What follows belongs to an exercise in optimizing a design on an open flow for small area and a short achievable clock period; a production flow would make more cautious choices.
RTL that was checked went through simulation tests only; none was proved equivalent to the original.
The series may have gaps, and a smaller design here may also do less where the tests do not look.
No functional check of the RTL was part of runs 2 to 7.
No activity file was given, so power comes from the tool's default toggle rates.

[flow/run.sh]
#!/bin/bash
# synth_recipe.tcl (not shown) runs the flow's synth.tcl, then flattens the netlist and writes it again
# the make line also repeats each setting of config.mk as NAME=value (left out here)
make -C /OpenROAD-flow-scripts/flow DESIGN_CONFIG=/design/flow/config.mk WORK_HOME=/design/flow/orfs CLKGATE_MAP_FILE= SYNTH_SCRIPT=/design/flow/synth_recipe.tcl finish
[flow/config.mk]
export PLATFORM = sky130hd
export DESIGN_NAME = best_offset_prefetcher
export DESIGN_NICKNAME = best_offset_prefetcher
export VERILOG_FILES = /design/flow/design.v
export SDC_FILE = /design/flow/constraint.sdc
export NUM_CORES = 4
export LEC_CHECK = 0
export CAP_MARGIN = 20
export CORE_MARGIN = 2
export CORE_UTILIZATION = 40
export SLEW_MARGIN = 20
[flow/constraint.sdc]
create_clock -name core_clock -period 17.0 [get_ports {clk}]
set_input_delay 3.4000 -clock core_clock [delete_from_list [all_inputs] [get_ports {clk}]]
set_output_delay 3.4000 -clock core_clock [all_outputs]
set_load 0.01 [all_outputs]
[flow/design.v]
module bank #(
	parameter 	WIDTH 		= 64,
	parameter 	TAG_WIDTH 	= 12,
	parameter 	INDEX_WIDTH = 6,
	parameter 	SIZE 		= 1 << INDEX_WIDTH,
	parameter 	SIDE 		= 1 				 
)(
	input 		logic 					clk,
	input		logic 					rst,
	input 		logic 					read_i,
	input 		logic 					write_i,
	input 		logic 	[WIDTH - 1:0] 	data_i,
	input 		logic 	[WIDTH - 1:0]	read_address_i,
	output 		logic 					hit_o,				
	output	 	logic 					data_o,
	output 		logic 					valid_o
);
	logic 	[TAG_WIDTH - 1:0] bank_data [SIZE - 1:0];
	task reset_bank();
		for(int i = 0; i < SIZE; i++) begin 
			bank_data[i] 	<= '0;
		end 
	endtask
	task insert(logic [WIDTH - 1:0] data);
		bank_data[get_index(data)] <= get_tag(data);
	endtask
	function logic [WIDTH - 1:0] TRUNCATE(logic	[WIDTH - 1:0] x, int nbits);
		TRUNCATE = x & unsigned'((1 << nbits) - 1);
	endfunction
	function logic [TAG_WIDTH - 1:0] get_tag(logic [WIDTH - 1:0] data);
		get_tag = TRUNCATE(data >> INDEX_WIDTH, TAG_WIDTH);
	endfunction
	function logic [INDEX_WIDTH - 1:0] get_index(logic [WIDTH - 1:0] data);
		get_index = TRUNCATE(data ^ (data >> (INDEX_WIDTH << SIDE)), INDEX_WIDTH);
	endfunction
	assign hit_o 	= read_i & bank_data[get_index(read_address_i)] == get_tag(read_address_i);
	assign data_o 	= bank_data[get_index(read_address_i)];
	assign valid_o 	= read_i;
	always_ff @(posedge clk) begin
		if(rst) begin
			reset_bank();
		end else begin
			if(write_i)
				insert(data_i);
		end
	end
endmodule
module circular_queue #(parameter width = 32,
						parameter size 	= 8
) (
	input 	logic 				clk,
	input 	logic 				rst,
	input 	logic 				enq,
	input 	logic 				deq,
	input 	logic 	[width-1:0] in,
	output	logic 				empty,
	output 	logic 				full,
	output 	logic 				ready,
	output 	logic 	[width-1:0] out
);
	logic 	[width-1:0] 	arr 	[size];
	int 	front, rear;
	assign 	full 	= (front == 0 && rear == size - 1) || (rear == (front - 1) % (size - 1));
	assign 	empty 	= front == -1;
	task enqueue(logic [width-1:0] data_in);
		ready 				<= 0;
		if((front == 0 && rear == size - 1) || (rear == (front - 1) % (size - 1))) begin 
		end 
		else if(front == -1) begin 
			front 			<= 0;
			rear 			<= 0;
			arr[0]			<= data_in;
		end
		else begin 
			rear 					<= (rear + 1) % size;
			arr[(rear + 1) % size] 	<= data_in; 
		end 
	endtask
	task dequeue();
		if(front == -1) begin
			ready 				<= 0;
		end 
		else begin 
			out 				<= arr[front];
			arr[front] 			<= -1;
			ready 				<= 1;
			if(front == rear) begin 
				front 			<= -1;
				rear 			<= -1;
			end
			else begin 
				front 			<= (front + 1) % size;
			end
		end 
	endtask
	task endequeue(logic [width-1:0] data_in);
		if(front == -1) begin 
			out 					<= data_in;
			ready 					<= 0;
		end 
		else begin 
			out 					<= arr[front];
			arr[front] 				<= -1;
			front 					<= (front + 1) % size;
			rear 					<= (rear + 1) % size;
			arr[(rear + 1) % size] 	<= data_in; 
			ready 					<= 1;
		end 
	endtask
	always_ff @(posedge clk) begin
		if(rst) begin
			front 	<= -1;
			rear 	<= -1;
			ready 	<= 	0;
			for(int i = 0; i < size; i++) begin 
				arr[i] <= 0;
			end 
		end
		else if(enq && ~deq) begin
			enqueue(in);
		end 
		else if(~enq && deq) begin 
			dequeue();
		end 
		else if(enq && deq) begin 
			endequeue(in);
		end 
	end
endmodule
module best_offset_prefetcher #(
	parameter 	WIDTH 			= 64,
	parameter 	TAG_WIDTH 		= 12,
	parameter 	UP_NUM_SET 		= 8,
	parameter 	UP_NUM_ASSO 	= 0
) (
	input   	logic 					clk,
	input   	logic 					rst,
	input 		logic 	[WIDTH - 1:0] 	up_address_i,			 
	input 		logic 					up_miss_i,				 
	input 		logic 					up_valid_i,				 
	input 		logic 					up_prefetched_i,		 
	input 		logic 					lo_ready_i,				 
	output 		logic 	[WIDTH - 1:0]	lo_prefetch_address_o,	 
	output 		logic 					lo_prefetch_valid_o	 
);
	localparam 	int 	DEFAULT_OFFSET 		=  	1;
	localparam 	int 	SCORE_MAX 			=  	31;
	localparam 	int 	ROUND_MAX 			=  	100;
	localparam 	int 	RRINDEX 			=  	6;
	localparam 	int 	RRTAG 				=  	12;
	localparam 	int 	DELAYQSIZE 			=  	15;
	localparam 	int 	DELAY 				=  	60;
	localparam 	int 	TIME_BITS 			=  	12;
	localparam 	int 	LLC_RATE_MAX 		=  	255;
	localparam 	int 	GAUGE_MAX 			=  	8191;
	localparam 	int 	MSHR_THRESHOLD_MIN 	=  	2;
	localparam 	int 	LOW_SCORE 			=  	20;
	localparam 	int 	BAD_SCORE 			=  	1;  
	localparam 	int 	LINE_SIZE 			= 	256;
	localparam 	int 	LOGLINE				= 	6;
	typedef enum 	logic	{LEFT, RIGHT} 			rr_side;
	logic 	signed 	[$clog2(40) - 1:0] 	prefetch_offset;
	logic 			[$clog2(SCORE_MAX) 	- 1:0]	 	prefetch_score;
	logic 											prefetched_table 	[UP_NUM_SET];
	logic 			[$clog2(SCORE_MAX) - 1:0] 		score 				[46 - 1:0];
	logic 			[$clog2(SCORE_MAX) - 1:0] 		curr_max_score, next_max_score;
	logic 			[$clog2(46)  - 1:0] 		best_offset_idx, next_best_offset_idx;
	logic 			[$clog2(ROUND_MAX) - 1:0]		curr_round;
	logic 			[$clog2(46)  - 1:0]		curr_offset_idx;	 
	logic 											read_left, 			read_right;
	logic 											write_left, 		write_right;
	logic 			[TAG_WIDTH - 1:0] 				data_left, 			data_right;
	logic 											hit_left, 			hit_right;
	logic 											data_left_out, 		data_right_out;
	logic 											valid_left, 		valid_right;
	logic 											rr_hit;
	logic 			[TAG_WIDTH - 1:0]				read_address_left, 	read_address_right;		
	logic 											delay_queue_enq;
	logic 			[TAG_WIDTH - 1:0]				delay_queue_in;
	logic 											delay_queue_empty;
	logic 											delay_queue_full;
	logic 											delay_queue_ready;
	logic 			[TAG_WIDTH - 1:0]				delay_queue_out;
	assign 			next_max_score 			= 	score[curr_offset_idx] + 1 >= curr_max_score ? score[curr_offset_idx] + 1 : curr_max_score;
	assign 			next_best_offset_idx	= 	score[curr_offset_idx] + 1 >= curr_max_score ? curr_offset_idx : best_offset_idx;
	function automatic int offset_of(logic [$clog2(46) - 1:0] i);
		case (i)
			0: offset_of = -40;
			1: offset_of = 40;
			2: offset_of = -36;
			3: offset_of = 36;
			4: offset_of = -32;
			5: offset_of = 32;
			6: offset_of = -30;
			7: offset_of = 30;
			8: offset_of = -24;
			9: offset_of = 24;
			10: offset_of = -20;
			11: offset_of = 20;
			12: offset_of = -18;
			13: offset_of = 18;
			14: offset_of = -16;
			15: offset_of = 16;
			16: offset_of = -15;
			17: offset_of = 15;
			18: offset_of = -14;
			19: offset_of = 14;
			20: offset_of = -13;
			21: offset_of = 13;
			22: offset_of = -12;
			23: offset_of = 12;
			24: offset_of = -11;
			25: offset_of = 11;
			26: offset_of = -10;
			27: offset_of = 10;
			28: offset_of = -9;
			29: offset_of = 9;
			30: offset_of = -8;
			31: offset_of = 8;
			32: offset_of = -7;
			33: offset_of = 7;
			34: offset_of = -6;
			35: offset_of = 6;
			36: offset_of = -5;
			37: offset_of = 5;
			38: offset_of = -4;
			39: offset_of = 4;
			40: offset_of = -3;
			41: offset_of = 3;
			42: offset_of = -2;
			43: offset_of = 2;
			44: offset_of = -1;
			45: offset_of = 1;
			default: offset_of = 0;
		endcase
	endfunction
	bank #(TAG_WIDTH, RRTAG, RRINDEX, 1 << RRINDEX, LEFT) rr_table_left (
		.read_i(read_left),
		.write_i(write_left),
		.data_i(data_left),
		.read_address_i(read_address_left),
		.hit_o(hit_left),
		.data_o(data_left_out),
		.valid_o(valid_left),
		.*
	);
	bank #(TAG_WIDTH, RRTAG, RRINDEX, 1 << RRINDEX, RIGHT) rr_table_right (
		.read_i(read_right),
		.write_i(write_right),
		.data_i(data_right),
		.read_address_i(read_address_right),
		.hit_o(hit_right),
		.data_o(data_right_out),
		.valid_o(valid_right),
		.*
	);
	circular_queue #(TAG_WIDTH, DELAY) delay_queue (
		.enq(delay_queue_enq),
		.deq(1'b1),
		.in(delay_queue_in),
		.empty(delay_queue_empty),
		.full(delay_queue_full),
		.ready(delay_queue_ready),
		.out(delay_queue_out),
		.*
	);
	task reset();
		reset_offset_score();
		reset_prefetched_table();
		prefetch_offset <= '0;
		prefetch_score 	<= '0;
		lo_prefetch_address_o	<= '0;
		lo_prefetch_valid_o		<= '0;
	endtask
	task reset_offset_score();
		for(int i = 0; i < 46; i++) begin 
			score[i] 	<= '0;
		end 
		curr_max_score	<= '0;
		best_offset_idx	<= '0;
		curr_round		<= '0;
		curr_offset_idx	<= '0;
	endtask
	task reset_prefetched_table();
		for(int i = 0; i < UP_NUM_SET; i++) begin 
				prefetched_table [i] <= '0; 
		end 
	endtask
	function void set_defaults();
		read_left			= '0;
		read_right			= '0;
		write_left			= '0;
		write_right			= '0;
		data_left			= '0;
		data_right			= '0;
	endfunction
	function void rr_table_insert(logic [TAG_WIDTH - 1:0] data, rr_side side);
		unique case(side)
			LEFT: 	begin 
				write_right	= 0;
				write_left	= 1'b1;
				data_left	= data;
			end 
			RIGHT:	begin 
				write_right	= 1'b1;
				write_left	= 0;
				data_right	= data;
			end 
		endcase
	endfunction
	task delay_queue_push(logic [TAG_WIDTH - 1:0] data);
		delay_queue_enq 	<= 1'b1;
		delay_queue_in 		<= data;
	endtask
	function void dq_pop_rr_left_insert();
		if(delay_queue_ready) begin 
			rr_table_insert(delay_queue_out, LEFT);
		end else begin
			write_right	= 0;
			write_left	= 0;
			data_right	= '0;
		end
	endfunction
	task learn_best_offset(logic [TAG_WIDTH - 1:0] address);
		if (rr_hit) begin 
			score[curr_offset_idx] 	<= score[curr_offset_idx] + 1 == SCORE_MAX ? SCORE_MAX : score[curr_offset_idx] + 1;
			curr_max_score 			<= next_max_score;
			best_offset_idx 		<= next_best_offset_idx;
		end 
		if (curr_offset_idx == unsigned'(46 - 1)) begin
			curr_round 				<= curr_round + 1;
			if(next_max_score == SCORE_MAX || (curr_round + 1) == ROUND_MAX) begin 
				prefetch_offset 	<= offset_of(next_best_offset_idx) != 0 ? offset_of(next_best_offset_idx) : DEFAULT_OFFSET;
				prefetch_score 		<= next_max_score;
				if (next_max_score 	<= BAD_SCORE)
					prefetch_offset <= 0;
				reset_offset_score();
			end 
		end 
		curr_offset_idx 			<= curr_offset_idx == unsigned'(46 - 1) ? 0 : curr_offset_idx + 1;
	endtask
	task issue_prefetch(logic [TAG_WIDTH - 1:0] address, logic [$clog2(40) - 1:0] offset);
		delay_queue_push(address);
		if(offset != 0 && lo_ready_i) begin 
			lo_prefetch_address_o	<= address + offset;
			lo_prefetch_valid_o		<= 1;
		end 
	endtask
	task prefetcher_operate(logic [TAG_WIDTH - 1:0] address, logic hit);	 
		if (hit) begin
			prefetched_table[get_up_set(address)] <= 0;
		end
		if (~hit | (hit & prefetched_table[get_up_set(address)])) begin 
			learn_best_offset(address);
			issue_prefetch(address, prefetch_offset);
		end 
	endtask
	task fill_cache(logic [WIDTH - 1:0] address, logic prefetch_bit);
		prefetched_table[get_up_set(address)] 	<= prefetch_bit;
	endtask
	function logic [$clog2(UP_NUM_SET) - 1:0] get_up_set(logic [TAG_WIDTH - 1:0] address);
		get_up_set = (address >> $clog2(LINE_SIZE)) & unsigned'((1 << $clog2(UP_NUM_SET)) - 1);
	endfunction
	function logic [$clog2(UP_NUM_ASSO) - 1:0] get_up_way(logic [TAG_WIDTH - 1:0] address);
		get_up_way = 0;
	endfunction
	function void rr_check_hit (logic [TAG_WIDTH - 1:0] address, logic valid);
		read_left 			= valid;
		read_right			= valid;
		read_address_left	= address;
		read_address_right	= address;
		rr_hit 		= valid & (hit_left | hit_right);
	endfunction
	always_ff @(posedge clk) begin
		if (rst) begin
			reset();
		end else begin
			prefetcher_operate(up_address_i[WIDTH - 1 -: TAG_WIDTH], ~up_miss_i & up_valid_i);
			if (~up_miss_i & up_valid_i) begin 
				fill_cache(up_address_i[WIDTH - 1 -: TAG_WIDTH], up_prefetched_i & up_valid_i);
			end 
		end
	end
	always_comb begin 
		set_defaults();
		if (offset_of(curr_offset_idx) < 0)
			rr_check_hit(up_address_i + unsigned'(~offset_of(curr_offset_idx) + 1), up_valid_i);
		else
			rr_check_hit(up_address_i - unsigned'(offset_of(curr_offset_idx)), up_valid_i);
		dq_pop_rr_left_insert();
		if (up_prefetched_i || prefetch_offset == 0) begin 
			if (prefetch_offset < 0)
				rr_table_insert(up_address_i + unsigned'(~prefetch_offset + 1), RIGHT);
			else
				rr_table_insert(up_address_i - unsigned'(prefetch_offset), RIGHT);
		end 
	end
endmodule
==> flow_summary.html, run 1 <==
<table>
<tr><th>Metric</th><th>Value</th></tr>
<tr><th colspan="2">Setup path</th></tr>
<tr><td>CP arrival</td><td>17.04 ns</td></tr>
<tr><td>Worst EP required</td><td>17.72 ns</td></tr>
<tr><td>Crit. Startpoint</td><td>delay_queue.rear[0]</td></tr>
<tr><td>Cells on worst reg2reg path</td><td>53</td></tr>
<tr><td>Worst flop-to-flop path endpoint</td><td>delay_queue.arr[43][1]</td></tr>
<tr><td>Kind of start point of the critical path</td><td>register</td></tr>
<tr><td>Crit path largest cell delay</td><td>0.65 ns</td></tr>
<tr><td>Setup crit end kind</td><td>register</td></tr>
<tr><td>Reg2reg start</td><td>delay_queue.rear[0]</td></tr>
<tr><td>Top cell family by delay on the critical path</td><td>compound AO/OA/AOI/OAI gates</td></tr>
<tr><th colspan="2">Synth</th></tr>
<tr><td>Leading cell type by number of instances after synthesis</td><td>edfxtp_1</td></tr>
<tr><td>Share of flip-flops with an asynchronous set or reset after synthesis</td><td>0</td></tr>
<tr><td>Number of synthesized register bits</td><td>2016</td></tr>
<tr><td>Library cell with the largest summed area after synthesis</td><td>edfxtp_1</td></tr>
<tr><td>Post-synthesis adder-cell area fraction</td><td>0.00573</td></tr>
<tr><td>Yosys warns</td><td>4</td></tr>
<tr><td>Multiplexer share of the synthesized area</td><td>0.135</td></tr>
<tr><td>Post-synth EDFFs</td><td>1888</td></tr>
<tr><td>Fraction of synthesized cell area in xor and xnor cells</td><td>0.0233</td></tr>
<tr><td>Synthesized instance count</td><td>8320</td></tr>
<tr><td>Post-synthesis instance area</td><td>106000 µm²</td></tr>
<tr><td>Main combinational cell family by area after synthesis</td><td>multiplexers</td></tr>
<tr><td>Fraction of post-synthesis cell area in the top cell type by area</td><td>0.534</td></tr>
<tr><td>Most frequently used flop master after synthesis</td><td>edfxtp_1</td></tr>
<tr><td>Share of synthesized area occupied by flip-flops and latches</td><td>0.558</td></tr>
<tr><th colspan="2">Power and ir drop</th></tr>
<tr><td>Peak VDD IR</td><td>96.0 µV</td></tr>
<tr><td>Power spent charging and discharging nets</td><td>0.00298 W</td></tr>
<tr><td>Power per Cell Area</td><td>99.3 nW/µm²</td></tr>
<tr><td>Clock network power share</td><td>0.386</td></tr>
<tr><td>Proportion of total power due to net switching</td><td>0.253</td></tr>
<tr><td>Internal cell power</td><td>0.00881 W</td></tr>
<tr><td>Combinational Power Share</td><td>0.130</td></tr>
<tr><th colspan="2">Floorplanning</th></tr>
<tr><td>Starting utilization of the core area</td><td>0.401</td></tr>
<tr><td>Rows</td><td>189</td></tr>
<tr><td>X dimension of the die</td><td>519 µm</td></tr>
<tr><td>Die H</td><td>519 µm</td></tr>
<tr><td>Placeable core area</td><td>265000 µm²</td></tr>
<tr><th colspan="2">Clocking</th></tr>
<tr><td>Maximum buffer depth of the clock tree</td><td>3</td></tr>
<tr><td>Clock latency of the later-clocked register in the worst-skew pair</td><td>0.89 ns</td></tr>
<tr><td>Clock-pin transition on the worst setup and hold timing paths</td><td>0.06 ns</td></tr>
<tr><td>TritonCTS Sinks</td><td>2016</td></tr>
<tr><td>Hold bufs inserted after CTS</td><td>0</td></tr>
<tr><td>Root buffer cell</td><td>clkbuf_16</td></tr>
<tr><th colspan="2">Placed design</th></tr>
<tr><td>Count of input and output buffers</td><td>43</td></tr>
<tr><td>RePlAce Congestion</td><td>0.878</td></tr>
<tr><th colspan="2">Finish</th></tr>
<tr><td>Final-stage net count</td><td>8290</td></tr>
<tr><td>Area growth, synth to finish</td><td>11.8%</td></tr>
<tr><th colspan="2">STA</th></tr>
<tr><td>Transition time at the pin with the least slew margin</td><td>1.24 ns</td></tr>
<tr><td>Worst-case setup margin in the final layout</td><td>0.676 ns</td></tr>
<tr><td>Number of hold violations in the final report</td><td>0</td></tr>
<tr><td>Final worst hold slack</td><td>0.477 ns</td></tr>
<tr><td>Number of setup violations in the final report</td><td>0</td></tr>
<tr><td>Final period util</td><td>0.960</td></tr>
<tr><td>Final-layout setup total negative slack</td><td>0 ns</td></tr>
<tr><td>Final worst clock skew</td><td>0.0582 ns</td></tr>
<tr><th colspan="2">Job</th></tr>
<tr><td>Count of max-cap constraint violations</td><td>0</td></tr>
<tr><th colspan="2">Drt</th></tr>
<tr><td>DRT Pass-1 Iters</td><td>5</td></tr>
<tr><td>Post-Route WL</td><td>297000 µm</td></tr>
<tr><td>DR DRC count</td><td>0</td></tr>
<tr><td>Final antenna-violating net count</td><td>0</td></tr>
<tr><th colspan="2">Min path</th></tr>
<tr><td>Hold crit path type</td><td>register to register</td></tr>
<tr><td>Min-Delay Startpoint</td><td>lo_prefetch_valid_o</td></tr>
<tr><th colspan="2">Global route</th></tr>
<tr><td>Antenna violations before repair</td><td>12</td></tr>
<tr><td>Global-route wire length before repair</td><td>447000 µm</td></tr>
<tr><td>Largest net degree at the start of global routing</td><td>97</td></tr>
<tr><th colspan="2">Status</th></tr>
<tr><td>Result of the run</td><td>complete, no violations</td></tr>
</table>
==> run 1: worst reg2reg max path, delay by kind of cell (launching register included) <==
kind	cells	cell delay [ns]
AOI/OAI and AO/OA	30	8.87
and+or+nand+nor	15	4.99
buffers and inverters	4	0.81
adders and majority gates	2	0.54
DFF	1	0.37
muxes	1	0.36
xor gates and xnor gates	1	0.27
==> run 1: registers in the layout, indices dropped and copies added (netlist names), 7 cells and up, named ones only <==
signal and count:
delay_queue_in 12, rr_table_right.bank_data 384, delay_queue.rear 32, delay_queue.front 32, delay_queue.arr 768, delay_queue.out 12
curr_round 7, score 320, prefetched_table 8, rr_table_left.bank_data 384, lo_prefetch_address_o 13
==> run 1: routing by layer <==
metal	wire [µm]	track usage
met2	143000	0.350
met4	10900	0.0744
met3	21800	0.0278
met1	121000	0.293
met5	44	0
==> run 1: per-stage QoR <==
| stage | total power [W] | area [µm²] |
|---|---|---|
| 2_1_floorplan | 0.00682 | 106000 |
| 3_3_place_gp | 0.00732 | 110000 |
| 3_5_place_dp | 0.00734 | 110000 |
| 4_1_cts | 0.0119 | 118000 |
| 5_1_grt | 0.0121 | 119000 |
| 6_report | 0.0118 | 119000 |
==> run 1: placed cells by master, fill, tap and decap left out, types with 140 or more instances in the layout <==
cell type and n:
o21ai_0 140, a21o_1 149, a31o_1 154, clkbuf_16 210, mux4_2 611, a21oi_1 149
nand2_1 680, edfxtp_1 1888, a31o_2 309, nor2_1 1275, buf_4 297, xnor2_1 160
o21bai_1 174
==> run 1: power by group through the flow <==
stage / sequential (W) / clock, W / combinational (W)
floorplan: 0.00575 / 0 / 0.00107
global placement: 0.00579 / 0 / 0.00153
detailed placement: 0.00580 / 0 / 0.00154
CTS: 0.00570 / 0.00463 / 0.00155
global route: 0.00571 / 0.00482 / 0.00162
finish: 0.00570 / 0.00456 / 0.00154
==> run 1: final cells by class <==
cell class	instances	area (µm²)	share of cell area
inverter	83	319	0.00269
multi-input combinational	5511	45000	0.379
timing repair buffer	353	2860	0.0241
clock inverter	133	1370	0.0116
sequential	2016	59300	0.500
antenna	5	12.5	0.000105
clock buffer	255	5440	0.0459
tap	3533	4420	0.0372
==> run 1: timing repair <==
action	in CTS	in global routing
buffers inserted	3	16
cloned	0	3
pin swaps	2	26
resized for setup	39	176
setup endpoints to repair	1052	1598
==> run 1: worst max-delay path by stage <==
stage,endpoint,slack (ns),depth (start not counted)
after global routing,delay_queue.arr[0][9],-0.14,54
after global placement,delay_queue.arr[17][10],-0.05,52
after detailed placement,delay_queue.arr[5][2],-0.36,52
final,delay_queue.arr[43][1],0.68,53
after floorplan,delay_queue.arr[57][0],1.35,59
after CTS,delay_queue.front[29],0.0006,56
==> run 1: cell families after synthesis <==
family	Yosys count
AND/OR/NAND/NOR	2729
XOR/XNOR	279
flip-flops	2016
multiplexers	662
AO/OA/AOI/OAI	1740
other	1
adder cells (fa/ha/maj)	47
buffers and inverters	846
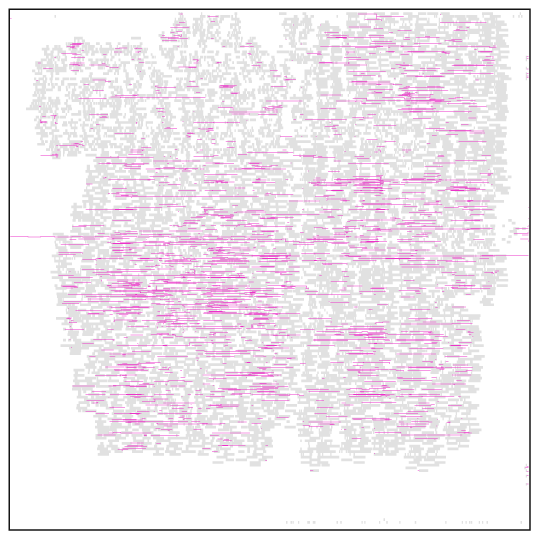
**Above:** run 1 (the metal 3 layer).
(1 px per µm)
nets with wire on the layer	855
longest straight run	161 µm
share of all routed wire	7.3%
wire length on this layer	21.8 mm

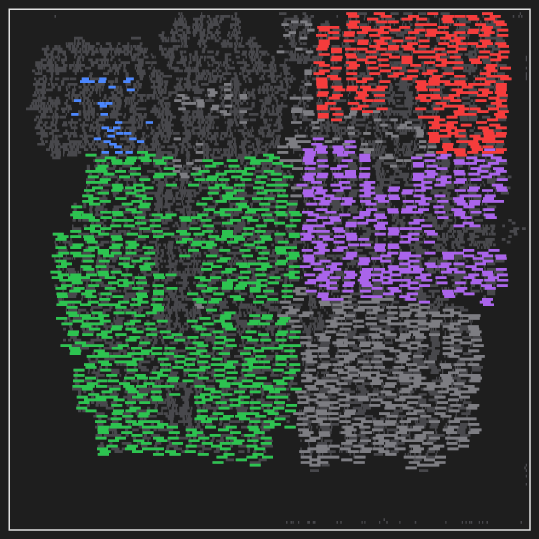
**Above:** run 1 (sequential cells grouped by signal name).
(1 px per µm)
signal	colour	flops
delay_queue.arr	green	768
score	red	320
delay_queue.rear	blue	32
rr_table_right.bank_data	purple	384
not coloured	512

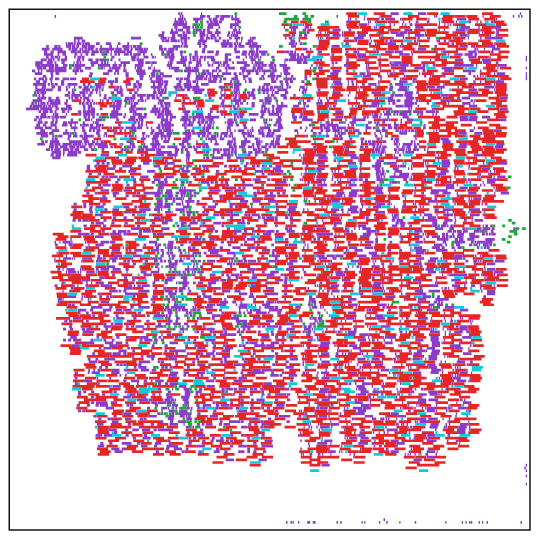
**Above:** run 1 (cells coloured by class).
(1 px per µm)
class	colour	cells	share of their area
clock drivers and dummy loads	cyan	388	6.0%
combinational and other logic	purple	5594	40%
flops	red	2016	52%
other buffers and delay cells	green	353	2.5%

**Run 1: track usage over the die**

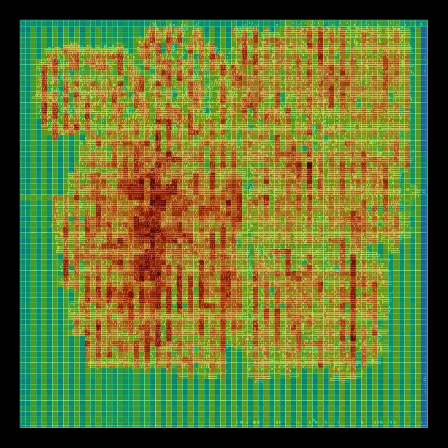

--- run 2 (changed files replaced; the others as in run 1) ---
==> flow/design.v <==
module bank (
	input	logic			clk,
	input	logic			clr,
	input	logic			we,
	input	logic	[5:0]	waddr,
	input	logic	[5:0]	wdata,
	input	logic	[5:0]	raddr,
	output	logic	[5:0]	rdata
);
	logic	[6*64-1:0]	mem;
	logic	[5:0]		dbus;
	assign dbus = wdata & {6{~clr}};
	genvar i;
	generate
		for (i = 0; i < 64; i++) begin : g_entry
			always_ff @(posedge clk) begin
				if (clr || (we && waddr == i))
					mem[6*i +: 6] <= dbus;
			end
		end
	endgenerate
	assign rdata = mem[6*raddr +: 6];
endmodule
module best_offset_prefetcher #(
	parameter	WIDTH		= 64,
	parameter	TAG_WIDTH	= 12,
	parameter	UP_NUM_SET	= 8,
	parameter	UP_NUM_ASSO	= 0
) (
	input		logic					clk,
	input		logic					rst,
	input		logic	[WIDTH - 1:0]	up_address_i,
	input		logic					up_miss_i,
	input		logic					up_valid_i,
	input		logic					up_prefetched_i,
	input		logic					lo_ready_i,
	output		logic	[WIDTH - 1:0]	lo_prefetch_address_o,
	output		logic					lo_prefetch_valid_o
);
	localparam int NOFF = 46;
	function automatic logic [5:0] mag_of(logic [4:0] k);
		case (k)
			0: mag_of = 40;  1: mag_of = 36;  2: mag_of = 32;  3: mag_of = 30;
			4: mag_of = 24;  5: mag_of = 20;  6: mag_of = 18;  7: mag_of = 16;
			8: mag_of = 15;  9: mag_of = 14; 10: mag_of = 13; 11: mag_of = 12;
			12: mag_of = 11; 13: mag_of = 10; 14: mag_of = 9; 15: mag_of = 8;
			16: mag_of = 7;  17: mag_of = 6;  18: mag_of = 5; 19: mag_of = 4;
			20: mag_of = 3;  21: mag_of = 2;  default: mag_of = 1;
		endcase
	endfunction
	function automatic logic [11:0] off12(logic [5:0] i);
		logic [11:0] m;
		m = {6'd0, mag_of(i[5:1])};
		off12 = i[0] ? m : -m;
	endfunction
	logic	[5:0]	cur_q;			 
	logic	[6:0]	round_q;		 
	logic			qd;				 
	logic			clr_d;			 
	logic	[4:0]	cmax_q;			 
	logic	[5:0]	best_q;			 
	logic	[4:0]	nm_p;			 
	logic	[5:0]	nbo_p;			 
	logic			pnd;			 
	logic	[11:0]	ra_q;			 
	logic			r0d;			 
	logic	[5:0]	po;				 
	logic	[7:0]	pt;				 
	logic			wr_en;			 
	logic	[11:0]	wr_data;
	logic			rst_d;
	logic	[12:0]	out_a;
	logic			out_v;
	logic	[4:0]	ring [NOFF];
	logic	[5:0]	rd_tag;
	bank rr_table (
		.clk	(clk),
		.clr	(rst_d),
		.we		(wr_en),
		.waddr	(wr_data[5:0]),
		.wdata	(wr_data[11:6]),
		.raddr	(ra_q[5:0]),
		.rdata	(rd_tag)
	);
	logic hitp;
	assign hitp = pnd & (ra_q[11:6] == 6'd0 || rd_tag == ra_q[11:6]);
	logic	[5:0]	cur;
	logic	[6:0]	round_c;
	logic			last;
	logic	[11:0]	cur_off;
	logic	[4:0]	s0;
	logic	[5:0]	s1;
	logic	[4:0]	c0;
	logic			ge0, ge1;
	logic	[4:0]	nm0, nm1, nm;
	logic	[5:0]	nbo0, nbo1, nbo;
	logic			end_c, eol0, eol1, eol;
	logic	[5:0]	newpo0, newpo1, newpo;
	logic	[4:0]	tail;
	assign cur		= clr_d ? 6'd0 : !qd ? cur_q : (cur_q == NOFF - 1) ? 6'd0 : cur_q + 6'd1;
	assign round_c	= clr_d ? 7'd0 : (qd && cur_q == NOFF - 1) ? round_q + 7'd1 : round_q;
	assign last		= cur == NOFF - 1;
	assign end_c	= round_c == 7'd99;
	assign cur_off	= off12(cur);
	assign s0		= (round_c == 7'd0) ? 5'd0 : (qd ? ring[1] : ring[0]);
	assign s1		= {1'b0, s0} + 6'd1;
	assign c0		= clr_d ? 5'd0 : cmax_q;
	assign ge0		= s1 >= {1'b0, c0};
	assign nm0		= ge0 ? s1[4:0] : c0;
	assign nbo0		= ge0 ? cur_off[5:0] : best_q;
	assign eol0		= last && (nm0 == 5'd31 || end_c);
	assign newpo0	= (nm0 <= 5'd1) ? 6'd0 : nbo0;
	assign ge1		= s1 >= {1'b0, nm_p};
	assign nm1		= ge1 ? s1[4:0] : nm_p;
	assign nbo1		= ge1 ? cur_off[5:0] : nbo_p;
	assign eol1		= last && (nm1 == 5'd31 || end_c);
	assign newpo1	= (nm1 <= 5'd1) ? 6'd0 : nbo1;
	assign nm		= hitp ? nm1 : nm0;
	assign nbo		= hitp ? nbo1 : nbo0;
	assign eol		= hitp ? eol1 : eol0;
	assign newpo	= hitp ? newpo1 : newpo0;
	assign tail		= (r0d ? 5'd0 : ring[0]) + {4'd0, hitp};
	logic	hit, q;
	assign hit	= ~up_miss_i & up_valid_i;
	assign q	= ~hit | pt[up_address_i[62:60]];
	always_ff @(posedge clk) begin
		cur_q	<= cur;
		round_q	<= round_c;
		cmax_q	<= hitp ? nm_p : c0;
		best_q	<= hitp ? nbo_p : best_q;
		nm_p	<= nm;
		nbo_p	<= nbo;
		r0d		<= round_c == 7'd0;
		rst_d	<= rst;
		ra_q	<= up_address_i[11:0] - cur_off;
		wr_data	<= up_address_i[11:0] - {{6{po[5]}}, po};
		if (rst) begin
			qd		<= 1'b0;
			clr_d	<= 1'b1;
			pnd		<= 1'b0;
			po		<= '0;
			pt		<= '0;
			wr_en	<= 1'b0;
			out_a	<= '0;
			out_v	<= 1'b0;
		end else begin
			qd		<= q;
			clr_d	<= q & eol;
			pnd		<= q & up_valid_i & ~eol;
			if (q && eol)
				po	<= newpo;
			if (hit)
				pt[up_address_i[62:60]] <= up_prefetched_i;
			wr_en	<= up_prefetched_i | po == 6'd0;
			if (q && po != 6'd0 && lo_ready_i) begin
				out_a	<= {1'b0, up_address_i[63:52]} + {7'd0, po};
				out_v	<= 1'b1;
			end
		end
	end
	genvar i;
	generate
		for (i = 0; i < NOFF; i++) begin : g_ring
			always_ff @(posedge clk) begin
				if (qd)
					ring[i] <= (i == NOFF - 1) ? tail : ring[(i + 1) % NOFF];
			end
		end
	endgenerate
	assign lo_prefetch_address_o	= {{(WIDTH - 13){1'b0}}, out_a};
	assign lo_prefetch_valid_o		= out_v;
endmodule
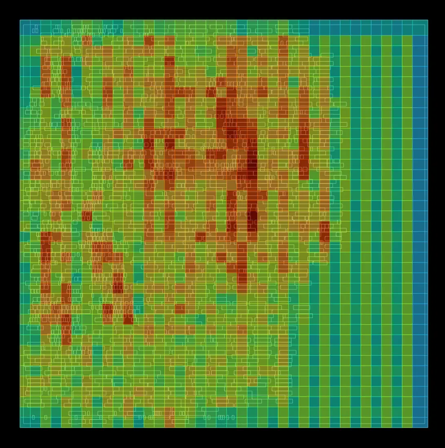
**Above:** run 2 (track usage over the die).
GR peak layer: met2
fin util: 0.454
met1 Usage GRT: 0.228

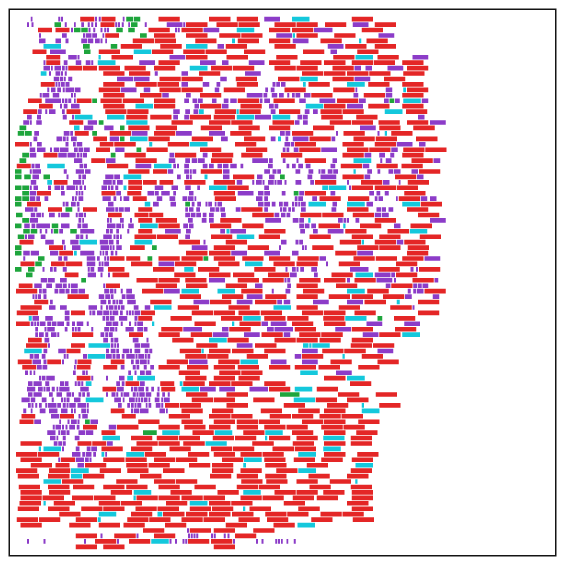
**Above:** run 2 (cells coloured by class).
(2 px per µm)
class	colour	cells	share of their area
flops	red	707	65%
clock drivers and dummy loads	cyan	128	7.4%
other buffers and delay cells	green	63	2.0%
combinational and other logic	purple	1002	26%

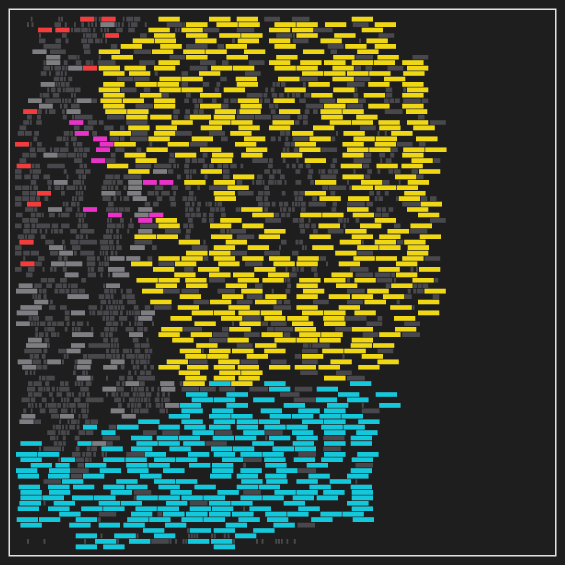
**Above:** run 2 (sequential cells grouped by signal name).
(2 px per µm)
signal	colour	flops
ring	cyan	230
out_a	red	13
rr_table.mem	yellow	384
wr_data	magenta	12

==> flow_summary.html, run 2 <==
<table>
<tr><th>Metric</th><th>Value</th></tr>
<tr><th colspan="2">Setup path</th></tr>
<tr><td>Kind of start point of the critical path</td><td>register</td></tr>
<tr><td>Worst EP required</td><td>17.36 ns</td></tr>
<tr><td>Setup crit end kind</td><td>register</td></tr>
<tr><td>Cell with the largest stage delay on the worst path</td><td>dfxtp_4</td></tr>
<tr><td>Crit path largest cell delay</td><td>0.94 ns</td></tr>
<tr><td>CP arrival</td><td>6.13 ns</td></tr>
<tr><th colspan="2">Synth</th></tr>
<tr><td>Number of synthesized register bits</td><td>707</td></tr>
<tr><td>Synthesized instance count</td><td>1781</td></tr>
<tr><td>Leading cell type by number of instances after synthesis</td><td>edfxtp_1</td></tr>
<tr><td>Library cell with the largest summed area after synthesis</td><td>edfxtp_1</td></tr>
<tr><td>Yosys warns</td><td>3</td></tr>
<tr><td>Fraction of post-synthesis cell area in the top cell type by area</td><td>0.640</td></tr>
<tr><td>Share of flip-flops with an asynchronous set or reset after synthesis</td><td>0</td></tr>
<tr><td>Most frequently used flop master after synthesis</td><td>edfxtp_1</td></tr>
<tr><td>Post-synth EDFFs</td><td>615</td></tr>
<tr><td>Post-synthesis instance area</td><td>28800 µm²</td></tr>
<tr><td>Share of synthesized area occupied by flip-flops and latches</td><td>0.704</td></tr>
<tr><th colspan="2">Min path</th></tr>
<tr><td>Hold crit path type</td><td>register to register</td></tr>
<tr><th colspan="2">Power and ir drop</th></tr>
<tr><td>Peak VDD IR</td><td>82.4 µV</td></tr>
<tr><td>Design Power</td><td>0.00411 W</td></tr>
<tr><td>Power per Cell Area</td><td>127 nW/µm²</td></tr>
<tr><th colspan="2">Placed design</th></tr>
<tr><td>Standard cell area after detailed placement</td><td>30100 µm²</td></tr>
<tr><td>RePlAce Congestion</td><td>0.806</td></tr>
<tr><td>Count of input and output buffers</td><td>43</td></tr>
<tr><th colspan="2">Drt</th></tr>
<tr><td>DR DRC count</td><td>0</td></tr>
<tr><td>Final antenna-violating net count</td><td>0</td></tr>
<tr><td>Post-Route WL</td><td>59800 µm</td></tr>
<tr><td>DRT Pass-1 Iters</td><td>6</td></tr>
<tr><th colspan="2">Finish</th></tr>
<tr><td>Fraction of layout cells with a size suffix above 1</td><td>0.125</td></tr>
<tr><td>Post-route design area</td><td>32400 µm²</td></tr>
<tr><td>Top register by number of flip-flops</td><td>rr_table.mem</td></tr>
<tr><td>Area growth, synth to finish</td><td>12.5%</td></tr>
<tr><td>Largest registers</td><td>rr_table.mem x384, ring x230, out_a x13</td></tr>
<tr><td>Final-stage net count</td><td>1970</td></tr>
<tr><td>Top library cells by usage in the layout, fill and taps aside</td><td>edfxtp_1 (615), dfxtp_1 (86), mux2i_1 (81), nor2_1 (81), nand2_1 (79)</td></tr>
<tr><td>Max reg flops</td><td>384</td></tr>
<tr><td>Commonest non-fill, non-tap cell in the layout</td><td>edfxtp_1</td></tr>
<tr><td>Antenna fix cells</td><td>0</td></tr>
<tr><th colspan="2">Job</th></tr>
<tr><td>Count of max-cap constraint violations</td><td>0</td></tr>
<tr><th colspan="2">Floorplanning</th></tr>
<tr><td>X dimension of the die</td><td>272 µm</td></tr>
<tr><td>Ports placed on the boundary</td><td>135</td></tr>
<tr><td>Starting utilization of the core area</td><td>0.403</td></tr>
<tr><td>Placeable core area</td><td>71500 µm²</td></tr>
<tr><td>Die H</td><td>272 µm</td></tr>
<tr><th colspan="2">Global route</th></tr>
<tr><td>Global-route wire length before repair</td><td>91300 µm</td></tr>
<tr><td>Met3 GRT Util</td><td>0.0274</td></tr>
<tr><td>Remaining Overflow, GRT</td><td>0</td></tr>
<tr><td>Largest net degree at the start of global routing</td><td>230</td></tr>
<tr><td>Via count of the first global-routing pass</td><td>15000</td></tr>
<tr><td>Antenna violations before repair</td><td>0</td></tr>
<tr><td>Met2 Resource Use GR</td><td>0.256</td></tr>
<tr><th colspan="2">STA</th></tr>
<tr><td>Number of setup violations in the final report</td><td>0</td></tr>
<tr><td>Final-layout setup total negative slack</td><td>0 ns</td></tr>
<tr><td>Transition time at the pin with the least slew margin</td><td>0.977 ns</td></tr>
<tr><td>Final worst hold slack</td><td>0.411 ns</td></tr>
<tr><td>Final period util</td><td>0.339</td></tr>
<tr><td>Time the worst path needs with I/O delays and setup</td><td>5.77 ns</td></tr>
<tr><td>Final worst clock skew</td><td>0.0147 ns</td></tr>
<tr><td>Number of hold violations in the final report</td><td>0</td></tr>
<tr><th colspan="2">Clocking</th></tr>
<tr><td>Clock latency of the later-clocked register in the worst-skew pair</td><td>0.60 ns</td></tr>
<tr><td>Hold bufs inserted after CTS</td><td>0</td></tr>
<tr><td>Maximum buffer depth of the clock tree</td><td>3</td></tr>
<tr><td>Clock-pin transition on the worst setup and hold timing paths</td><td>0.06 ns</td></tr>
<tr><td>Clock buffer count from CTS</td><td>71</td></tr>
<tr><td>Root buffer cell</td><td>clkbuf_16</td></tr>
<tr><td>Number of setup buffers added after CTS</td><td>0</td></tr>
<tr><td>Cells resized by post-CTS repair</td><td>0</td></tr>
<tr><td>TritonCTS Sinks</td><td>707</td></tr>
<tr><th colspan="2">Status</th></tr>
<tr><td>Result of the run</td><td>complete, no violations</td></tr>
</table>
==> run 2: worst paths after layout <==
kind	slack (ns)	end	startpoint	cells past startpoint
setup / recovery	11.23	ring[45][4]	ra_q[2]	14
hold / removal	0.41	ring[34][0]	ring[35][0]	0
setup reg to reg	11.23	ring[45][4]	ra_q[2]	14
hold reg to reg	0.41	ring[34][0]	ring[35][0]	0
==> run 2: critical path: cells and delay by family (launching register included) <==
kind	cells	cell delay [ns]
compound gates	1	0.31
mux	4	1.67
xor+xnor	2	0.33
fa+ha+maj	2	0.55
buf+inv	3	1.48
simple gates	2	0.16
flops	1	0.94
==> run 2: routing by layer <==
layer / vias to the layer above / wire, µm
met5: - / 0
li1: 6906 / -
met4: 0 / 1280
met2: 482 / 28500
met3: 87 / 3610
met1: 7747 / 26400
==> run 2: area by class of cell <==
type	instances	area, µm²
Fill cell	6164	39100
Sequential cell	707	20300
Multi-Input combinational cell	949	7800
Clock buffer	82	1870
Tap cell	950	1190
Timing Repair Buffer	63	613
Clock inverter	46	434
Inverter	53	199
==> run 2: kinds of logic after synthesis <==
family | synth area share
buffers and inverters | 0.0333
and+or+nand+nor | 0.0597
muxes | 0.0927
xor gates and xnor gates | 0.0185
other | 0.000130
DFF | 0.704
adders and majority gates | 0.0246
AOI/OAI and AO/OA | 0.0667
==> run 2: metrics by stage <==
step | worst slack, ns | instances
detailed placement | 10.76 | 2721
global route | 10.84 | 2850
floorplan | 6.78 | 1831
global placement | 10.78 | 2721
finish | 11.23 | 2850
CTS | 11.12 | 2849
==> run 2: power by group <==
part	internal, W	switching, W
clock	0.000900	0.000651
combinational	0.000176	0.000284
sequential	0.00204	0.0000583
total	0.00311	0.000994
**Run 2: logic cells by family**

(2 px per µm)
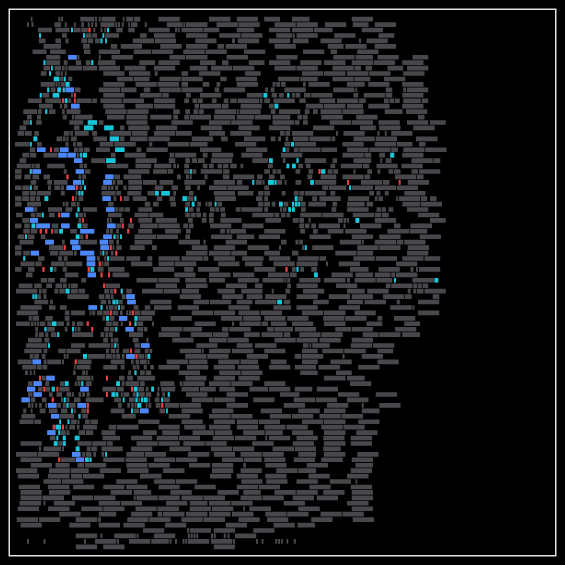

## Run 3: what changed since run 2
--- a/flow/config.mk
+++ b/flow/config.mk
@@ -8,4 +8,6 @@
 export CAP_MARGIN = 20
 export CORE_MARGIN = 2
 export CORE_UTILIZATION = 40
+export CTS_CLUSTER_DIAMETER = 100
+export CTS_CLUSTER_SIZE = 30
 export SLEW_MARGIN = 20
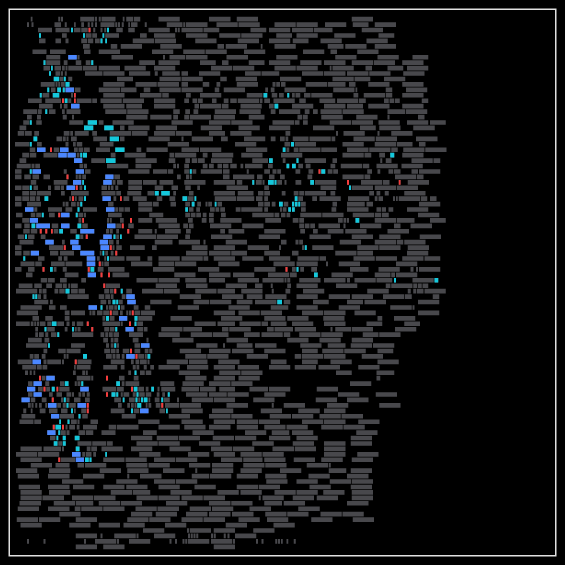
**Above:** run 3 (logic cells by family).
(2 px per µm)
family	colour	cells
NOR gates	cyan	148
adder and majority cells	blue	55
inverters	red	53

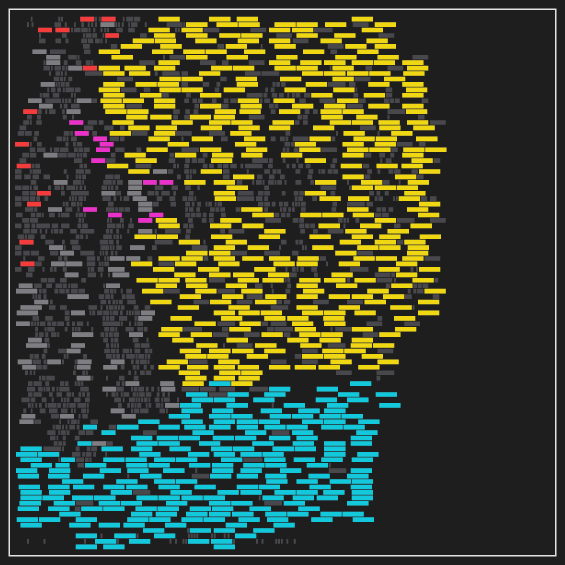
**Above:** run 3 (sequential cells grouped by signal name).
(2 px per µm)
signal	colour	flops
wr_data	magenta	12
out_a	red	13
ring	cyan	230
rr_table.mem	yellow	384
not coloured	68

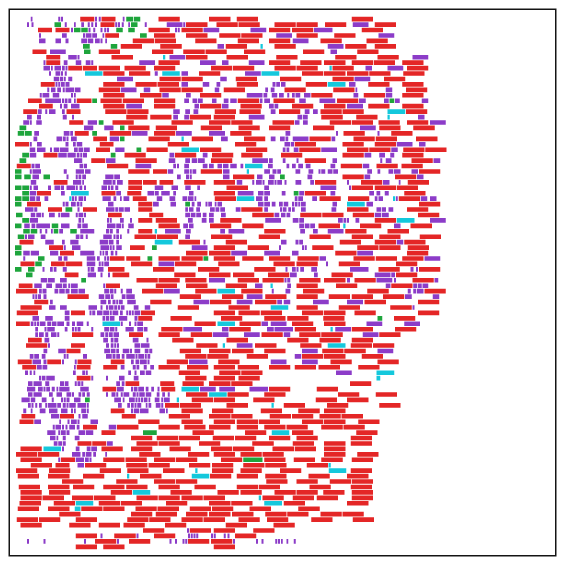
**Above:** run 3 (cells coloured by class).
(2 px per µm)
class	colour	cells	share of their area
other buffers and delay cells	green	63	2.1%
flops	red	707	68%
clock drivers and dummy loads	cyan	48	2.6%
combinational and other logic	purple	1002	27%

==> flow_summary.html, run 3 <==
<table>
<tr><th>Metric</th><th>Value</th></tr>
<tr><th colspan="2">Clocking</th></tr>
<tr><td>Cells resized by post-CTS repair</td><td>0</td></tr>
<tr><td>Number of H-tree levels</td><td>1</td></tr>
<tr><td>Number of setup buffers added after CTS</td><td>0</td></tr>
<tr><td>TritonCTS Sinks</td><td>707</td></tr>
<tr><td>Clock-pin transition on the worst setup and hold timing paths</td><td>0.12 ns</td></tr>
<tr><td>Clock buffer count from CTS</td><td>27</td></tr>
<tr><td>Hold bufs inserted after CTS</td><td>0</td></tr>
<tr><td>Maximum buffer depth of the clock tree</td><td>3</td></tr>
<tr><td>Clock latency of the later-clocked register in the worst-skew pair</td><td>0.62 ns</td></tr>
<tr><td>Root buffer cell</td><td>clkbuf_16</td></tr>
<tr><th colspan="2">Setup path</th></tr>
<tr><td>Cell with the largest stage delay on the worst path</td><td>dfxtp_4</td></tr>
<tr><td>CP arrival</td><td>6.21 ns</td></tr>
<tr><td>Worst EP required</td><td>17.35 ns</td></tr>
<tr><td>Kind of start point of the critical path</td><td>register</td></tr>
<tr><td>Setup crit end kind</td><td>register</td></tr>
<tr><td>Crit path largest cell delay</td><td>0.98 ns</td></tr>
<tr><th colspan="2">STA</th></tr>
<tr><td>Final worst clock skew</td><td>0.0459 ns</td></tr>
<tr><td>Number of hold violations in the final report</td><td>0</td></tr>
<tr><td>Worst-case setup margin in the final layout</td><td>11.14 ns</td></tr>
<tr><td>Max Slew Vio Count</td><td>0</td></tr>
<tr><td>Transition time at the pin with the least slew margin</td><td>1.00 ns</td></tr>
<tr><td>Final period util</td><td>0.345</td></tr>
<tr><td>Time the worst path needs with I/O delays and setup</td><td>5.86 ns</td></tr>
<tr><td>Final-layout setup total negative slack</td><td>0 ns</td></tr>
<tr><td>Number of setup violations in the final report</td><td>0</td></tr>
<tr><th colspan="2">Synth</th></tr>
<tr><td>Library cell with the largest summed area after synthesis</td><td>edfxtp_1</td></tr>
<tr><td>Yosys warns</td><td>3</td></tr>
<tr><td>Number of synthesized register bits</td><td>707</td></tr>
<tr><td>Leading cell type by number of instances after synthesis</td><td>edfxtp_1</td></tr>
<tr><td>Share of synthesized area occupied by flip-flops and latches</td><td>0.704</td></tr>
<tr><td>Post-synthesis instance area</td><td>28800 µm²</td></tr>
<tr><td>Most frequently used flop master after synthesis</td><td>edfxtp_1</td></tr>
<tr><td>Fraction of post-synthesis cell area in the top cell type by area</td><td>0.640</td></tr>
<tr><td>Share of flip-flops with an asynchronous set or reset after synthesis</td><td>0</td></tr>
<tr><td>Synthesized instance count</td><td>1781</td></tr>
<tr><td>Post-synth EDFFs</td><td>615</td></tr>
<tr><th colspan="2">Power and ir drop</th></tr>
<tr><td>Clock network power share</td><td>0.238</td></tr>
<tr><td>Sequential Power Share</td><td>0.625</td></tr>
<tr><td>Power per Cell Area</td><td>108 nW/µm²</td></tr>
<tr><td>Power spent charging and discharging nets</td><td>0.000834 W</td></tr>
<tr><td>Internal cell power</td><td>0.00251 W</td></tr>
<tr><td>Peak VDD IR</td><td>78.3 µV</td></tr>
<tr><td>Proportion of total power due to net switching</td><td>0.249</td></tr>
<tr><td>Combinational Power Share</td><td>0.137</td></tr>
<tr><th colspan="2">Global route</th></tr>
<tr><td>Largest net degree at the start of global routing</td><td>230</td></tr>
<tr><td>Global-route wire length before repair</td><td>89300 µm</td></tr>
<tr><td>Remaining Overflow, GRT</td><td>0</td></tr>
<tr><td>Via count of the first global-routing pass</td><td>14500</td></tr>
<tr><td>Antenna violations before repair</td><td>0</td></tr>
<tr><th colspan="2">Floorplanning</th></tr>
<tr><td>Die H</td><td>272 µm</td></tr>
<tr><td>X dimension of the die</td><td>272 µm</td></tr>
<tr><td>Ports placed on the boundary</td><td>135</td></tr>
<tr><td>Starting utilization of the core area</td><td>0.403</td></tr>
<tr><td>Rows</td><td>98</td></tr>
<tr><td>Placeable core area</td><td>71500 µm²</td></tr>
<tr><th colspan="2">Finish</th></tr>
<tr><td>Final cell count without fillers</td><td>2770</td></tr>
<tr><td>Commonest non-fill, non-tap cell in the layout</td><td>edfxtp_1</td></tr>
<tr><td>Multi-input gate area</td><td>7800 µm²</td></tr>
<tr><td>Post-route design area</td><td>30900 µm²</td></tr>
<tr><td>Area growth, synth to finish</td><td>7.13%</td></tr>
<tr><td>Max reg flops</td><td>384</td></tr>
<tr><td>Top library cells by usage in the layout, fill and taps aside</td><td>edfxtp_1 (615), dfxtp_1 (86), mux2i_1 (81), nor2_1 (81), nand2_1 (79)</td></tr>
<tr><td>Antenna fix cells</td><td>0</td></tr>
<tr><td>Fill count</td><td>6298</td></tr>
<tr><td>Top register by number of flip-flops</td><td>rr_table.mem</td></tr>
<tr><td>Final-stage net count</td><td>1926</td></tr>
<tr><td>Fraction of layout cells with a size suffix above 1</td><td>0.0874</td></tr>
<tr><td>Largest registers</td><td>rr_table.mem x384, ring x230, out_a x13</td></tr>
<tr><td>Storage cell area</td><td>20300 µm²</td></tr>
<tr><th colspan="2">Placed design</th></tr>
<tr><td>RePlAce Congestion</td><td>0.806</td></tr>
<tr><td>Standard cell area after detailed placement</td><td>30100 µm²</td></tr>
<tr><td>Setup slack after placement</td><td>10.76 ns</td></tr>
<tr><td>Cells after DPL</td><td>2721</td></tr>
<tr><td>Count of input and output buffers</td><td>43</td></tr>
<tr><th colspan="2">Min path</th></tr>
<tr><td>Hold crit path type</td><td>register to register</td></tr>
<tr><th colspan="2">Drt</th></tr>
<tr><td>Final antenna-violating net count</td><td>0</td></tr>
<tr><td>DRT Pass-1 Iters</td><td>5</td></tr>
<tr><td>DR DRC count</td><td>0</td></tr>
<tr><td>Post-Route WL</td><td>58400 µm</td></tr>
<tr><th colspan="2">Status</th></tr>
<tr><td>Result of the run</td><td>complete, no violations</td></tr>
<tr><th colspan="2">Job</th></tr>
<tr><td>Count of max-cap constraint violations</td><td>0</td></tr>
</table>
-- run 3: cell counts after synthesis --
Identical to the previous run, type by type.
-- run 3: worst paths after layout --
path / from / end / slack, ns / depth (start not counted)
hold reg to reg: ring[3][1] / ring[2][1] / 0.42 / 0
setup reg to reg: ra_q[2] / ring[45][4] / 11.14 / 14
hold / removal: ring[3][1] / ring[2][1] / 0.42 / 0
setup / recovery: ra_q[2] / ring[45][4] / 11.14 / 14
-- run 3: layout make-up --
| class | instances | area share |
|---|---|---|
| Clock inverter | 2 | 0.000486 |
| Tap cell | 950 | 0.0385 |
| Inverter | 53 | 0.00644 |
| Sequential cell | 707 | 0.658 |
| Timing Repair Buffer | 63 | 0.0198 |
| Multi-Input combinational cell | 949 | 0.253 |
| Clock buffer | 46 | 0.0242 |
-- run 3: cells by family after synthesis --
kind of cell / share of synthesized area
AND/OR/NAND/NOR: 0.0597
other: 0.000130
flip-flops: 0.704
multiplexers: 0.0927
AO/OA/AOI/OAI: 0.0667
buffers and inverters: 0.0333
adder cells (fa/ha/maj): 0.0246
XOR/XNOR: 0.0185
-- run 3: per-stage QoR --
stage	hold WS, ns	total power, W	utilization
3_3_place_gp	0.404	0.00258	0.421
6_report	0.417	0.00335	0.432
2_1_floorplan	0.400	0.00244	-
3_5_place_dp	0.405	0.00259	0.421
5_1_grt	0.423	0.00348	0.432
4_1_cts	0.420	0.00338	0.432
-- run 3: worst max-delay path, delay by kind of cell (launching register included) --
family / cells / cell delay, ns
xor+xnor: 2 / 0.32
buf+inv: 3 / 1.49
fa+ha+maj: 2 / 0.55
mux: 4 / 1.67
flops: 1 / 0.98
simple gates: 2 / 0.16
compound gates: 1 / 0.33
-- run 3: power by group through the flow --
stage          clock [W]  combinational (W)  sequential [W]
6_report        0.000798           0.000460         0.00209
2_1_floorplan          0           0.000327         0.00211
5_1_grt         0.000879           0.000497         0.00210
3_3_place_gp           0           0.000451         0.00212
3_5_place_dp           0           0.000458         0.00213
4_1_cts         0.000827           0.000460         0.00209
-- run 3: layer usage --
metal / GRT usage / vias to the layer above / part of all wire
li1: - / 6773 / -
met1: 0.226 / 7631 / 0.44
met2: 0.253 / 440 / 0.48
met3: 0.0200 / 60 / 0.061
met4: 0.0331 / 0 / 0.018
met5: 0 / - / 0
**Run 3: track usage over the die**

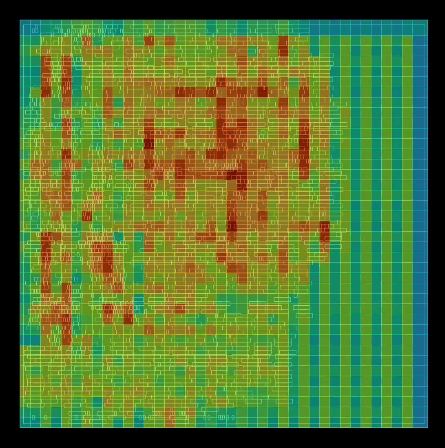

==> run 4: a larger rewrite; changed files in full <==
==> flow/design.v <==
module bank (
	input	logic			clk,
	input	logic			clr,
	input	logic			we,
	input	logic	[5:0]	waddr,
	input	logic	[5:0]	wdata,
	input	logic	[5:0]	raddr,
	output	logic	[5:0]	rdata
);
	logic	[6*64-1:0]	mem;
	logic	[5:0]		dbus;
	assign dbus = wdata & {6{~clr}};
	genvar i;
	generate
		for (i = 0; i < 64; i++) begin : g_entry
			always_ff @(posedge clk) begin
				if (clr || (we && waddr == i))
					mem[6*i +: 6] <= dbus;
			end
		end
	endgenerate
	assign rdata = mem[6*raddr +: 6];
endmodule
module best_offset_prefetcher #(
	parameter	WIDTH		= 64,
	parameter	TAG_WIDTH	= 12,
	parameter	UP_NUM_SET	= 8,
	parameter	UP_NUM_ASSO	= 0
) (
	input		logic					clk,
	input		logic					rst,
	input		logic	[WIDTH - 1:0]	up_address_i,
	input		logic					up_miss_i,
	input		logic					up_valid_i,
	input		logic					up_prefetched_i,
	input		logic					lo_ready_i,
	output		logic	[WIDTH - 1:0]	lo_prefetch_address_o,
	output		logic					lo_prefetch_valid_o
);
	localparam int NOFF = 46;
	function automatic logic [5:0] mag_of(logic [4:0] k);
		case (k)
			0: mag_of = 40;  1: mag_of = 36;  2: mag_of = 32;  3: mag_of = 30;
			4: mag_of = 24;  5: mag_of = 20;  6: mag_of = 18;  7: mag_of = 16;
			8: mag_of = 15;  9: mag_of = 14; 10: mag_of = 13; 11: mag_of = 12;
			12: mag_of = 11; 13: mag_of = 10; 14: mag_of = 9; 15: mag_of = 8;
			16: mag_of = 7;  17: mag_of = 6;  18: mag_of = 5; 19: mag_of = 4;
			20: mag_of = 3;  21: mag_of = 2;  default: mag_of = 1;
		endcase
	endfunction
	function automatic logic [11:0] off12(logic [5:0] i);
		logic [11:0] m;
		m = {6'd0, mag_of(i[5:1])};
		off12 = i[0] ? m : -m;
	endfunction
	function automatic logic [6:0] add6(logic [5:0] a, logic [5:0] b, logic ci);
		logic [5:0] g, p, gg, pp;
		logic [6:0] c;
		g = a & b;
		p = a ^ b;
		gg[0] = g[0] | (p[0] & ci);
		pp[0] = 1'b0;
		for (int k = 1; k < 6; k++) begin
			gg[k] = g[k];
			pp[k] = p[k];
		end
		gg[1] = gg[1] | (pp[1] & gg[0]);
		gg[3] = gg[3] | (pp[3] & gg[2]);  pp[3] = pp[3] & pp[2];
		gg[5] = gg[5] | (pp[5] & gg[4]);  pp[5] = pp[5] & pp[4];
		gg[2] = gg[2] | (pp[2] & gg[1]);
		gg[3] = gg[3] | (pp[3] & gg[1]);
		gg[4] = gg[4] | (pp[4] & gg[3]);
		gg[5] = gg[5] | (pp[5] & gg[3]);
		c[0] = ci;
		for (int k = 0; k < 6; k++)
			c[k + 1] = gg[k];
		add6 = {c[6], p ^ c[5:0]};
	endfunction
	function automatic logic [5:0] inc6(logic [5:0] a);
		inc6 = a ^ {&a[4:0], &a[3:0], &a[2:0], &a[1:0], a[0], 1'b1};
	endfunction
	function automatic logic [5:0] dec6(logic [5:0] a);
		dec6 = a ^ {~|a[4:0], ~|a[3:0], ~|a[2:0], ~|a[1:0], ~a[0], 1'b1};
	endfunction
	logic	[5:0]	cur;			 
	logic	[6:0]	round_q;		 
	logic			qd;				 
	logic			qr;				 
	logic			clr_d;			 
	logic	[4:0]	cmax_q;			 
	logic	[5:0]	best_q;			 
	logic	[4:0]	nm_p;			 
	logic	[5:0]	nbo_p;			 
	logic			pnd;			 
	logic	[5:0]	ra_lo;			 
	logic			ra_inc, ra_dec;	 
	logic	[5:0]	a_hi;			 
	logic			r0d;			 
	logic	[5:0]	po;				 
	logic	[7:0]	pt;				 
	logic			wr_en;			 
	logic	[5:0]	wr_lo;
	logic			wr_inc, wr_dec;
	logic			rst_d;
	logic	[12:0]	out_a;
	logic			out_v;
	logic	[4:0]	ring [NOFF];
	logic	[5:0]	a_hi_inc, a_hi_dec;
	assign a_hi_inc = inc6(a_hi);
	assign a_hi_dec = dec6(a_hi);
	logic	[5:0]	rd_tag, ra_hi, wr_hi;
	assign ra_hi = ra_inc ? a_hi_inc : ra_dec ? a_hi_dec : a_hi;
	assign wr_hi = wr_inc ? a_hi_inc : wr_dec ? a_hi_dec : a_hi;
	bank rr_table (
		.clk	(clk),
		.clr	(rst_d),
		.we		(wr_en),
		.waddr	(wr_lo),
		.wdata	(wr_hi),
		.raddr	(ra_lo),
		.rdata	(rd_tag)
	);
	logic hitp;
	assign hitp = pnd & (ra_hi == 6'd0 || rd_tag == ra_hi);
	logic			last, end_c;
	logic	[11:0]	cur_off;
	logic	[4:0]	s0;
	logic	[5:0]	s1;
	logic	[4:0]	c0;
	logic			ge0, ge1;
	logic	[4:0]	nm0, nm1, nm;
	logic	[5:0]	nbo0, nbo1, nbo;
	logic			eol0, eol1, eol;
	logic	[5:0]	newpo0, newpo1, newpo;
	logic	[4:0]	tl, tl1;
	assign last		= cur == NOFF - 1;
	assign end_c	= round_q == 7'd99;
	assign cur_off	= off12(cur);
	assign s0		= (round_q == 7'd0) ? 5'd0 : (qd ? ring[1] : ring[0]);
	assign s1		= {1'b0, s0} + 6'd1;
	assign c0		= clr_d ? 5'd0 : cmax_q;
	assign ge0		= s1 >= {1'b0, c0};
	assign nm0		= ge0 ? s1[4:0] : c0;
	assign nbo0		= ge0 ? cur_off[5:0] : best_q;
	assign eol0		= last && (nm0 == 5'd31 || end_c);
	assign newpo0	= (nm0 <= 5'd1) ? 6'd0 : nbo0;
	assign ge1		= s1 >= {1'b0, nm_p};
	assign nm1		= ge1 ? s1[4:0] : nm_p;
	assign nbo1		= ge1 ? cur_off[5:0] : nbo_p;
	assign eol1		= last && (nm1 == 5'd31 || end_c);
	assign newpo1	= (nm1 <= 5'd1) ? 6'd0 : nbo1;
	assign nm		= hitp ? nm1 : nm0;
	assign nbo		= hitp ? nbo1 : nbo0;
	assign eol		= hitp ? eol1 : eol0;
	assign newpo	= hitp ? newpo1 : newpo0;
	assign tl		= r0d ? 5'd0 : ring[0];
	assign tl1		= tl + 5'd1;
	logic	hit, q;
	assign hit	= ~up_miss_i & up_valid_i;
	assign q	= ~hit | pt[up_address_i[62:60]];
	logic	[6:0]	rs, ws, os;
	logic	[5:0]	oh, oh1;
	assign rs	= add6(up_address_i[5:0], ~cur_off[5:0], 1'b1);
	assign ws	= add6(up_address_i[5:0], ~po, 1'b1);
	assign os	= add6(up_address_i[57:52], po, 1'b0);
	assign oh	= up_address_i[63:58];
	assign oh1	= inc6(oh);
	always_ff @(posedge clk) begin
		cmax_q	<= hitp ? nm_p : c0;
		best_q	<= hitp ? nbo_p : best_q;
		nm_p	<= nm;
		nbo_p	<= nbo;
		r0d		<= round_q == 7'd0;
		rst_d	<= rst;
		qr		<= q;
		ra_lo	<= rs[5:0];
		ra_inc	<= cur_off[11] & rs[6];
		ra_dec	<= ~cur_off[11] & ~rs[6];
		wr_lo	<= ws[5:0];
		wr_inc	<= po[5] & ws[6];
		wr_dec	<= ~po[5] & ~ws[6];
		a_hi	<= up_address_i[11:6];
		if (rst) begin
			cur		<= '0;
			round_q	<= '0;
			qd		<= 1'b0;
			clr_d	<= 1'b1;
			pnd		<= 1'b0;
			po		<= '0;
			pt		<= '0;
			wr_en	<= 1'b0;
			out_a	<= '0;
			out_v	<= 1'b0;
		end else begin
			if (q) begin
				cur		<= last ? 6'd0 : cur + 6'd1;
				round_q	<= eol ? 7'd0 : last ? round_q + 7'd1 : round_q;
				if (eol)
					po	<= newpo;
			end
			qd		<= q;
			clr_d	<= q & eol;
			pnd		<= q & up_valid_i & ~eol;
			if (hit)
				pt[up_address_i[62:60]] <= up_prefetched_i;
			wr_en	<= up_prefetched_i | po == 6'd0;
			if (q && po != 6'd0 && lo_ready_i) begin
				out_a	<= {os[6] & (&oh), os[6] ? oh1 : oh, os[5:0]};
				out_v	<= 1'b1;
			end
		end
	end
	genvar i;
	generate
		for (i = 0; i < NOFF; i++) begin : g_ring
			always_ff @(posedge clk) begin
				if (qr)
					ring[i] <= (i == NOFF - 1) ? (hitp ? tl1 : tl) : ring[(i + 1) % NOFF];
			end
		end
	endgenerate
	assign lo_prefetch_address_o	= {{(WIDTH - 13){1'b0}}, out_a};
	assign lo_prefetch_valid_o		= out_v;
endmodule
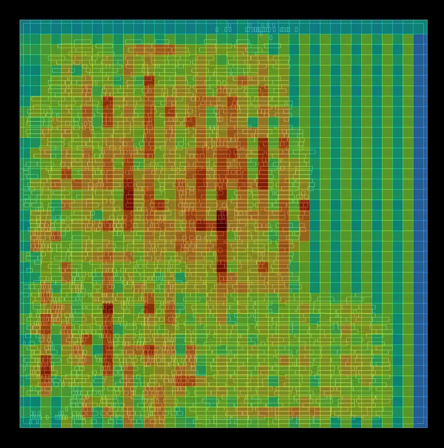
**Above:** run 4 (track usage over the die).
met2 Resource Use GR: 0.242
met1 Usage GRT: 0.208

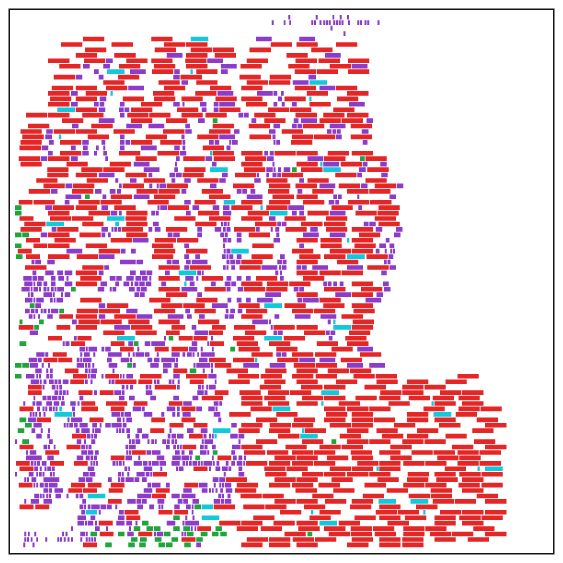
**Above:** run 4 (cells coloured by class).
(2 px per µm)
class	colour	cells	share of their area
combinational and other logic	purple	966	26%
clock drivers and dummy loads	cyan	52	2.8%
flops	red	712	69%
other buffers and delay cells	green	60	1.9%

==> flow_summary.html, run 4 <==
<table>
<tr><th>Metric</th><th>Value</th></tr>
<tr><th colspan="2">STA</th></tr>
<tr><td>Number of setup violations in the final report</td><td>0</td></tr>
<tr><td>Transition time at the pin with the least slew margin</td><td>1.19 ns</td></tr>
<tr><td>Final-layout setup total negative slack</td><td>0 ns</td></tr>
<tr><td>Max Slew Vio Count</td><td>0</td></tr>
<tr><td>Final period util</td><td>0.375</td></tr>
<tr><td>Number of hold violations in the final report</td><td>0</td></tr>
<tr><td>Final worst clock skew</td><td>0.0225 ns</td></tr>
<tr><td>Final worst hold slack</td><td>0.423 ns</td></tr>
<tr><td>Time the worst path needs with I/O delays and setup</td><td>6.38 ns</td></tr>
<tr><th colspan="2">Setup path</th></tr>
<tr><td>CP arrival</td><td>6.91 ns</td></tr>
<tr><td>Top cell family by delay on the critical path</td><td>simple AND/OR/NAND/NOR gates</td></tr>
<tr><td>Minimum setup slack among reg-to-reg paths</td><td>11.56 ns</td></tr>
<tr><td>Crit. Startpoint</td><td>up_address_i[60]</td></tr>
<tr><td>Critical path fanouts, max</td><td>10</td></tr>
<tr><td>Crit path largest cell delay</td><td>0.74 ns</td></tr>
<tr><td>Worst flop-to-flop path endpoint</td><td>po[3]</td></tr>
<tr><td>Setup crit end kind</td><td>register</td></tr>
<tr><td>Critical Path Stages</td><td>13</td></tr>
<tr><td>Cells on worst reg2reg path</td><td>17</td></tr>
<tr><td>Kind of start point of the critical path</td><td>input pin</td></tr>
<tr><td>Cell with the largest stage delay on the worst path</td><td>clkdlybuf4s50_1</td></tr>
<tr><td>Reg2reg start</td><td>round_q[0]</td></tr>
<tr><td>CP Buf/Inv Count</td><td>2</td></tr>
<tr><th colspan="2">Min path</th></tr>
<tr><td>Hold crit path type</td><td>register to register</td></tr>
<tr><td>Min-Delay Startpoint</td><td>ring[3][1]</td></tr>
<tr><th colspan="2">Global route</th></tr>
<tr><td>Via count of the first global-routing pass</td><td>14100</td></tr>
<tr><td>Global-route wire length before repair</td><td>84200 µm</td></tr>
<tr><td>Antenna violations before repair</td><td>1</td></tr>
<tr><td>Remaining Overflow, GRT</td><td>0</td></tr>
<tr><td>Largest net degree at the start of global routing</td><td>88</td></tr>
<tr><th colspan="2">Synth</th></tr>
<tr><td>Post-synth EDFFs</td><td>620</td></tr>
<tr><td>Yosys warns</td><td>3</td></tr>
<tr><td>Leading cell type by number of instances after synthesis</td><td>edfxtp_1</td></tr>
<tr><td>Post-synthesis instance area</td><td>28600 µm²</td></tr>
<tr><td>Share of flip-flops with an asynchronous set or reset after synthesis</td><td>0</td></tr>
<tr><td>Leading cell types by count after synthesis</td><td>edfxtp_1 (620), mux2i_1 (106), dfxtp_1 (92)</td></tr>
<tr><td>Synthesized instance count</td><td>1755</td></tr>
<tr><td>Number of synthesized register bits</td><td>712</td></tr>
<tr><td>Library cell with the largest summed area after synthesis</td><td>edfxtp_1</td></tr>
<tr><td>Fraction of post-synthesis cell area in the top cell type by area</td><td>0.650</td></tr>
<tr><td>Most frequently used flop master after synthesis</td><td>edfxtp_1</td></tr>
<tr><th colspan="2">Drt</th></tr>
<tr><td>Final antenna-violating net count</td><td>0</td></tr>
<tr><td>DRT Pass-1 Iters</td><td>5</td></tr>
<tr><td>Post-Route WL</td><td>55400 µm</td></tr>
<tr><td>DR DRC count</td><td>0</td></tr>
<tr><td>Initial drt markers</td><td>1042</td></tr>
<tr><th colspan="2">Power and ir drop</th></tr>
<tr><td>Proportion of total power due to net switching</td><td>0.250</td></tr>
<tr><td>Peak VDD IR</td><td>69.7 µV</td></tr>
<tr><td>Internal cell power</td><td>0.00255 W</td></tr>
<tr><td>Power per Cell Area</td><td>110 nW/µm²</td></tr>
<tr><td>Sequential Power Share</td><td>0.628</td></tr>
<tr><td>Power spent charging and discharging nets</td><td>0.000849 W</td></tr>
<tr><td>Design Power</td><td>0.00339 W</td></tr>
<tr><td>Combinational Power Share</td><td>0.129</td></tr>
<tr><th colspan="2">Clocking</th></tr>
<tr><td>Clock latency of the later-clocked register in the worst-skew pair</td><td>0.63 ns</td></tr>
<tr><td>Maximum buffer depth of the clock tree</td><td>3</td></tr>
<tr><td>Number of setup buffers added after CTS</td><td>0</td></tr>
<tr><td>Number of H-tree levels</td><td>1</td></tr>
<tr><td>Clock-pin transition on the worst setup and hold timing paths</td><td>0.11 ns</td></tr>
<tr><td>Clock buffer count from CTS</td><td>28</td></tr>
<tr><td>TritonCTS Sinks</td><td>712</td></tr>
<tr><td>Cells resized by post-CTS repair</td><td>0</td></tr>
<tr><td>Root buffer cell</td><td>clkbuf_16</td></tr>
<tr><th colspan="2">Finish</th></tr>
<tr><td>Final-stage net count</td><td>1897</td></tr>
<tr><td>Post-route design area</td><td>30700 µm²</td></tr>
<tr><td>Antenna fix cells</td><td>0</td></tr>
<tr><td>Top register by number of flip-flops</td><td>rr_table.mem</td></tr>
<tr><td>Commonest non-fill, non-tap cell in the layout</td><td>edfxtp_1</td></tr>
<tr><td>Top library cells by usage in the layout, fill and taps aside</td><td>edfxtp_1 (620), mux2i_1 (106), dfxtp_1 (87), nor2_1 (81), nand2_1 (67)</td></tr>
<tr><td>Area growth, synth to finish</td><td>7.34%</td></tr>
<tr><td>Max reg flops</td><td>384</td></tr>
<tr><th colspan="2">Floorplanning</th></tr>
<tr><td>Placeable core area</td><td>71100 µm²</td></tr>
<tr><td>Ports placed on the boundary</td><td>135</td></tr>
<tr><td>Rows</td><td>98</td></tr>
<tr><td>Die H</td><td>272 µm</td></tr>
<tr><td>Starting utilization of the core area</td><td>0.403</td></tr>
<tr><th colspan="2">Status</th></tr>
<tr><td>Result of the run</td><td>complete, no violations</td></tr>
<tr><th colspan="2">Job</th></tr>
<tr><td>Count of max-cap constraint violations</td><td>0</td></tr>
<tr><th colspan="2">Placed design</th></tr>
<tr><td>Count of input and output buffers</td><td>43</td></tr>
<tr><td>Standard cell area after detailed placement</td><td>29900 µm²</td></tr>
<tr><td>RePlAce Congestion</td><td>0.811</td></tr>
</table>
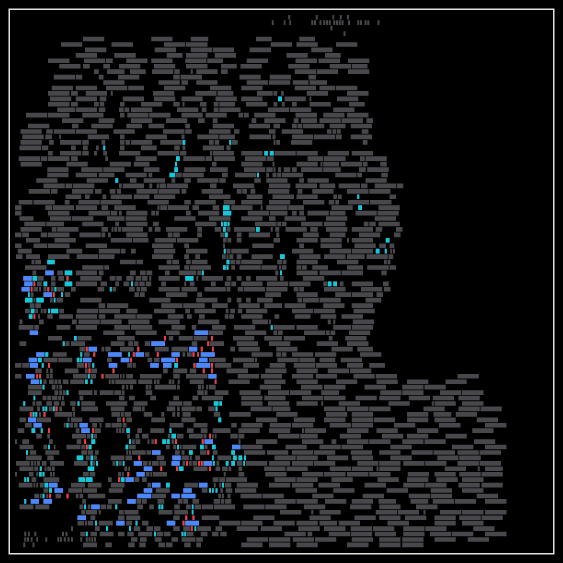
**Above:** run 4 (logic cells by family).
(2 px per µm)
family	colour	cells
NOR gates	cyan	150
adder and majority cells	blue	59
inverters	red	60

-- run 4: through the flow --
stage / worst slack, ns / std cells / util
after floorplan: 10.94 / 1805 / -
after detailed placement: 9.97 / 2688 / 0.420
after global routing: 10.34 / 2740 / 0.432
after global placement: 10.07 / 2688 / 0.420
after CTS: 10.67 / 2740 / 0.432
final: 10.62 / 2740 / 0.432
-- run 4: cells by family (layout without fill, tap and decap cells) --
kind of cell,count (synthesis),after routing,synth area share
AOI/OAI and AO/OA,246,246,0.0607
adders and majority gates,59,59,0.0281
xor gates and xnor gates,50,50,0.0153
other,1,51,0.000131
buffers and inverters,187,172,0.0337
and+or+nand+nor,322,322,0.0563
muxes,178,178,0.0911
DFF,712,712,0.715
-- run 4: area by class of cell --
class,count,area (µm²)
fill,6367,40400
timing repair buffer,60,553
multi-input combinational,906,7460
tap,950,1190
clock inverter,6,63.8
sequential,712,20500
inverter,60,225
clock buffer,46,768
-- run 4: power by group through the flow --
stage | Combinational (W) | Clock [W] | Sequential (W)
after floorplan | 0.000311 | 0 | 0.00215
after global placement | 0.000433 | 0 | 0.00217
after detailed placement | 0.000440 | 0 | 0.00217
after CTS | 0.000441 | 0.000859 | 0.00213
after global routing | 0.000473 | 0.000908 | 0.00215
final | 0.000438 | 0.000825 | 0.00213
-- run 4: worst min path at each step --
stage | end | cells after the start
floorplan | ring[10][0] | 0
global placement | ring[3][0] | 0
detailed placement | ring[32][4] | 0
CTS | ring[2][1] | 0
global route | ring[2][1] | 0
finish | ring[2][1] | 0
-- run 4: metal layers --
| layer | global-route usage | wire, µm | up-vias |
|---|---|---|---|
| li1 | - | - | 6585 |
| met1 | 0.208 | 24900 | 7319 |
| met2 | 0.242 | 26700 | 315 |
| met3 | 0.0198 | 2780 | 61 |
| met4 | 0.0356 | 1080 | 0 |
| met5 | 0 | 0 | - |
**Run 4: the metal 3 layer**

(1.5 px per µm)
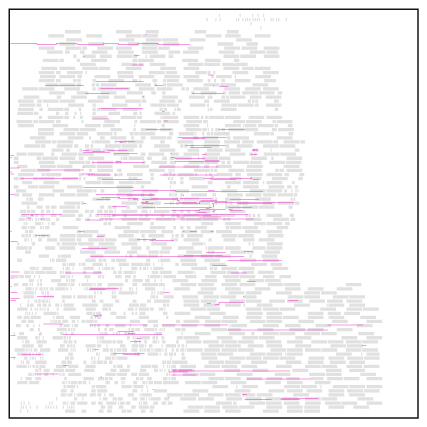

## Run 5: what changed since run 4
--- a/flow/config.mk
+++ b/flow/config.mk
@@ -7,7 +7,7 @@
 export LEC_CHECK = 0
 export CAP_MARGIN = 20
 export CORE_MARGIN = 2
-export CORE_UTILIZATION = 40
+export CORE_UTILIZATION = 65
 export CTS_CLUSTER_DIAMETER = 100
 export CTS_CLUSTER_SIZE = 30
 export SLEW_MARGIN = 20
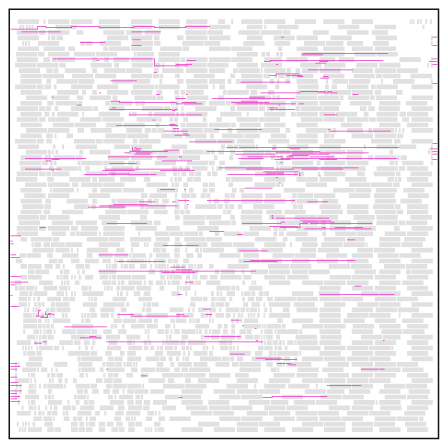
**Above:** run 5 (the metal 3 layer).
(2 px per µm)
share of all routed wire	5.4%
wire length on this layer	2830 µm
main direction	horizontal
longest straight run	79.6 µm

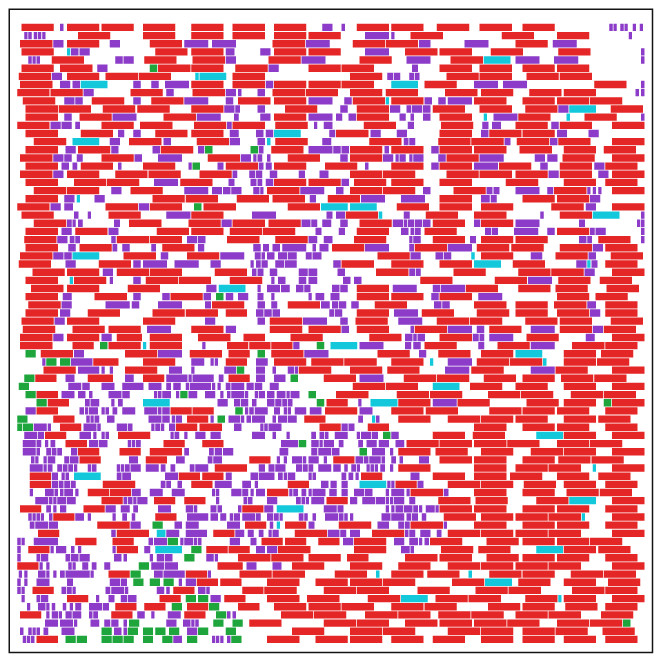
**Above:** run 5 (cells coloured by class).
(3 px per µm)
class	colour	cells	share of their area
flops	red	712	69%
clock drivers and dummy loads	cyan	49	2.6%
other buffers and delay cells	green	64	2.0%
combinational and other logic	purple	966	26%

==> flow_summary.html, run 5 <==
<table>
<tr><th>Metric</th><th>Value</th></tr>
<tr><th colspan="2">Global route</th></tr>
<tr><td>Largest net degree at the start of global routing</td><td>87</td></tr>
<tr><td>Via count of the first global-routing pass</td><td>13800</td></tr>
<tr><td>Remaining Overflow, GRT</td><td>0</td></tr>
<tr><td>Global-route wire length before repair</td><td>80000 µm</td></tr>
<tr><td>Antenna violations before repair</td><td>0</td></tr>
<tr><td>GRT Total Usage</td><td>0.233</td></tr>
<tr><th colspan="2">Drt</th></tr>
<tr><td>Initial drt markers</td><td>1246</td></tr>
<tr><td>Number of vias per cell</td><td>6.02</td></tr>
<tr><td>Final antenna-violating net count</td><td>0</td></tr>
<tr><td>DRT Pass-1 Iters</td><td>5</td></tr>
<tr><td>Post-Route WL</td><td>52300 µm</td></tr>
<tr><td>Drt wl/cell</td><td>22.0 µm</td></tr>
<tr><td>DR DRC count</td><td>0</td></tr>
<tr><th colspan="2">Placed design</th></tr>
<tr><td>Standard cell area after detailed placement</td><td>29500 µm²</td></tr>
<tr><td>Setup slack after placement</td><td>9.88 ns</td></tr>
<tr><td>RePlAce Congestion</td><td>0.851</td></tr>
<tr><td>Detailed placement HPWL</td><td>33100 µm</td></tr>
<tr><td>Count of input and output buffers</td><td>43</td></tr>
<tr><th colspan="2">Min path</th></tr>
<tr><td>Hold crit path type</td><td>register to register</td></tr>
<tr><td>Worst hold path endpoint</td><td>ring[11][2]</td></tr>
<tr><td>Min-Delay Startpoint</td><td>ring[12][2]</td></tr>
<tr><td>Hold Path Cell Cnt</td><td>0</td></tr>
<tr><th colspan="2">Job</th></tr>
<tr><td>Count of max-cap constraint violations</td><td>0</td></tr>
<tr><th colspan="2">Power and ir drop</th></tr>
<tr><td>Peak VDD IR</td><td>81.2 µV</td></tr>
<tr><td>Power per Cell Area</td><td>111 nW/µm²</td></tr>
<tr><td>Sequential Power Share</td><td>0.638</td></tr>
<tr><td>Combinational Power Share</td><td>0.127</td></tr>
<tr><td>Proportion of total power due to net switching</td><td>0.243</td></tr>
<tr><td>Internal cell power</td><td>0.00253 W</td></tr>
<tr><td>Power spent charging and discharging nets</td><td>0.000813 W</td></tr>
<tr><td>Clock network power share</td><td>0.234</td></tr>
<tr><th colspan="2">Clocking</th></tr>
<tr><td>Cells resized by post-CTS repair</td><td>0</td></tr>
<tr><td>Number of H-tree levels</td><td>1</td></tr>
<tr><td>Hold bufs inserted after CTS</td><td>0</td></tr>
<tr><td>Maximum buffer depth of the clock tree</td><td>3</td></tr>
<tr><td>Clock latency of the later-clocked register in the worst-skew pair</td><td>0.60 ns</td></tr>
<tr><td>Clock-pin transition on the worst setup and hold timing paths</td><td>0.11 ns</td></tr>
<tr><td>TritonCTS Sinks</td><td>712</td></tr>
<tr><td>Clock buffer count from CTS</td><td>27</td></tr>
<tr><td>Root buffer cell</td><td>clkbuf_16</td></tr>
<tr><td>Number of setup buffers added after CTS</td><td>0</td></tr>
<tr><th colspan="2">STA</th></tr>
<tr><td>Timing-limited maximum frequency</td><td>151 MHz</td></tr>
<tr><td>Final worst clock skew</td><td>0.0159 ns</td></tr>
<tr><td>Max Slew Vio Count</td><td>0</td></tr>
<tr><td>Number of setup violations in the final report</td><td>0</td></tr>
<tr><td>Transition time at the pin with the least slew margin</td><td>1.09 ns</td></tr>
<tr><td>RSZ-0062 raised after global routing</td><td>no</td></tr>
<tr><td>Number of hold violations in the final report</td><td>0</td></tr>
<tr><td>Worst-case setup margin in the final layout</td><td>10.38 ns</td></tr>
<tr><td>Time the worst path needs with I/O delays and setup</td><td>6.62 ns</td></tr>
<tr><td>Final-layout setup total negative slack</td><td>0 ns</td></tr>
<tr><td>Slew HR</td><td>0.272</td></tr>
<tr><td>Final period util</td><td>0.389</td></tr>
<tr><th colspan="2">Synth</th></tr>
<tr><td>Fraction of post-synthesis cell area in the top cell type by area</td><td>0.650</td></tr>
<tr><td>Post-synth EDFFs</td><td>620</td></tr>
<tr><td>Yosys warns</td><td>3</td></tr>
<tr><td>Yosys cell types</td><td>60</td></tr>
<tr><td>Library cell with the largest summed area after synthesis</td><td>edfxtp_1</td></tr>
<tr><td>Share of synthesized area occupied by flip-flops and latches</td><td>0.715</td></tr>
<tr><td>Share of flip-flops with an asynchronous set or reset after synthesis</td><td>0</td></tr>
<tr><td>Leading cell type by number of instances after synthesis</td><td>edfxtp_1</td></tr>
<tr><td>Post-synthesis instance area</td><td>28600 µm²</td></tr>
<tr><td>Number of synthesized register bits</td><td>712</td></tr>
<tr><td>Synthesized instance count</td><td>1755</td></tr>
<tr><td>Most frequently used flop master after synthesis</td><td>edfxtp_1</td></tr>
<tr><td>Leading cell types by count after synthesis</td><td>edfxtp_1 (620), mux2i_1 (106), dfxtp_1 (92)</td></tr>
<tr><th colspan="2">Setup path</th></tr>
<tr><td>Setup crit end kind</td><td>register</td></tr>
<tr><td>Kind of start point of the critical path</td><td>input pin</td></tr>
<tr><td>Crit path kind</td><td>input pin to register</td></tr>
<tr><td>Worst flop-to-flop path endpoint</td><td>po[1]</td></tr>
<tr><td>Cells on worst reg2reg path</td><td>13</td></tr>
<tr><td>Reg2reg start</td><td>ra_lo[2]</td></tr>
<tr><td>Critical path fanouts, max</td><td>10</td></tr>
<tr><td>Worst EP required</td><td>17.49 ns</td></tr>
<tr><td>Minimum setup slack among reg-to-reg paths</td><td>11.65 ns</td></tr>
<tr><td>CP arrival</td><td>7.11 ns</td></tr>
<tr><th colspan="2">Finish</th></tr>
<tr><td>Largest registers</td><td>rr_table.mem x384, ring x230, out_a x13</td></tr>
<tr><td>Fraction of layout cells with a size suffix above 1</td><td>0.0888</td></tr>
<tr><td>Max reg flops</td><td>384</td></tr>
<tr><td>Top register by number of flip-flops</td><td>rr_table.mem</td></tr>
<tr><td>Final-stage net count</td><td>1900</td></tr>
<tr><td>Area growth, synth to finish</td><td>5.56%</td></tr>
<tr><td>Top library cells by usage in the layout, fill and taps aside</td><td>edfxtp_1 (620), mux2i_1 (106), dfxtp_1 (87), nor2_1 (81), nand2_1 (67)</td></tr>
<tr><td>Antenna fix cells</td><td>0</td></tr>
<tr><td>Commonest non-fill, non-tap cell in the layout</td><td>edfxtp_1</td></tr>
<tr><td>Post-route design area</td><td>30200 µm²</td></tr>
<tr><th colspan="2">Floorplanning</th></tr>
<tr><td>Rows</td><td>76</td></tr>
<tr><td>Starting utilization of the core area</td><td>0.662</td></tr>
<tr><td>X dimension of the die</td><td>214 µm</td></tr>
<tr><td>Placeable core area</td><td>43300 µm²</td></tr>
<tr><td>Ports placed on the boundary</td><td>135</td></tr>
<tr><td>Die H</td><td>214 µm</td></tr>
<tr><th colspan="2">Status</th></tr>
<tr><td>Result of the run</td><td>complete, no violations</td></tr>
</table>
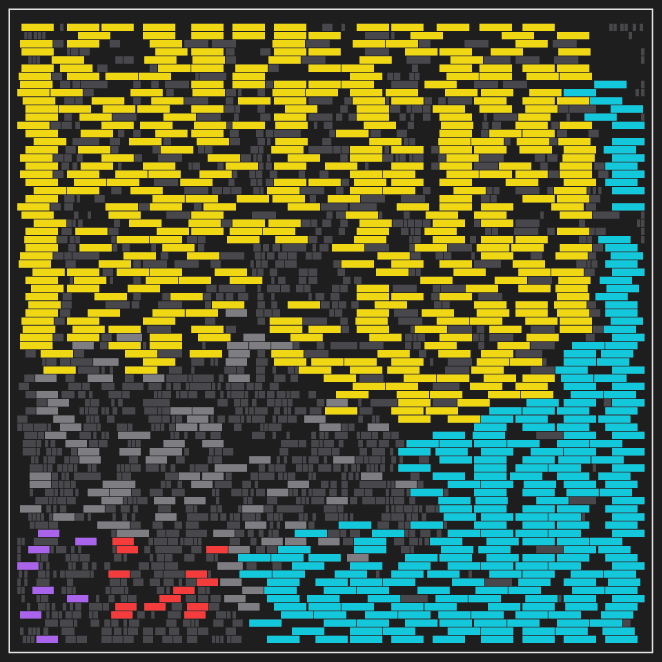
**Above:** run 5 (sequential cells grouped by signal name).
(3 px per µm)
signal	colour	flops
rr_table.mem	yellow	384
out_a	red	13
ring	cyan	230
pt	purple	8
not coloured	77

run 5: cell count changes in the layout (fill, tap and decap cells not counted), sizes merged:
cell / change
clkinvlp: -1
buf: +4
inv: -1
clkinv: -2
clkbuf: +1
run 5: power groups by stage:
| stage | registers [W] | clock network, W | logic, W |
|---|---|---|---|
| 5_1_grt | 0.00215 | 0.000864 | 0.000461 |
| 3_3_place_gp | 0.00217 | 0 | 0.000417 |
| 3_5_place_dp | 0.00217 | 0 | 0.000426 |
| 4_1_cts | 0.00214 | 0.000806 | 0.000427 |
| 2_1_floorplan | 0.00215 | 0 | 0.000311 |
| 6_report | 0.00214 | 0.000784 | 0.000427 |
run 5: how the worst max path moves through the flow:
stage | from | endpoint | slack, ns | cells after the start
2_1_floorplan | up_address_i[60] | register | 10.94 | 14
3_3_place_gp | up_address_i[60] | register | 9.98 | 13
5_1_grt | up_address_i[60] | register | 10.18 | 13
4_1_cts | up_address_i[60] | register | 10.48 | 13
6_report | up_address_i[60] | register | 10.38 | 13
3_5_place_dp | up_address_i[60] | register | 9.88 | 13
run 5: cell type report:
class / count / area (µm²)
flip-flops and latches: 712 / 20500
fillers: 2843 / 13000
multi-input cells: 906 / 7440
clock buffers: 47 / 751
well taps: 585 / 732
repair buffers: 64 / 583
inverters: 60 / 225
clock inverters: 2 / 12.5
run 5: through the flow:
stage                     hold WS, ns  utilization  std cells  power [W]
final                           0.423        0.699       2376    0.00335
after global routing            0.431        0.699       2376    0.00348
after CTS                       0.427        0.699       2376    0.00337
after detailed placement        0.405        0.681       2327    0.00260
after global placement          0.402        0.681       2327    0.00259
after floorplan                 0.400            -       1805    0.00246
run 5: cell families after synthesis:
kind of cell,count (synthesis),share of synthesized area
buffers and inverters,187,0.0337
other,1,0.000131
XOR/XNOR,50,0.0153
AND/OR/NAND/NOR,322,0.0563
multiplexers,178,0.0911
flip-flops,712,0.715
AO/OA/AOI/OAI,246,0.0607
adder cells (fa/ha/maj),59,0.0281
run 5: worst max-delay path: stages:
cell             delay (ns)
clkdlybuf4s50_1        0.74
mux4_2                 0.57
nand2b_1               0.11
nand3_1                0.39
nand2_1                0.36
nand2b_1               0.30
nor2_1                 0.31
inv_1                  0.11
ha_1                   0.21
and3_1                 0.15
a21oi_1                0.14
o22ai_1                0.10
a22o_1                 0.23
run 5: per-layer routing:
layer	routed length [µm]	vias to the layer above	track usage
met1	24000	7262	0.353
met2	24500	385	0.371
met3	2830	57	0.0252
met5	0	-	0
li1	-	6594	-
met4	968	0	0.0515
**Run 5: track usage over the die**

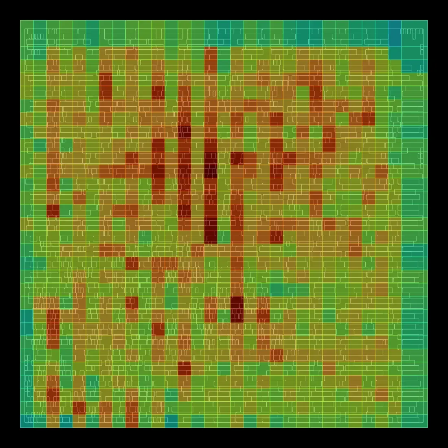

## Run 6: what changed since run 5
--- a/flow/design.v
+++ b/flow/design.v
@@ -38,15 +38,12 @@
 	output		logic					lo_prefetch_valid_o
 );
 	localparam int NOFF = 46;
+	localparam logic [23*6-1:0] MAGS = {
+		6'd1,  6'd2,  6'd3,  6'd4,  6'd5,  6'd6,  6'd7,  6'd8,
+		6'd9,  6'd10, 6'd11, 6'd12, 6'd13, 6'd14, 6'd15, 6'd16,
+		6'd18, 6'd20, 6'd24, 6'd30, 6'd32, 6'd36, 6'd40};
 	function automatic logic [5:0] mag_of(logic [4:0] k);
-		case (k)
-			0: mag_of = 40;  1: mag_of = 36;  2: mag_of = 32;  3: mag_of = 30;
-			4: mag_of = 24;  5: mag_of = 20;  6: mag_of = 18;  7: mag_of = 16;
-			8: mag_of = 15;  9: mag_of = 14; 10: mag_of = 13; 11: mag_of = 12;
-			12: mag_of = 11; 13: mag_of = 10; 14: mag_of = 9; 15: mag_of = 8;
-			16: mag_of = 7;  17: mag_of = 6;  18: mag_of = 5; 19: mag_of = 4;
-			20: mag_of = 3;  21: mag_of = 2;  default: mag_of = 1;
-		endcase
+		mag_of = (k < 5'd23) ? MAGS[6*k +: 6] : 6'd1;
 	endfunction
 	function automatic logic [11:0] off12(logic [5:0] i);
 		logic [11:0] m;
--- a/flow/config.mk
+++ b/flow/config.mk
@@ -7,7 +7,7 @@
 export LEC_CHECK = 0
 export CAP_MARGIN = 20
 export CORE_MARGIN = 2
-export CORE_UTILIZATION = 65
+export CORE_UTILIZATION = 40
 export CTS_CLUSTER_DIAMETER = 100
 export CTS_CLUSTER_SIZE = 30
 export SLEW_MARGIN = 20
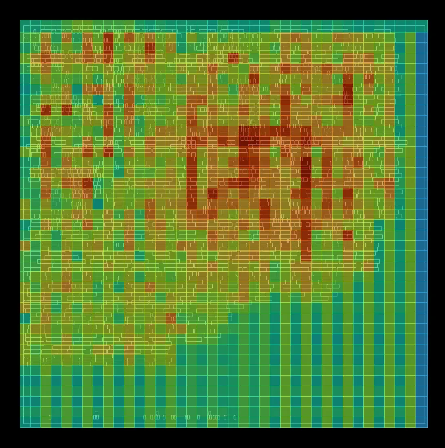
**Above:** run 6 (track usage over the die).
GRT Total Usage: 0.152
drt wl/cell: 21.1 µm

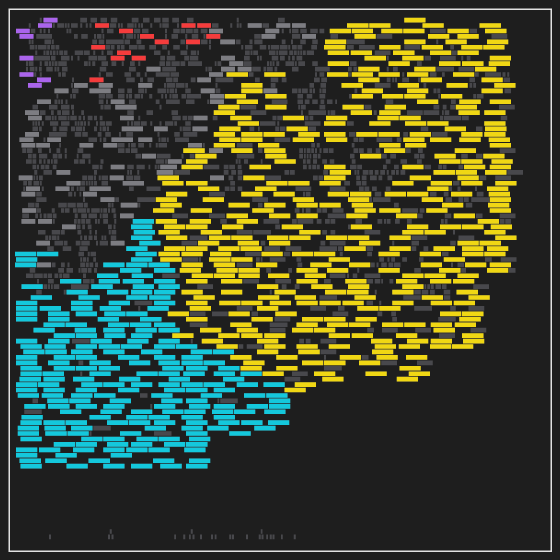
**Above:** run 6 (sequential cells grouped by signal name).
(2 px per µm)
signal	colour	flops
ring	cyan	230
out_a	red	13
pt	purple	8
rr_table.mem	yellow	384
not coloured	71

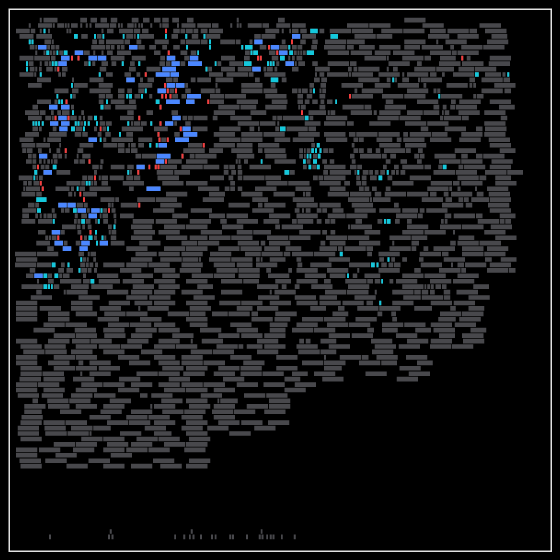
**Above:** run 6 (logic cells by family).
(2 px per µm)
family	colour	cells
adder and majority cells	blue	58
inverters	red	52
NOR gates	cyan	139

==> flow_summary.html, run 6 <==
<table>
<tr><th>Metric</th><th>Value</th></tr>
<tr><th colspan="2">Floorplanning</th></tr>
<tr><td>Die H</td><td>270 µm</td></tr>
<tr><td>Ports placed on the boundary</td><td>135</td></tr>
<tr><td>Rows</td><td>97</td></tr>
<tr><td>Placeable core area</td><td>70100 µm²</td></tr>
<tr><td>Starting utilization of the core area</td><td>0.404</td></tr>
<tr><td>X dimension of the die</td><td>270 µm</td></tr>
<tr><th colspan="2">STA</th></tr>
<tr><td>Slew HR</td><td>0.151</td></tr>
<tr><td>Transition time at the pin with the least slew margin</td><td>1.26 ns</td></tr>
<tr><td>Number of hold violations in the final report</td><td>0</td></tr>
<tr><td>Final period util</td><td>0.347</td></tr>
<tr><td>Final worst clock skew</td><td>0.0376 ns</td></tr>
<tr><td>Time the worst path needs with I/O delays and setup</td><td>5.90 ns</td></tr>
<tr><td>Final-layout setup total negative slack</td><td>0 ns</td></tr>
<tr><td>Timing-limited maximum frequency</td><td>170 MHz</td></tr>
<tr><td>RSZ-0062 raised after global routing</td><td>no</td></tr>
<tr><td>Number of setup violations in the final report</td><td>0</td></tr>
<tr><td>Max Slew Vio Count</td><td>0</td></tr>
<tr><th colspan="2">Clocking</th></tr>
<tr><td>Hold bufs inserted after CTS</td><td>0</td></tr>
<tr><td>Clock-pin transition on the worst setup and hold timing paths</td><td>0.11 ns</td></tr>
<tr><td>TritonCTS Sinks</td><td>706</td></tr>
<tr><td>Clock buffer count from CTS</td><td>28</td></tr>
<tr><td>Maximum buffer depth of the clock tree</td><td>3</td></tr>
<tr><td>Cells resized by post-CTS repair</td><td>0</td></tr>
<tr><td>Clock latency of the later-clocked register in the worst-skew pair</td><td>0.64 ns</td></tr>
<tr><td>Number of setup buffers added after CTS</td><td>0</td></tr>
<tr><td>Root buffer cell</td><td>clkbuf_16</td></tr>
<tr><td>Number of H-tree levels</td><td>1</td></tr>
<tr><th colspan="2">Setup path</th></tr>
<tr><td>CP arrival</td><td>6.37 ns</td></tr>
<tr><td>Worst EP required</td><td>17.47 ns</td></tr>
<tr><td>Cells on worst reg2reg path</td><td>13</td></tr>
<tr><td>Crit path kind</td><td>register to register</td></tr>
<tr><td>Top cell family by delay on the critical path</td><td>compound AO/OA/AOI/OAI gates</td></tr>
<tr><td>Critical Path, Cell by Cell</td><td>buf_4, nor2b_1, a22oi_1, nand3_1, nand4_1, o21ai_1, xor2_1, o2111ai_1, o31ai_4, buf_4, mux2i_1, nand2_1, a21oi_1</td></tr>
<tr><td>Kind of start point of the critical path</td><td>register</td></tr>
<tr><td>Reg2reg start</td><td>ra_lo[0]</td></tr>
<tr><td>Minimum setup slack among reg-to-reg paths</td><td>11.10 ns</td></tr>
<tr><td>Critical path fanouts, max</td><td>48</td></tr>
<tr><td>Crit path largest cell delay</td><td>0.83 ns</td></tr>
<tr><td>Worst flop-to-flop path endpoint</td><td>pnd</td></tr>
<tr><td>CP Buf/Inv Count</td><td>2</td></tr>
<tr><td>Setup crit end kind</td><td>register</td></tr>
<tr><td>Cell with the largest stage delay on the worst path</td><td>nor2b_1</td></tr>
<tr><td>Crit path top cell by count</td><td>buf_4</td></tr>
<tr><th colspan="2">Drt</th></tr>
<tr><td>Post-Route WL</td><td>56700 µm</td></tr>
<tr><td>Number of vias per cell</td><td>5.24</td></tr>
<tr><td>DR DRC count</td><td>0</td></tr>
<tr><td>Initial drt markers</td><td>1292</td></tr>
<tr><td>Final antenna-violating net count</td><td>0</td></tr>
<tr><th colspan="2">Finish</th></tr>
<tr><td>Max reg flops</td><td>384</td></tr>
<tr><td>Antenna fix cells</td><td>0</td></tr>
<tr><td>Largest registers</td><td>rr_table.mem x384, ring x230, out_a x13</td></tr>
<tr><td>Fraction of layout cells with a size suffix above 1</td><td>0.0941</td></tr>
<tr><td>Top register by number of flip-flops</td><td>rr_table.mem</td></tr>
<tr><td>Multi-input gate area</td><td>7300 µm²</td></tr>
<tr><td>Final-stage net count</td><td>1849</td></tr>
<tr><td>Fill count</td><td>6297</td></tr>
<tr><td>Storage cell area</td><td>20400 µm²</td></tr>
<tr><td>Commonest non-fill, non-tap cell in the layout</td><td>edfxtp_1</td></tr>
<tr><td>Final cell count without fillers</td><td>2683</td></tr>
<tr><td>Top library cells by usage in the layout, fill and taps aside</td><td>edfxtp_1 (620), nor2_1 (93), mux2i_1 (87), dfxtp_1 (81), mux4_2 (78)</td></tr>
<tr><td>Area growth, synth to finish</td><td>7.46%</td></tr>
<tr><th colspan="2">Global route</th></tr>
<tr><td>Via count of the first global-routing pass</td><td>14000</td></tr>
<tr><td>Largest net degree at the start of global routing</td><td>90</td></tr>
<tr><td>Global-route wire length before repair</td><td>86200 µm</td></tr>
<tr><td>Antenna violations before repair</td><td>0</td></tr>
<tr><td>Remaining Overflow, GRT</td><td>0</td></tr>
<tr><th colspan="2">Synth</th></tr>
<tr><td>Leading cell types by count after synthesis</td><td>edfxtp_1 (620), nor2_1 (99), mux2i_1 (87)</td></tr>
<tr><td>Post-synth EDFFs</td><td>620</td></tr>
<tr><td>Library cell with the largest summed area after synthesis</td><td>edfxtp_1</td></tr>
<tr><td>Fraction of post-synthesis cell area in the top cell type by area</td><td>0.657</td></tr>
<tr><td>Yosys cell types</td><td>61</td></tr>
<tr><td>Yosys warns</td><td>3</td></tr>
<tr><td>Post-synthesis instance area</td><td>28400 µm²</td></tr>
<tr><td>Share of flip-flops with an asynchronous set or reset after synthesis</td><td>0</td></tr>
<tr><td>Number of synthesized register bits</td><td>706</td></tr>
<tr><td>Synthesized instance count</td><td>1706</td></tr>
<tr><td>Leading cell type by number of instances after synthesis</td><td>edfxtp_1</td></tr>
<tr><td>Most frequently used flop master after synthesis</td><td>edfxtp_1</td></tr>
<tr><th colspan="2">Placed design</th></tr>
<tr><td>Count of input and output buffers</td><td>43</td></tr>
<tr><td>Cells after DPL</td><td>2631</td></tr>
<tr><td>Detailed placement HPWL</td><td>36100 µm</td></tr>
<tr><td>RePlAce Congestion</td><td>0.843</td></tr>
<tr><th colspan="2">Min path</th></tr>
<tr><td>Min-Delay Startpoint</td><td>ring[36][1]</td></tr>
<tr><td>Worst hold path endpoint</td><td>ring[35][1]</td></tr>
<tr><td>Hold Path Cell Cnt</td><td>0</td></tr>
<tr><td>Hold crit path type</td><td>register to register</td></tr>
<tr><th colspan="2">Status</th></tr>
<tr><td>Result of the run</td><td>complete, no violations</td></tr>
<tr><th colspan="2">Power and ir drop</th></tr>
<tr><td>Power per Cell Area</td><td>117 nW/µm²</td></tr>
<tr><td>Peak VDD IR</td><td>111 µV</td></tr>
<tr><th colspan="2">Job</th></tr>
<tr><td>Count of max-cap constraint violations</td><td>0</td></tr>
</table>
-- run 6: cell count changes after synthesis, sizes merged, moves of 9 or more --
cell	previous run	this run
nor2	87	99
o21ai	32	19
nor3	25	13
inv	60	51
mux2i	106	87
o22ai	11	1
mux4	65	78
-- run 6: logic make-up after synthesis --
group,share of synthesized area
DFF,0.717
and+or+nand+nor,0.0533
AOI/OAI and AO/OA,0.0571
buffers and inverters,0.0335
muxes,0.0958
adders and majority gates,0.0280
xor gates and xnor gates,0.0148
other,0.000132
-- run 6: metrics by stage --
stage	area (µm²)	worst slack [ns]	utilization	total power (W)	hold slack, ns
2_1_floorplan	28500	11.07	-	0.00256	0.400
3_5_place_dp	29600	10.68	0.422	0.00274	0.405
6_report	30500	11.10	0.434	0.00356	0.417
5_1_grt	30500	10.67	0.434	0.00370	0.424
3_3_place_gp	29600	10.69	0.422	0.00273	0.405
4_1_cts	30500	11.03	0.434	0.00358	0.420
-- run 6: per-layer routing --
| layer | global-route usage | part of all wire | up-vias |
|---|---|---|---|
| met3 | 0.0212 | 0.050 | 70 |
| met2 | 0.245 | 0.47 | 348 |
| met5 | 0 | 0 | - |
| met1 | 0.223 | 0.46 | 7221 |
| li1 | - | - | 6432 |
| met4 | 0.0305 | 0.022 | 0 |
-- run 6: worst max-delay path by stage --
stage	start	to	depth (start not counted)
floorplan	qr	ring[0][0]	0
global placement	up_address_i[60]	out_a[12]	7
detailed placement	up_address_i[60]	out_a[3]	7
CTS	ra_lo[0]	pnd	13
global route	ra_lo[0]	pnd	13
finish	ra_lo[0]	pnd	13
-- run 6: power breakdown --
part / internal, W / leakage [nW] / switching [W] / total [W]
Sequential: 0.00207 / 7.04 / 0.0000723 / 0.00214
Clock: 0.000338 / 0.416 / 0.000510 / 0.000848
Combinational: 0.000209 / 3.53 / 0.000356 / 0.000565
-- run 6: cell type report --
cell class                 instances  share of cell area
tap                              940              0.0386
inverter                          52             0.00641
clock inverter                     5             0.00177
sequential                       706               0.668
multi-input combinational        871               0.240
clock buffer                      47              0.0267
timing repair buffer              62              0.0189
**Run 6: cells coloured by class**

(2 px per µm)
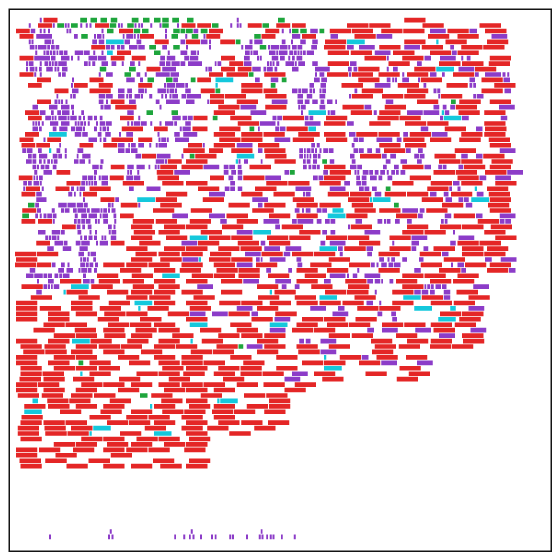

## Run 7: what changed since run 6
==> flow/flow/run.sh (new file) <==
#!/bin/bash
# Layout: the standard flow (standard.sh) with two changes to how it is
# made: Yosys leaves adders to ABC instead of mapping them to ha/fa cells
# first (ADDER_MAP_FILE empty), and the port buffers are buf_2 cells.
set -euo pipefail
bash standard.sh "ADDER_MAP_FILE=" "BUFFER_PORTS_ARGS=-buffer_cell sky130_fd_sc_hd__buf_2" finish > standard_flow.log 2>&1
==> flow/standard.sh (new file) <==
#!/bin/bash
# synth_recipe.tcl (not shown) runs the flow's synth.tcl, then flattens the netlist and writes it again
# the make line also repeats each setting of config.mk as NAME=value (left out here)
make -C /OpenROAD-flow-scripts/flow DESIGN_CONFIG=/design/flow/config.mk WORK_HOME=/design/flow/orfs CLKGATE_MAP_FILE= SYNTH_SCRIPT=/design/flow/synth_recipe.tcl "${@:-finish}"
removed: flow/run.sh
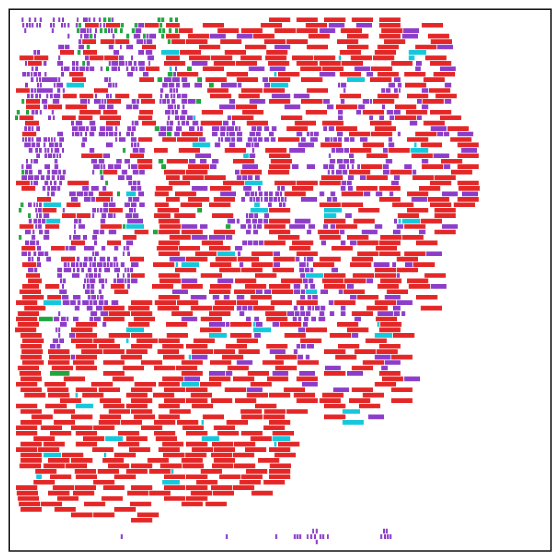
**Above:** run 7 (cells coloured by class).
(2 px per µm)
class	colour	cells	share of their area
other buffers and delay cells	green	58	1.2%
combinational and other logic	purple	928	25%
flops	red	706	70%
clock drivers and dummy loads	cyan	54	3.2%

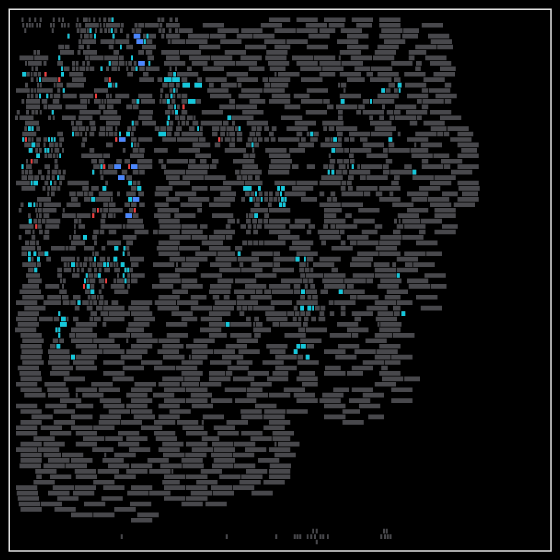
**Above:** run 7 (logic cells by family).
(2 px per µm)
family	colour	cells
inverters	red	17
NOR gates	cyan	151
adder and majority cells	blue	9

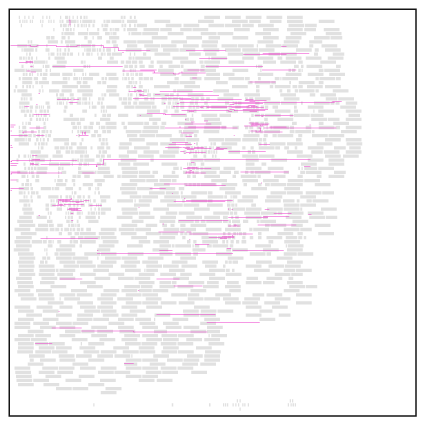
**Above:** run 7 (the metal 3 layer).
(1.5 px per µm)
nets with wire on the layer	129
main direction	horizontal
wire length on this layer	2730 µm
share of all routed wire	4.9%

==> flow_summary.html, run 7 <==
<table>
<tr><th>Metric</th><th>Value</th></tr>
<tr><th colspan="2">Placed design</th></tr>
<tr><td>RePlAce Congestion</td><td>0.844</td></tr>
<tr><td>Count of input and output buffers</td><td>43</td></tr>
<tr><td>Detailed placement HPWL</td><td>34500 µm</td></tr>
<tr><td>Standard cell area after detailed placement</td><td>29200 µm²</td></tr>
<tr><td>Setup slack after placement</td><td>11.05 ns</td></tr>
<tr><th colspan="2">Global route</th></tr>
<tr><td>Remaining Overflow, GRT</td><td>0</td></tr>
<tr><td>Antenna violations before repair</td><td>1</td></tr>
<tr><td>GRT Total Usage</td><td>0.148</td></tr>
<tr><td>Largest net degree at the start of global routing</td><td>215</td></tr>
<tr><td>Via count of the first global-routing pass</td><td>14100</td></tr>
<tr><td>Global-route wire length before repair</td><td>84800 µm</td></tr>
<tr><th colspan="2">Power and ir drop</th></tr>
<tr><td>Power spent charging and discharging nets</td><td>0.000787 W</td></tr>
<tr><td>Power per Cell Area</td><td>110 nW/µm²</td></tr>
<tr><td>Leakage dissipation</td><td>10.7 nW</td></tr>
<tr><td>Proportion of total power due to net switching</td><td>0.238</td></tr>
<tr><td>Combinational Power Share</td><td>0.105</td></tr>
<tr><td>Design Power</td><td>0.00330 W</td></tr>
<tr><td>Clock network power share</td><td>0.262</td></tr>
<tr><td>Sequential Power Share</td><td>0.633</td></tr>
<tr><td>Internal cell power</td><td>0.00252 W</td></tr>
<tr><td>Peak VDD IR</td><td>87.9 µV</td></tr>
<tr><th colspan="2">Setup path</th></tr>
<tr><td>Crit. Startpoint</td><td>ra_lo[2]</td></tr>
<tr><td>Worst flop-to-flop path endpoint</td><td>po[0]</td></tr>
<tr><td>End of the critical path</td><td>po[0]</td></tr>
<tr><td>Critical path fanouts, max</td><td>57</td></tr>
<tr><td>Setup crit end kind</td><td>register</td></tr>
<tr><td>Worst EP required</td><td>17.51 ns</td></tr>
<tr><td>Crit path kind</td><td>register to register</td></tr>
<tr><td>Cells on worst reg2reg path</td><td>12</td></tr>
<tr><td>CP arrival</td><td>6.32 ns</td></tr>
<tr><td>Reg2reg start</td><td>ra_lo[2]</td></tr>
<tr><td>Minimum setup slack among reg-to-reg paths</td><td>11.20 ns</td></tr>
<tr><td>Kind of start point of the critical path</td><td>register</td></tr>
<tr><th colspan="2">Synth</th></tr>
<tr><td>Synthesized instance count</td><td>1727</td></tr>
<tr><td>Number of synthesized register bits</td><td>706</td></tr>
<tr><td>Yosys warns</td><td>3</td></tr>
<tr><td>Leading cell type by number of instances after synthesis</td><td>edfxtp_1</td></tr>
<tr><td>Yosys cell types</td><td>76</td></tr>
<tr><td>Most frequently used flop master after synthesis</td><td>edfxtp_1</td></tr>
<tr><td>Post-synthesis instance area</td><td>28300 µm²</td></tr>
<tr><td>Share of flip-flops with an asynchronous set or reset after synthesis</td><td>0</td></tr>
<tr><td>Share of synthesized area occupied by flip-flops and latches</td><td>0.718</td></tr>
<tr><td>Library cell with the largest summed area after synthesis</td><td>edfxtp_1</td></tr>
<tr><td>Fraction of post-synthesis cell area in the top cell type by area</td><td>0.657</td></tr>
<tr><td>Leading cell types by count after synthesis</td><td>edfxtp_1 (620), mux2i_1 (88), dfxtp_1 (86)</td></tr>
<tr><td>Post-synth EDFFs</td><td>620</td></tr>
<tr><th colspan="2">STA</th></tr>
<tr><td>Number of setup violations in the final report</td><td>0</td></tr>
<tr><td>Worst-case setup margin in the final layout</td><td>11.20 ns</td></tr>
<tr><td>Transition time at the pin with the least slew margin</td><td>1.13 ns</td></tr>
<tr><td>RSZ-0062 raised after global routing</td><td>no</td></tr>
<tr><td>Max Slew Vio Count</td><td>0</td></tr>
<tr><td>Timing-limited maximum frequency</td><td>172 MHz</td></tr>
<tr><td>Final-layout setup total negative slack</td><td>0 ns</td></tr>
<tr><td>Time the worst path needs with I/O delays and setup</td><td>5.80 ns</td></tr>
<tr><td>Final worst clock skew</td><td>0.0303 ns</td></tr>
<tr><td>Final period util</td><td>0.341</td></tr>
<tr><td>Number of hold violations in the final report</td><td>0</td></tr>
<tr><td>Slew HR</td><td>0.241</td></tr>
<tr><th colspan="2">Floorplanning</th></tr>
<tr><td>Placeable core area</td><td>70000 µm²</td></tr>
<tr><td>Ports placed on the boundary</td><td>135</td></tr>
<tr><td>Starting utilization of the core area</td><td>0.404</td></tr>
<tr><td>Die H</td><td>270 µm</td></tr>
<tr><td>Rows</td><td>97</td></tr>
<tr><td>Die Outline Area</td><td>73000 µm²</td></tr>
<tr><td>X dimension of the die</td><td>270 µm</td></tr>
<tr><th colspan="2">Clocking</th></tr>
<tr><td>Clock-pin transition on the worst setup and hold timing paths</td><td>0.11 ns</td></tr>
<tr><td>Maximum buffer depth of the clock tree</td><td>3</td></tr>
<tr><td>Number of setup buffers added after CTS</td><td>0</td></tr>
<tr><td>Cells resized by post-CTS repair</td><td>0</td></tr>
<tr><td>Number of H-tree levels</td><td>1</td></tr>
<tr><td>Clock buffer count from CTS</td><td>29</td></tr>
<tr><td>Clock latency of the later-clocked register in the worst-skew pair</td><td>0.62 ns</td></tr>
<tr><td>Hold bufs inserted after CTS</td><td>0</td></tr>
<tr><td>TritonCTS Sinks</td><td>706</td></tr>
<tr><td>Root buffer cell</td><td>clkbuf_16</td></tr>
<tr><th colspan="2">Finish</th></tr>
<tr><td>Top register by number of flip-flops</td><td>rr_table.mem</td></tr>
<tr><td>Area growth, synth to finish</td><td>6.52%</td></tr>
<tr><td>Multi-input gate area</td><td>7300 µm²</td></tr>
<tr><td>Fraction of layout cells with a size suffix above 1</td><td>0.124</td></tr>
<tr><td>Largest registers</td><td>rr_table.mem x384, ring x230, out_a x13</td></tr>
<tr><td>Fin util</td><td>0.431</td></tr>
<tr><td>Commonest non-fill, non-tap cell in the layout</td><td>edfxtp_1</td></tr>
<tr><td>Storage cell area</td><td>20400 µm²</td></tr>
<tr><td>Antenna fix cells</td><td>0</td></tr>
<tr><td>Fill count</td><td>6202</td></tr>
<tr><td>Final-stage net count</td><td>1793</td></tr>
<tr><td>Top library cells by usage in the layout, fill and taps aside</td><td>edfxtp_1 (620), mux2i_1 (88), dfxtp_1 (81), nor2_1 (73)</td></tr>
<tr><td>Max reg flops</td><td>384</td></tr>
<tr><td>Post-route design area</td><td>30200 µm²</td></tr>
<tr><th colspan="2">Status</th></tr>
<tr><td>Result of the run</td><td>complete, no violations</td></tr>
<tr><th colspan="2">Drt</th></tr>
<tr><td>Number of vias per cell</td><td>5.30</td></tr>
<tr><td>DRT Pass-1 Iters</td><td>5</td></tr>
<tr><td>Initial drt markers</td><td>1401</td></tr>
<tr><td>Drt wl/cell</td><td>20.7 µm</td></tr>
<tr><td>Final antenna-violating net count</td><td>0</td></tr>
<tr><td>DR DRC count</td><td>0</td></tr>
<tr><td>Post-Route WL</td><td>55600 µm</td></tr>
<tr><th colspan="2">Min path</th></tr>
<tr><td>Hold crit path type</td><td>register to register</td></tr>
<tr><th colspan="2">Job</th></tr>
<tr><td>Count of max-cap constraint violations</td><td>0</td></tr>
</table>
[run 7: changes by cell type after synthesis, moves of 14 or more]
cell,delta
a21oi_1,+15
a22oi_1,-15
ha_1,-49
inv_1,-35
mux2_2,+15
nand3_1,-14
nor2_1,-20
o21ai_0,+22
xnor2_1,+22
[run 7: how the worst min path moves through the flow]
stage / startpoint / to / slack (ns) / cells past startpoint
2_1_floorplan: ring[11][0] / ring[10][0] / 0.40 / 0
3_3_place_gp: ring[17][0] / ring[16][0] / 0.41 / 0
3_5_place_dp: ring[38][4] / ring[37][4] / 0.40 / 0
4_1_cts: ring[20][0] / ring[19][0] / 0.41 / 0
5_1_grt: ring[39][0] / ring[38][0] / 0.42 / 0
6_report: ring[21][3] / ring[20][3] / 0.41 / 0
[run 7: final cells by class]
type                    instances  share of cell area
inverters                      17             0.00211
clock inverters                 8             0.00394
flip-flops and latches        706               0.675
multi-input cells             911               0.242
clock buffers                  46              0.0265
repair buffers                 58              0.0119
well taps                     940              0.0390
[run 7: per-stage QoR]
step	hold WS, ns	std cells
global route	0.422	2686
detailed placement	0.405	2631
global placement	0.407	2631
floorplan	0.400	1777
CTS	0.415	2685
finish	0.412	2686
[run 7: routing by layer]
| layer | part of all wire | wire length [µm] | GRT usage |
|---|---|---|---|
| met3 | 0.049 | 2730 | 0.0204 |
| met2 | 0.48 | 26600 | 0.243 |
| met1 | 0.45 | 25100 | 0.210 |
| met4 | 0.020 | 1090 | 0.0357 |
| met5 | 0.00023 | 13 | 0 |
[run 7: cell families after synthesis]
group / count (synthesis) / synth area share
buffers and inverters: 160 / 0.0326
other: 1 / 0.000132
adder cells (fa/ha/maj): 9 / 0.00318
AND/OR/NAND/NOR: 319 / 0.0565
multiplexers: 188 / 0.100
flip-flops: 706 / 0.718
AO/OA/AOI/OAI: 274 / 0.0673
XOR/XNOR: 70 / 0.0221
[run 7: power by group through the flow]
stage	sequential [W]	clock, W	combinational, W
2_1_floorplan	0.00210	0	0.000267
3_3_place_gp	0.00213	0	0.000344
3_5_place_dp	0.00213	0	0.000348
4_1_cts	0.00209	0.000897	0.000349
5_1_grt	0.00211	0.000954	0.000373
6_report	0.00209	0.000864	0.000347
[run 7: worst max-delay path, cell delays in order, from the launching register on]
cell and delay (ns):
dfxtp_4 0.98, buf_4 0.83, nor2b_1 0.10, a2111oi_0 0.55
nor3_1 0.21, nor4_1 0.81, xor2_1 0.20, o211ai_1 0.10
o41a_1 0.46, buf_4 0.29, mux2_4 0.39, a31o_1 0.34
mux2_1 0.37

## Gallery

The metal 3 layer.
(1.5 px per µm)
picture 1
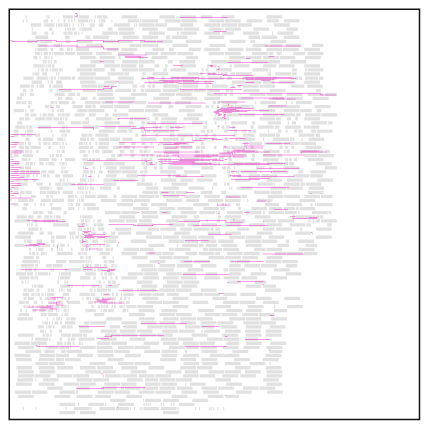
picture 2
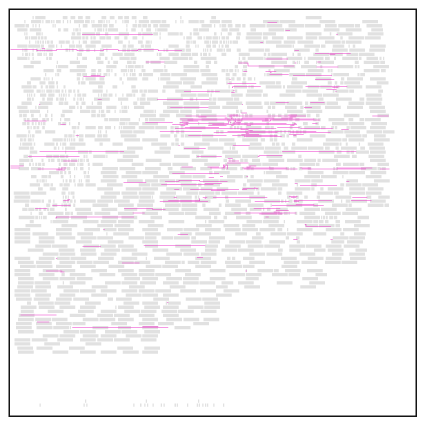
- run 6 = picture 2
- run 2 = picture 1

Key to picture 1:
wire length on this layer	3610 µm
main direction	horizontal
longest straight run	71.1 µm
nets with wire on the layer	163
share of all routed wire	6.0%

==> afterwards: timing with drivers on the ports <==
The results above use ideal ports. As a check the final layouts listed here were re-extracted and re-timed, cells and wires unchanged.
Step 1, drivers: a clkbuf_16 drives clk and a buf_2 each remaining input, both assumed.
Step 2 adds t to the input delays and takes it off the output delays; t is the mean of the earliest and latest rising clock arrival at the registers after step 1. Input paths then give back, and output paths get back, about the clock's delay inside the block.
Three values: no drivers, after step 1, after step 2; two values: the first two.
run	t (ns)	slack for setup (ns)	hold WS [ns]	slew at the worst register clock pin (ns)
run 1	0.958	0.676 / 0.676 / 0.676	0.477 / 0.477 / 0.477	0.07 / 0.07
run 2	0.657	11.230 / 11.230 / 10.758	0.411 / 0.411 / 0.411	0.07 / 0.07
run 3	0.656	11.140 / 11.140 / 10.756	0.417 / 0.417 / 0.417	0.12 / 0.12
run 4	0.680	10.623 / 10.654 / 9.974	0.423 / 0.423 / 0.423	0.11 / 0.11
run 5	0.651	10.381 / 10.418 / 9.767	0.423 / 0.423 / 0.423	0.11 / 0.11
run 6	0.680	11.101 / 11.101 / 10.677	0.417 / 0.417 / 0.417	0.12 / 0.12
run 7	0.660	11.198 / 11.198 / 11.058	0.412 / 0.412 / 0.412	0.12 / 0.12
After both steps every run listed still meets setup and hold. The setup slack of run 4, which loses most, moves by +0.031 ns with the drivers and by -0.649 ns with both steps.
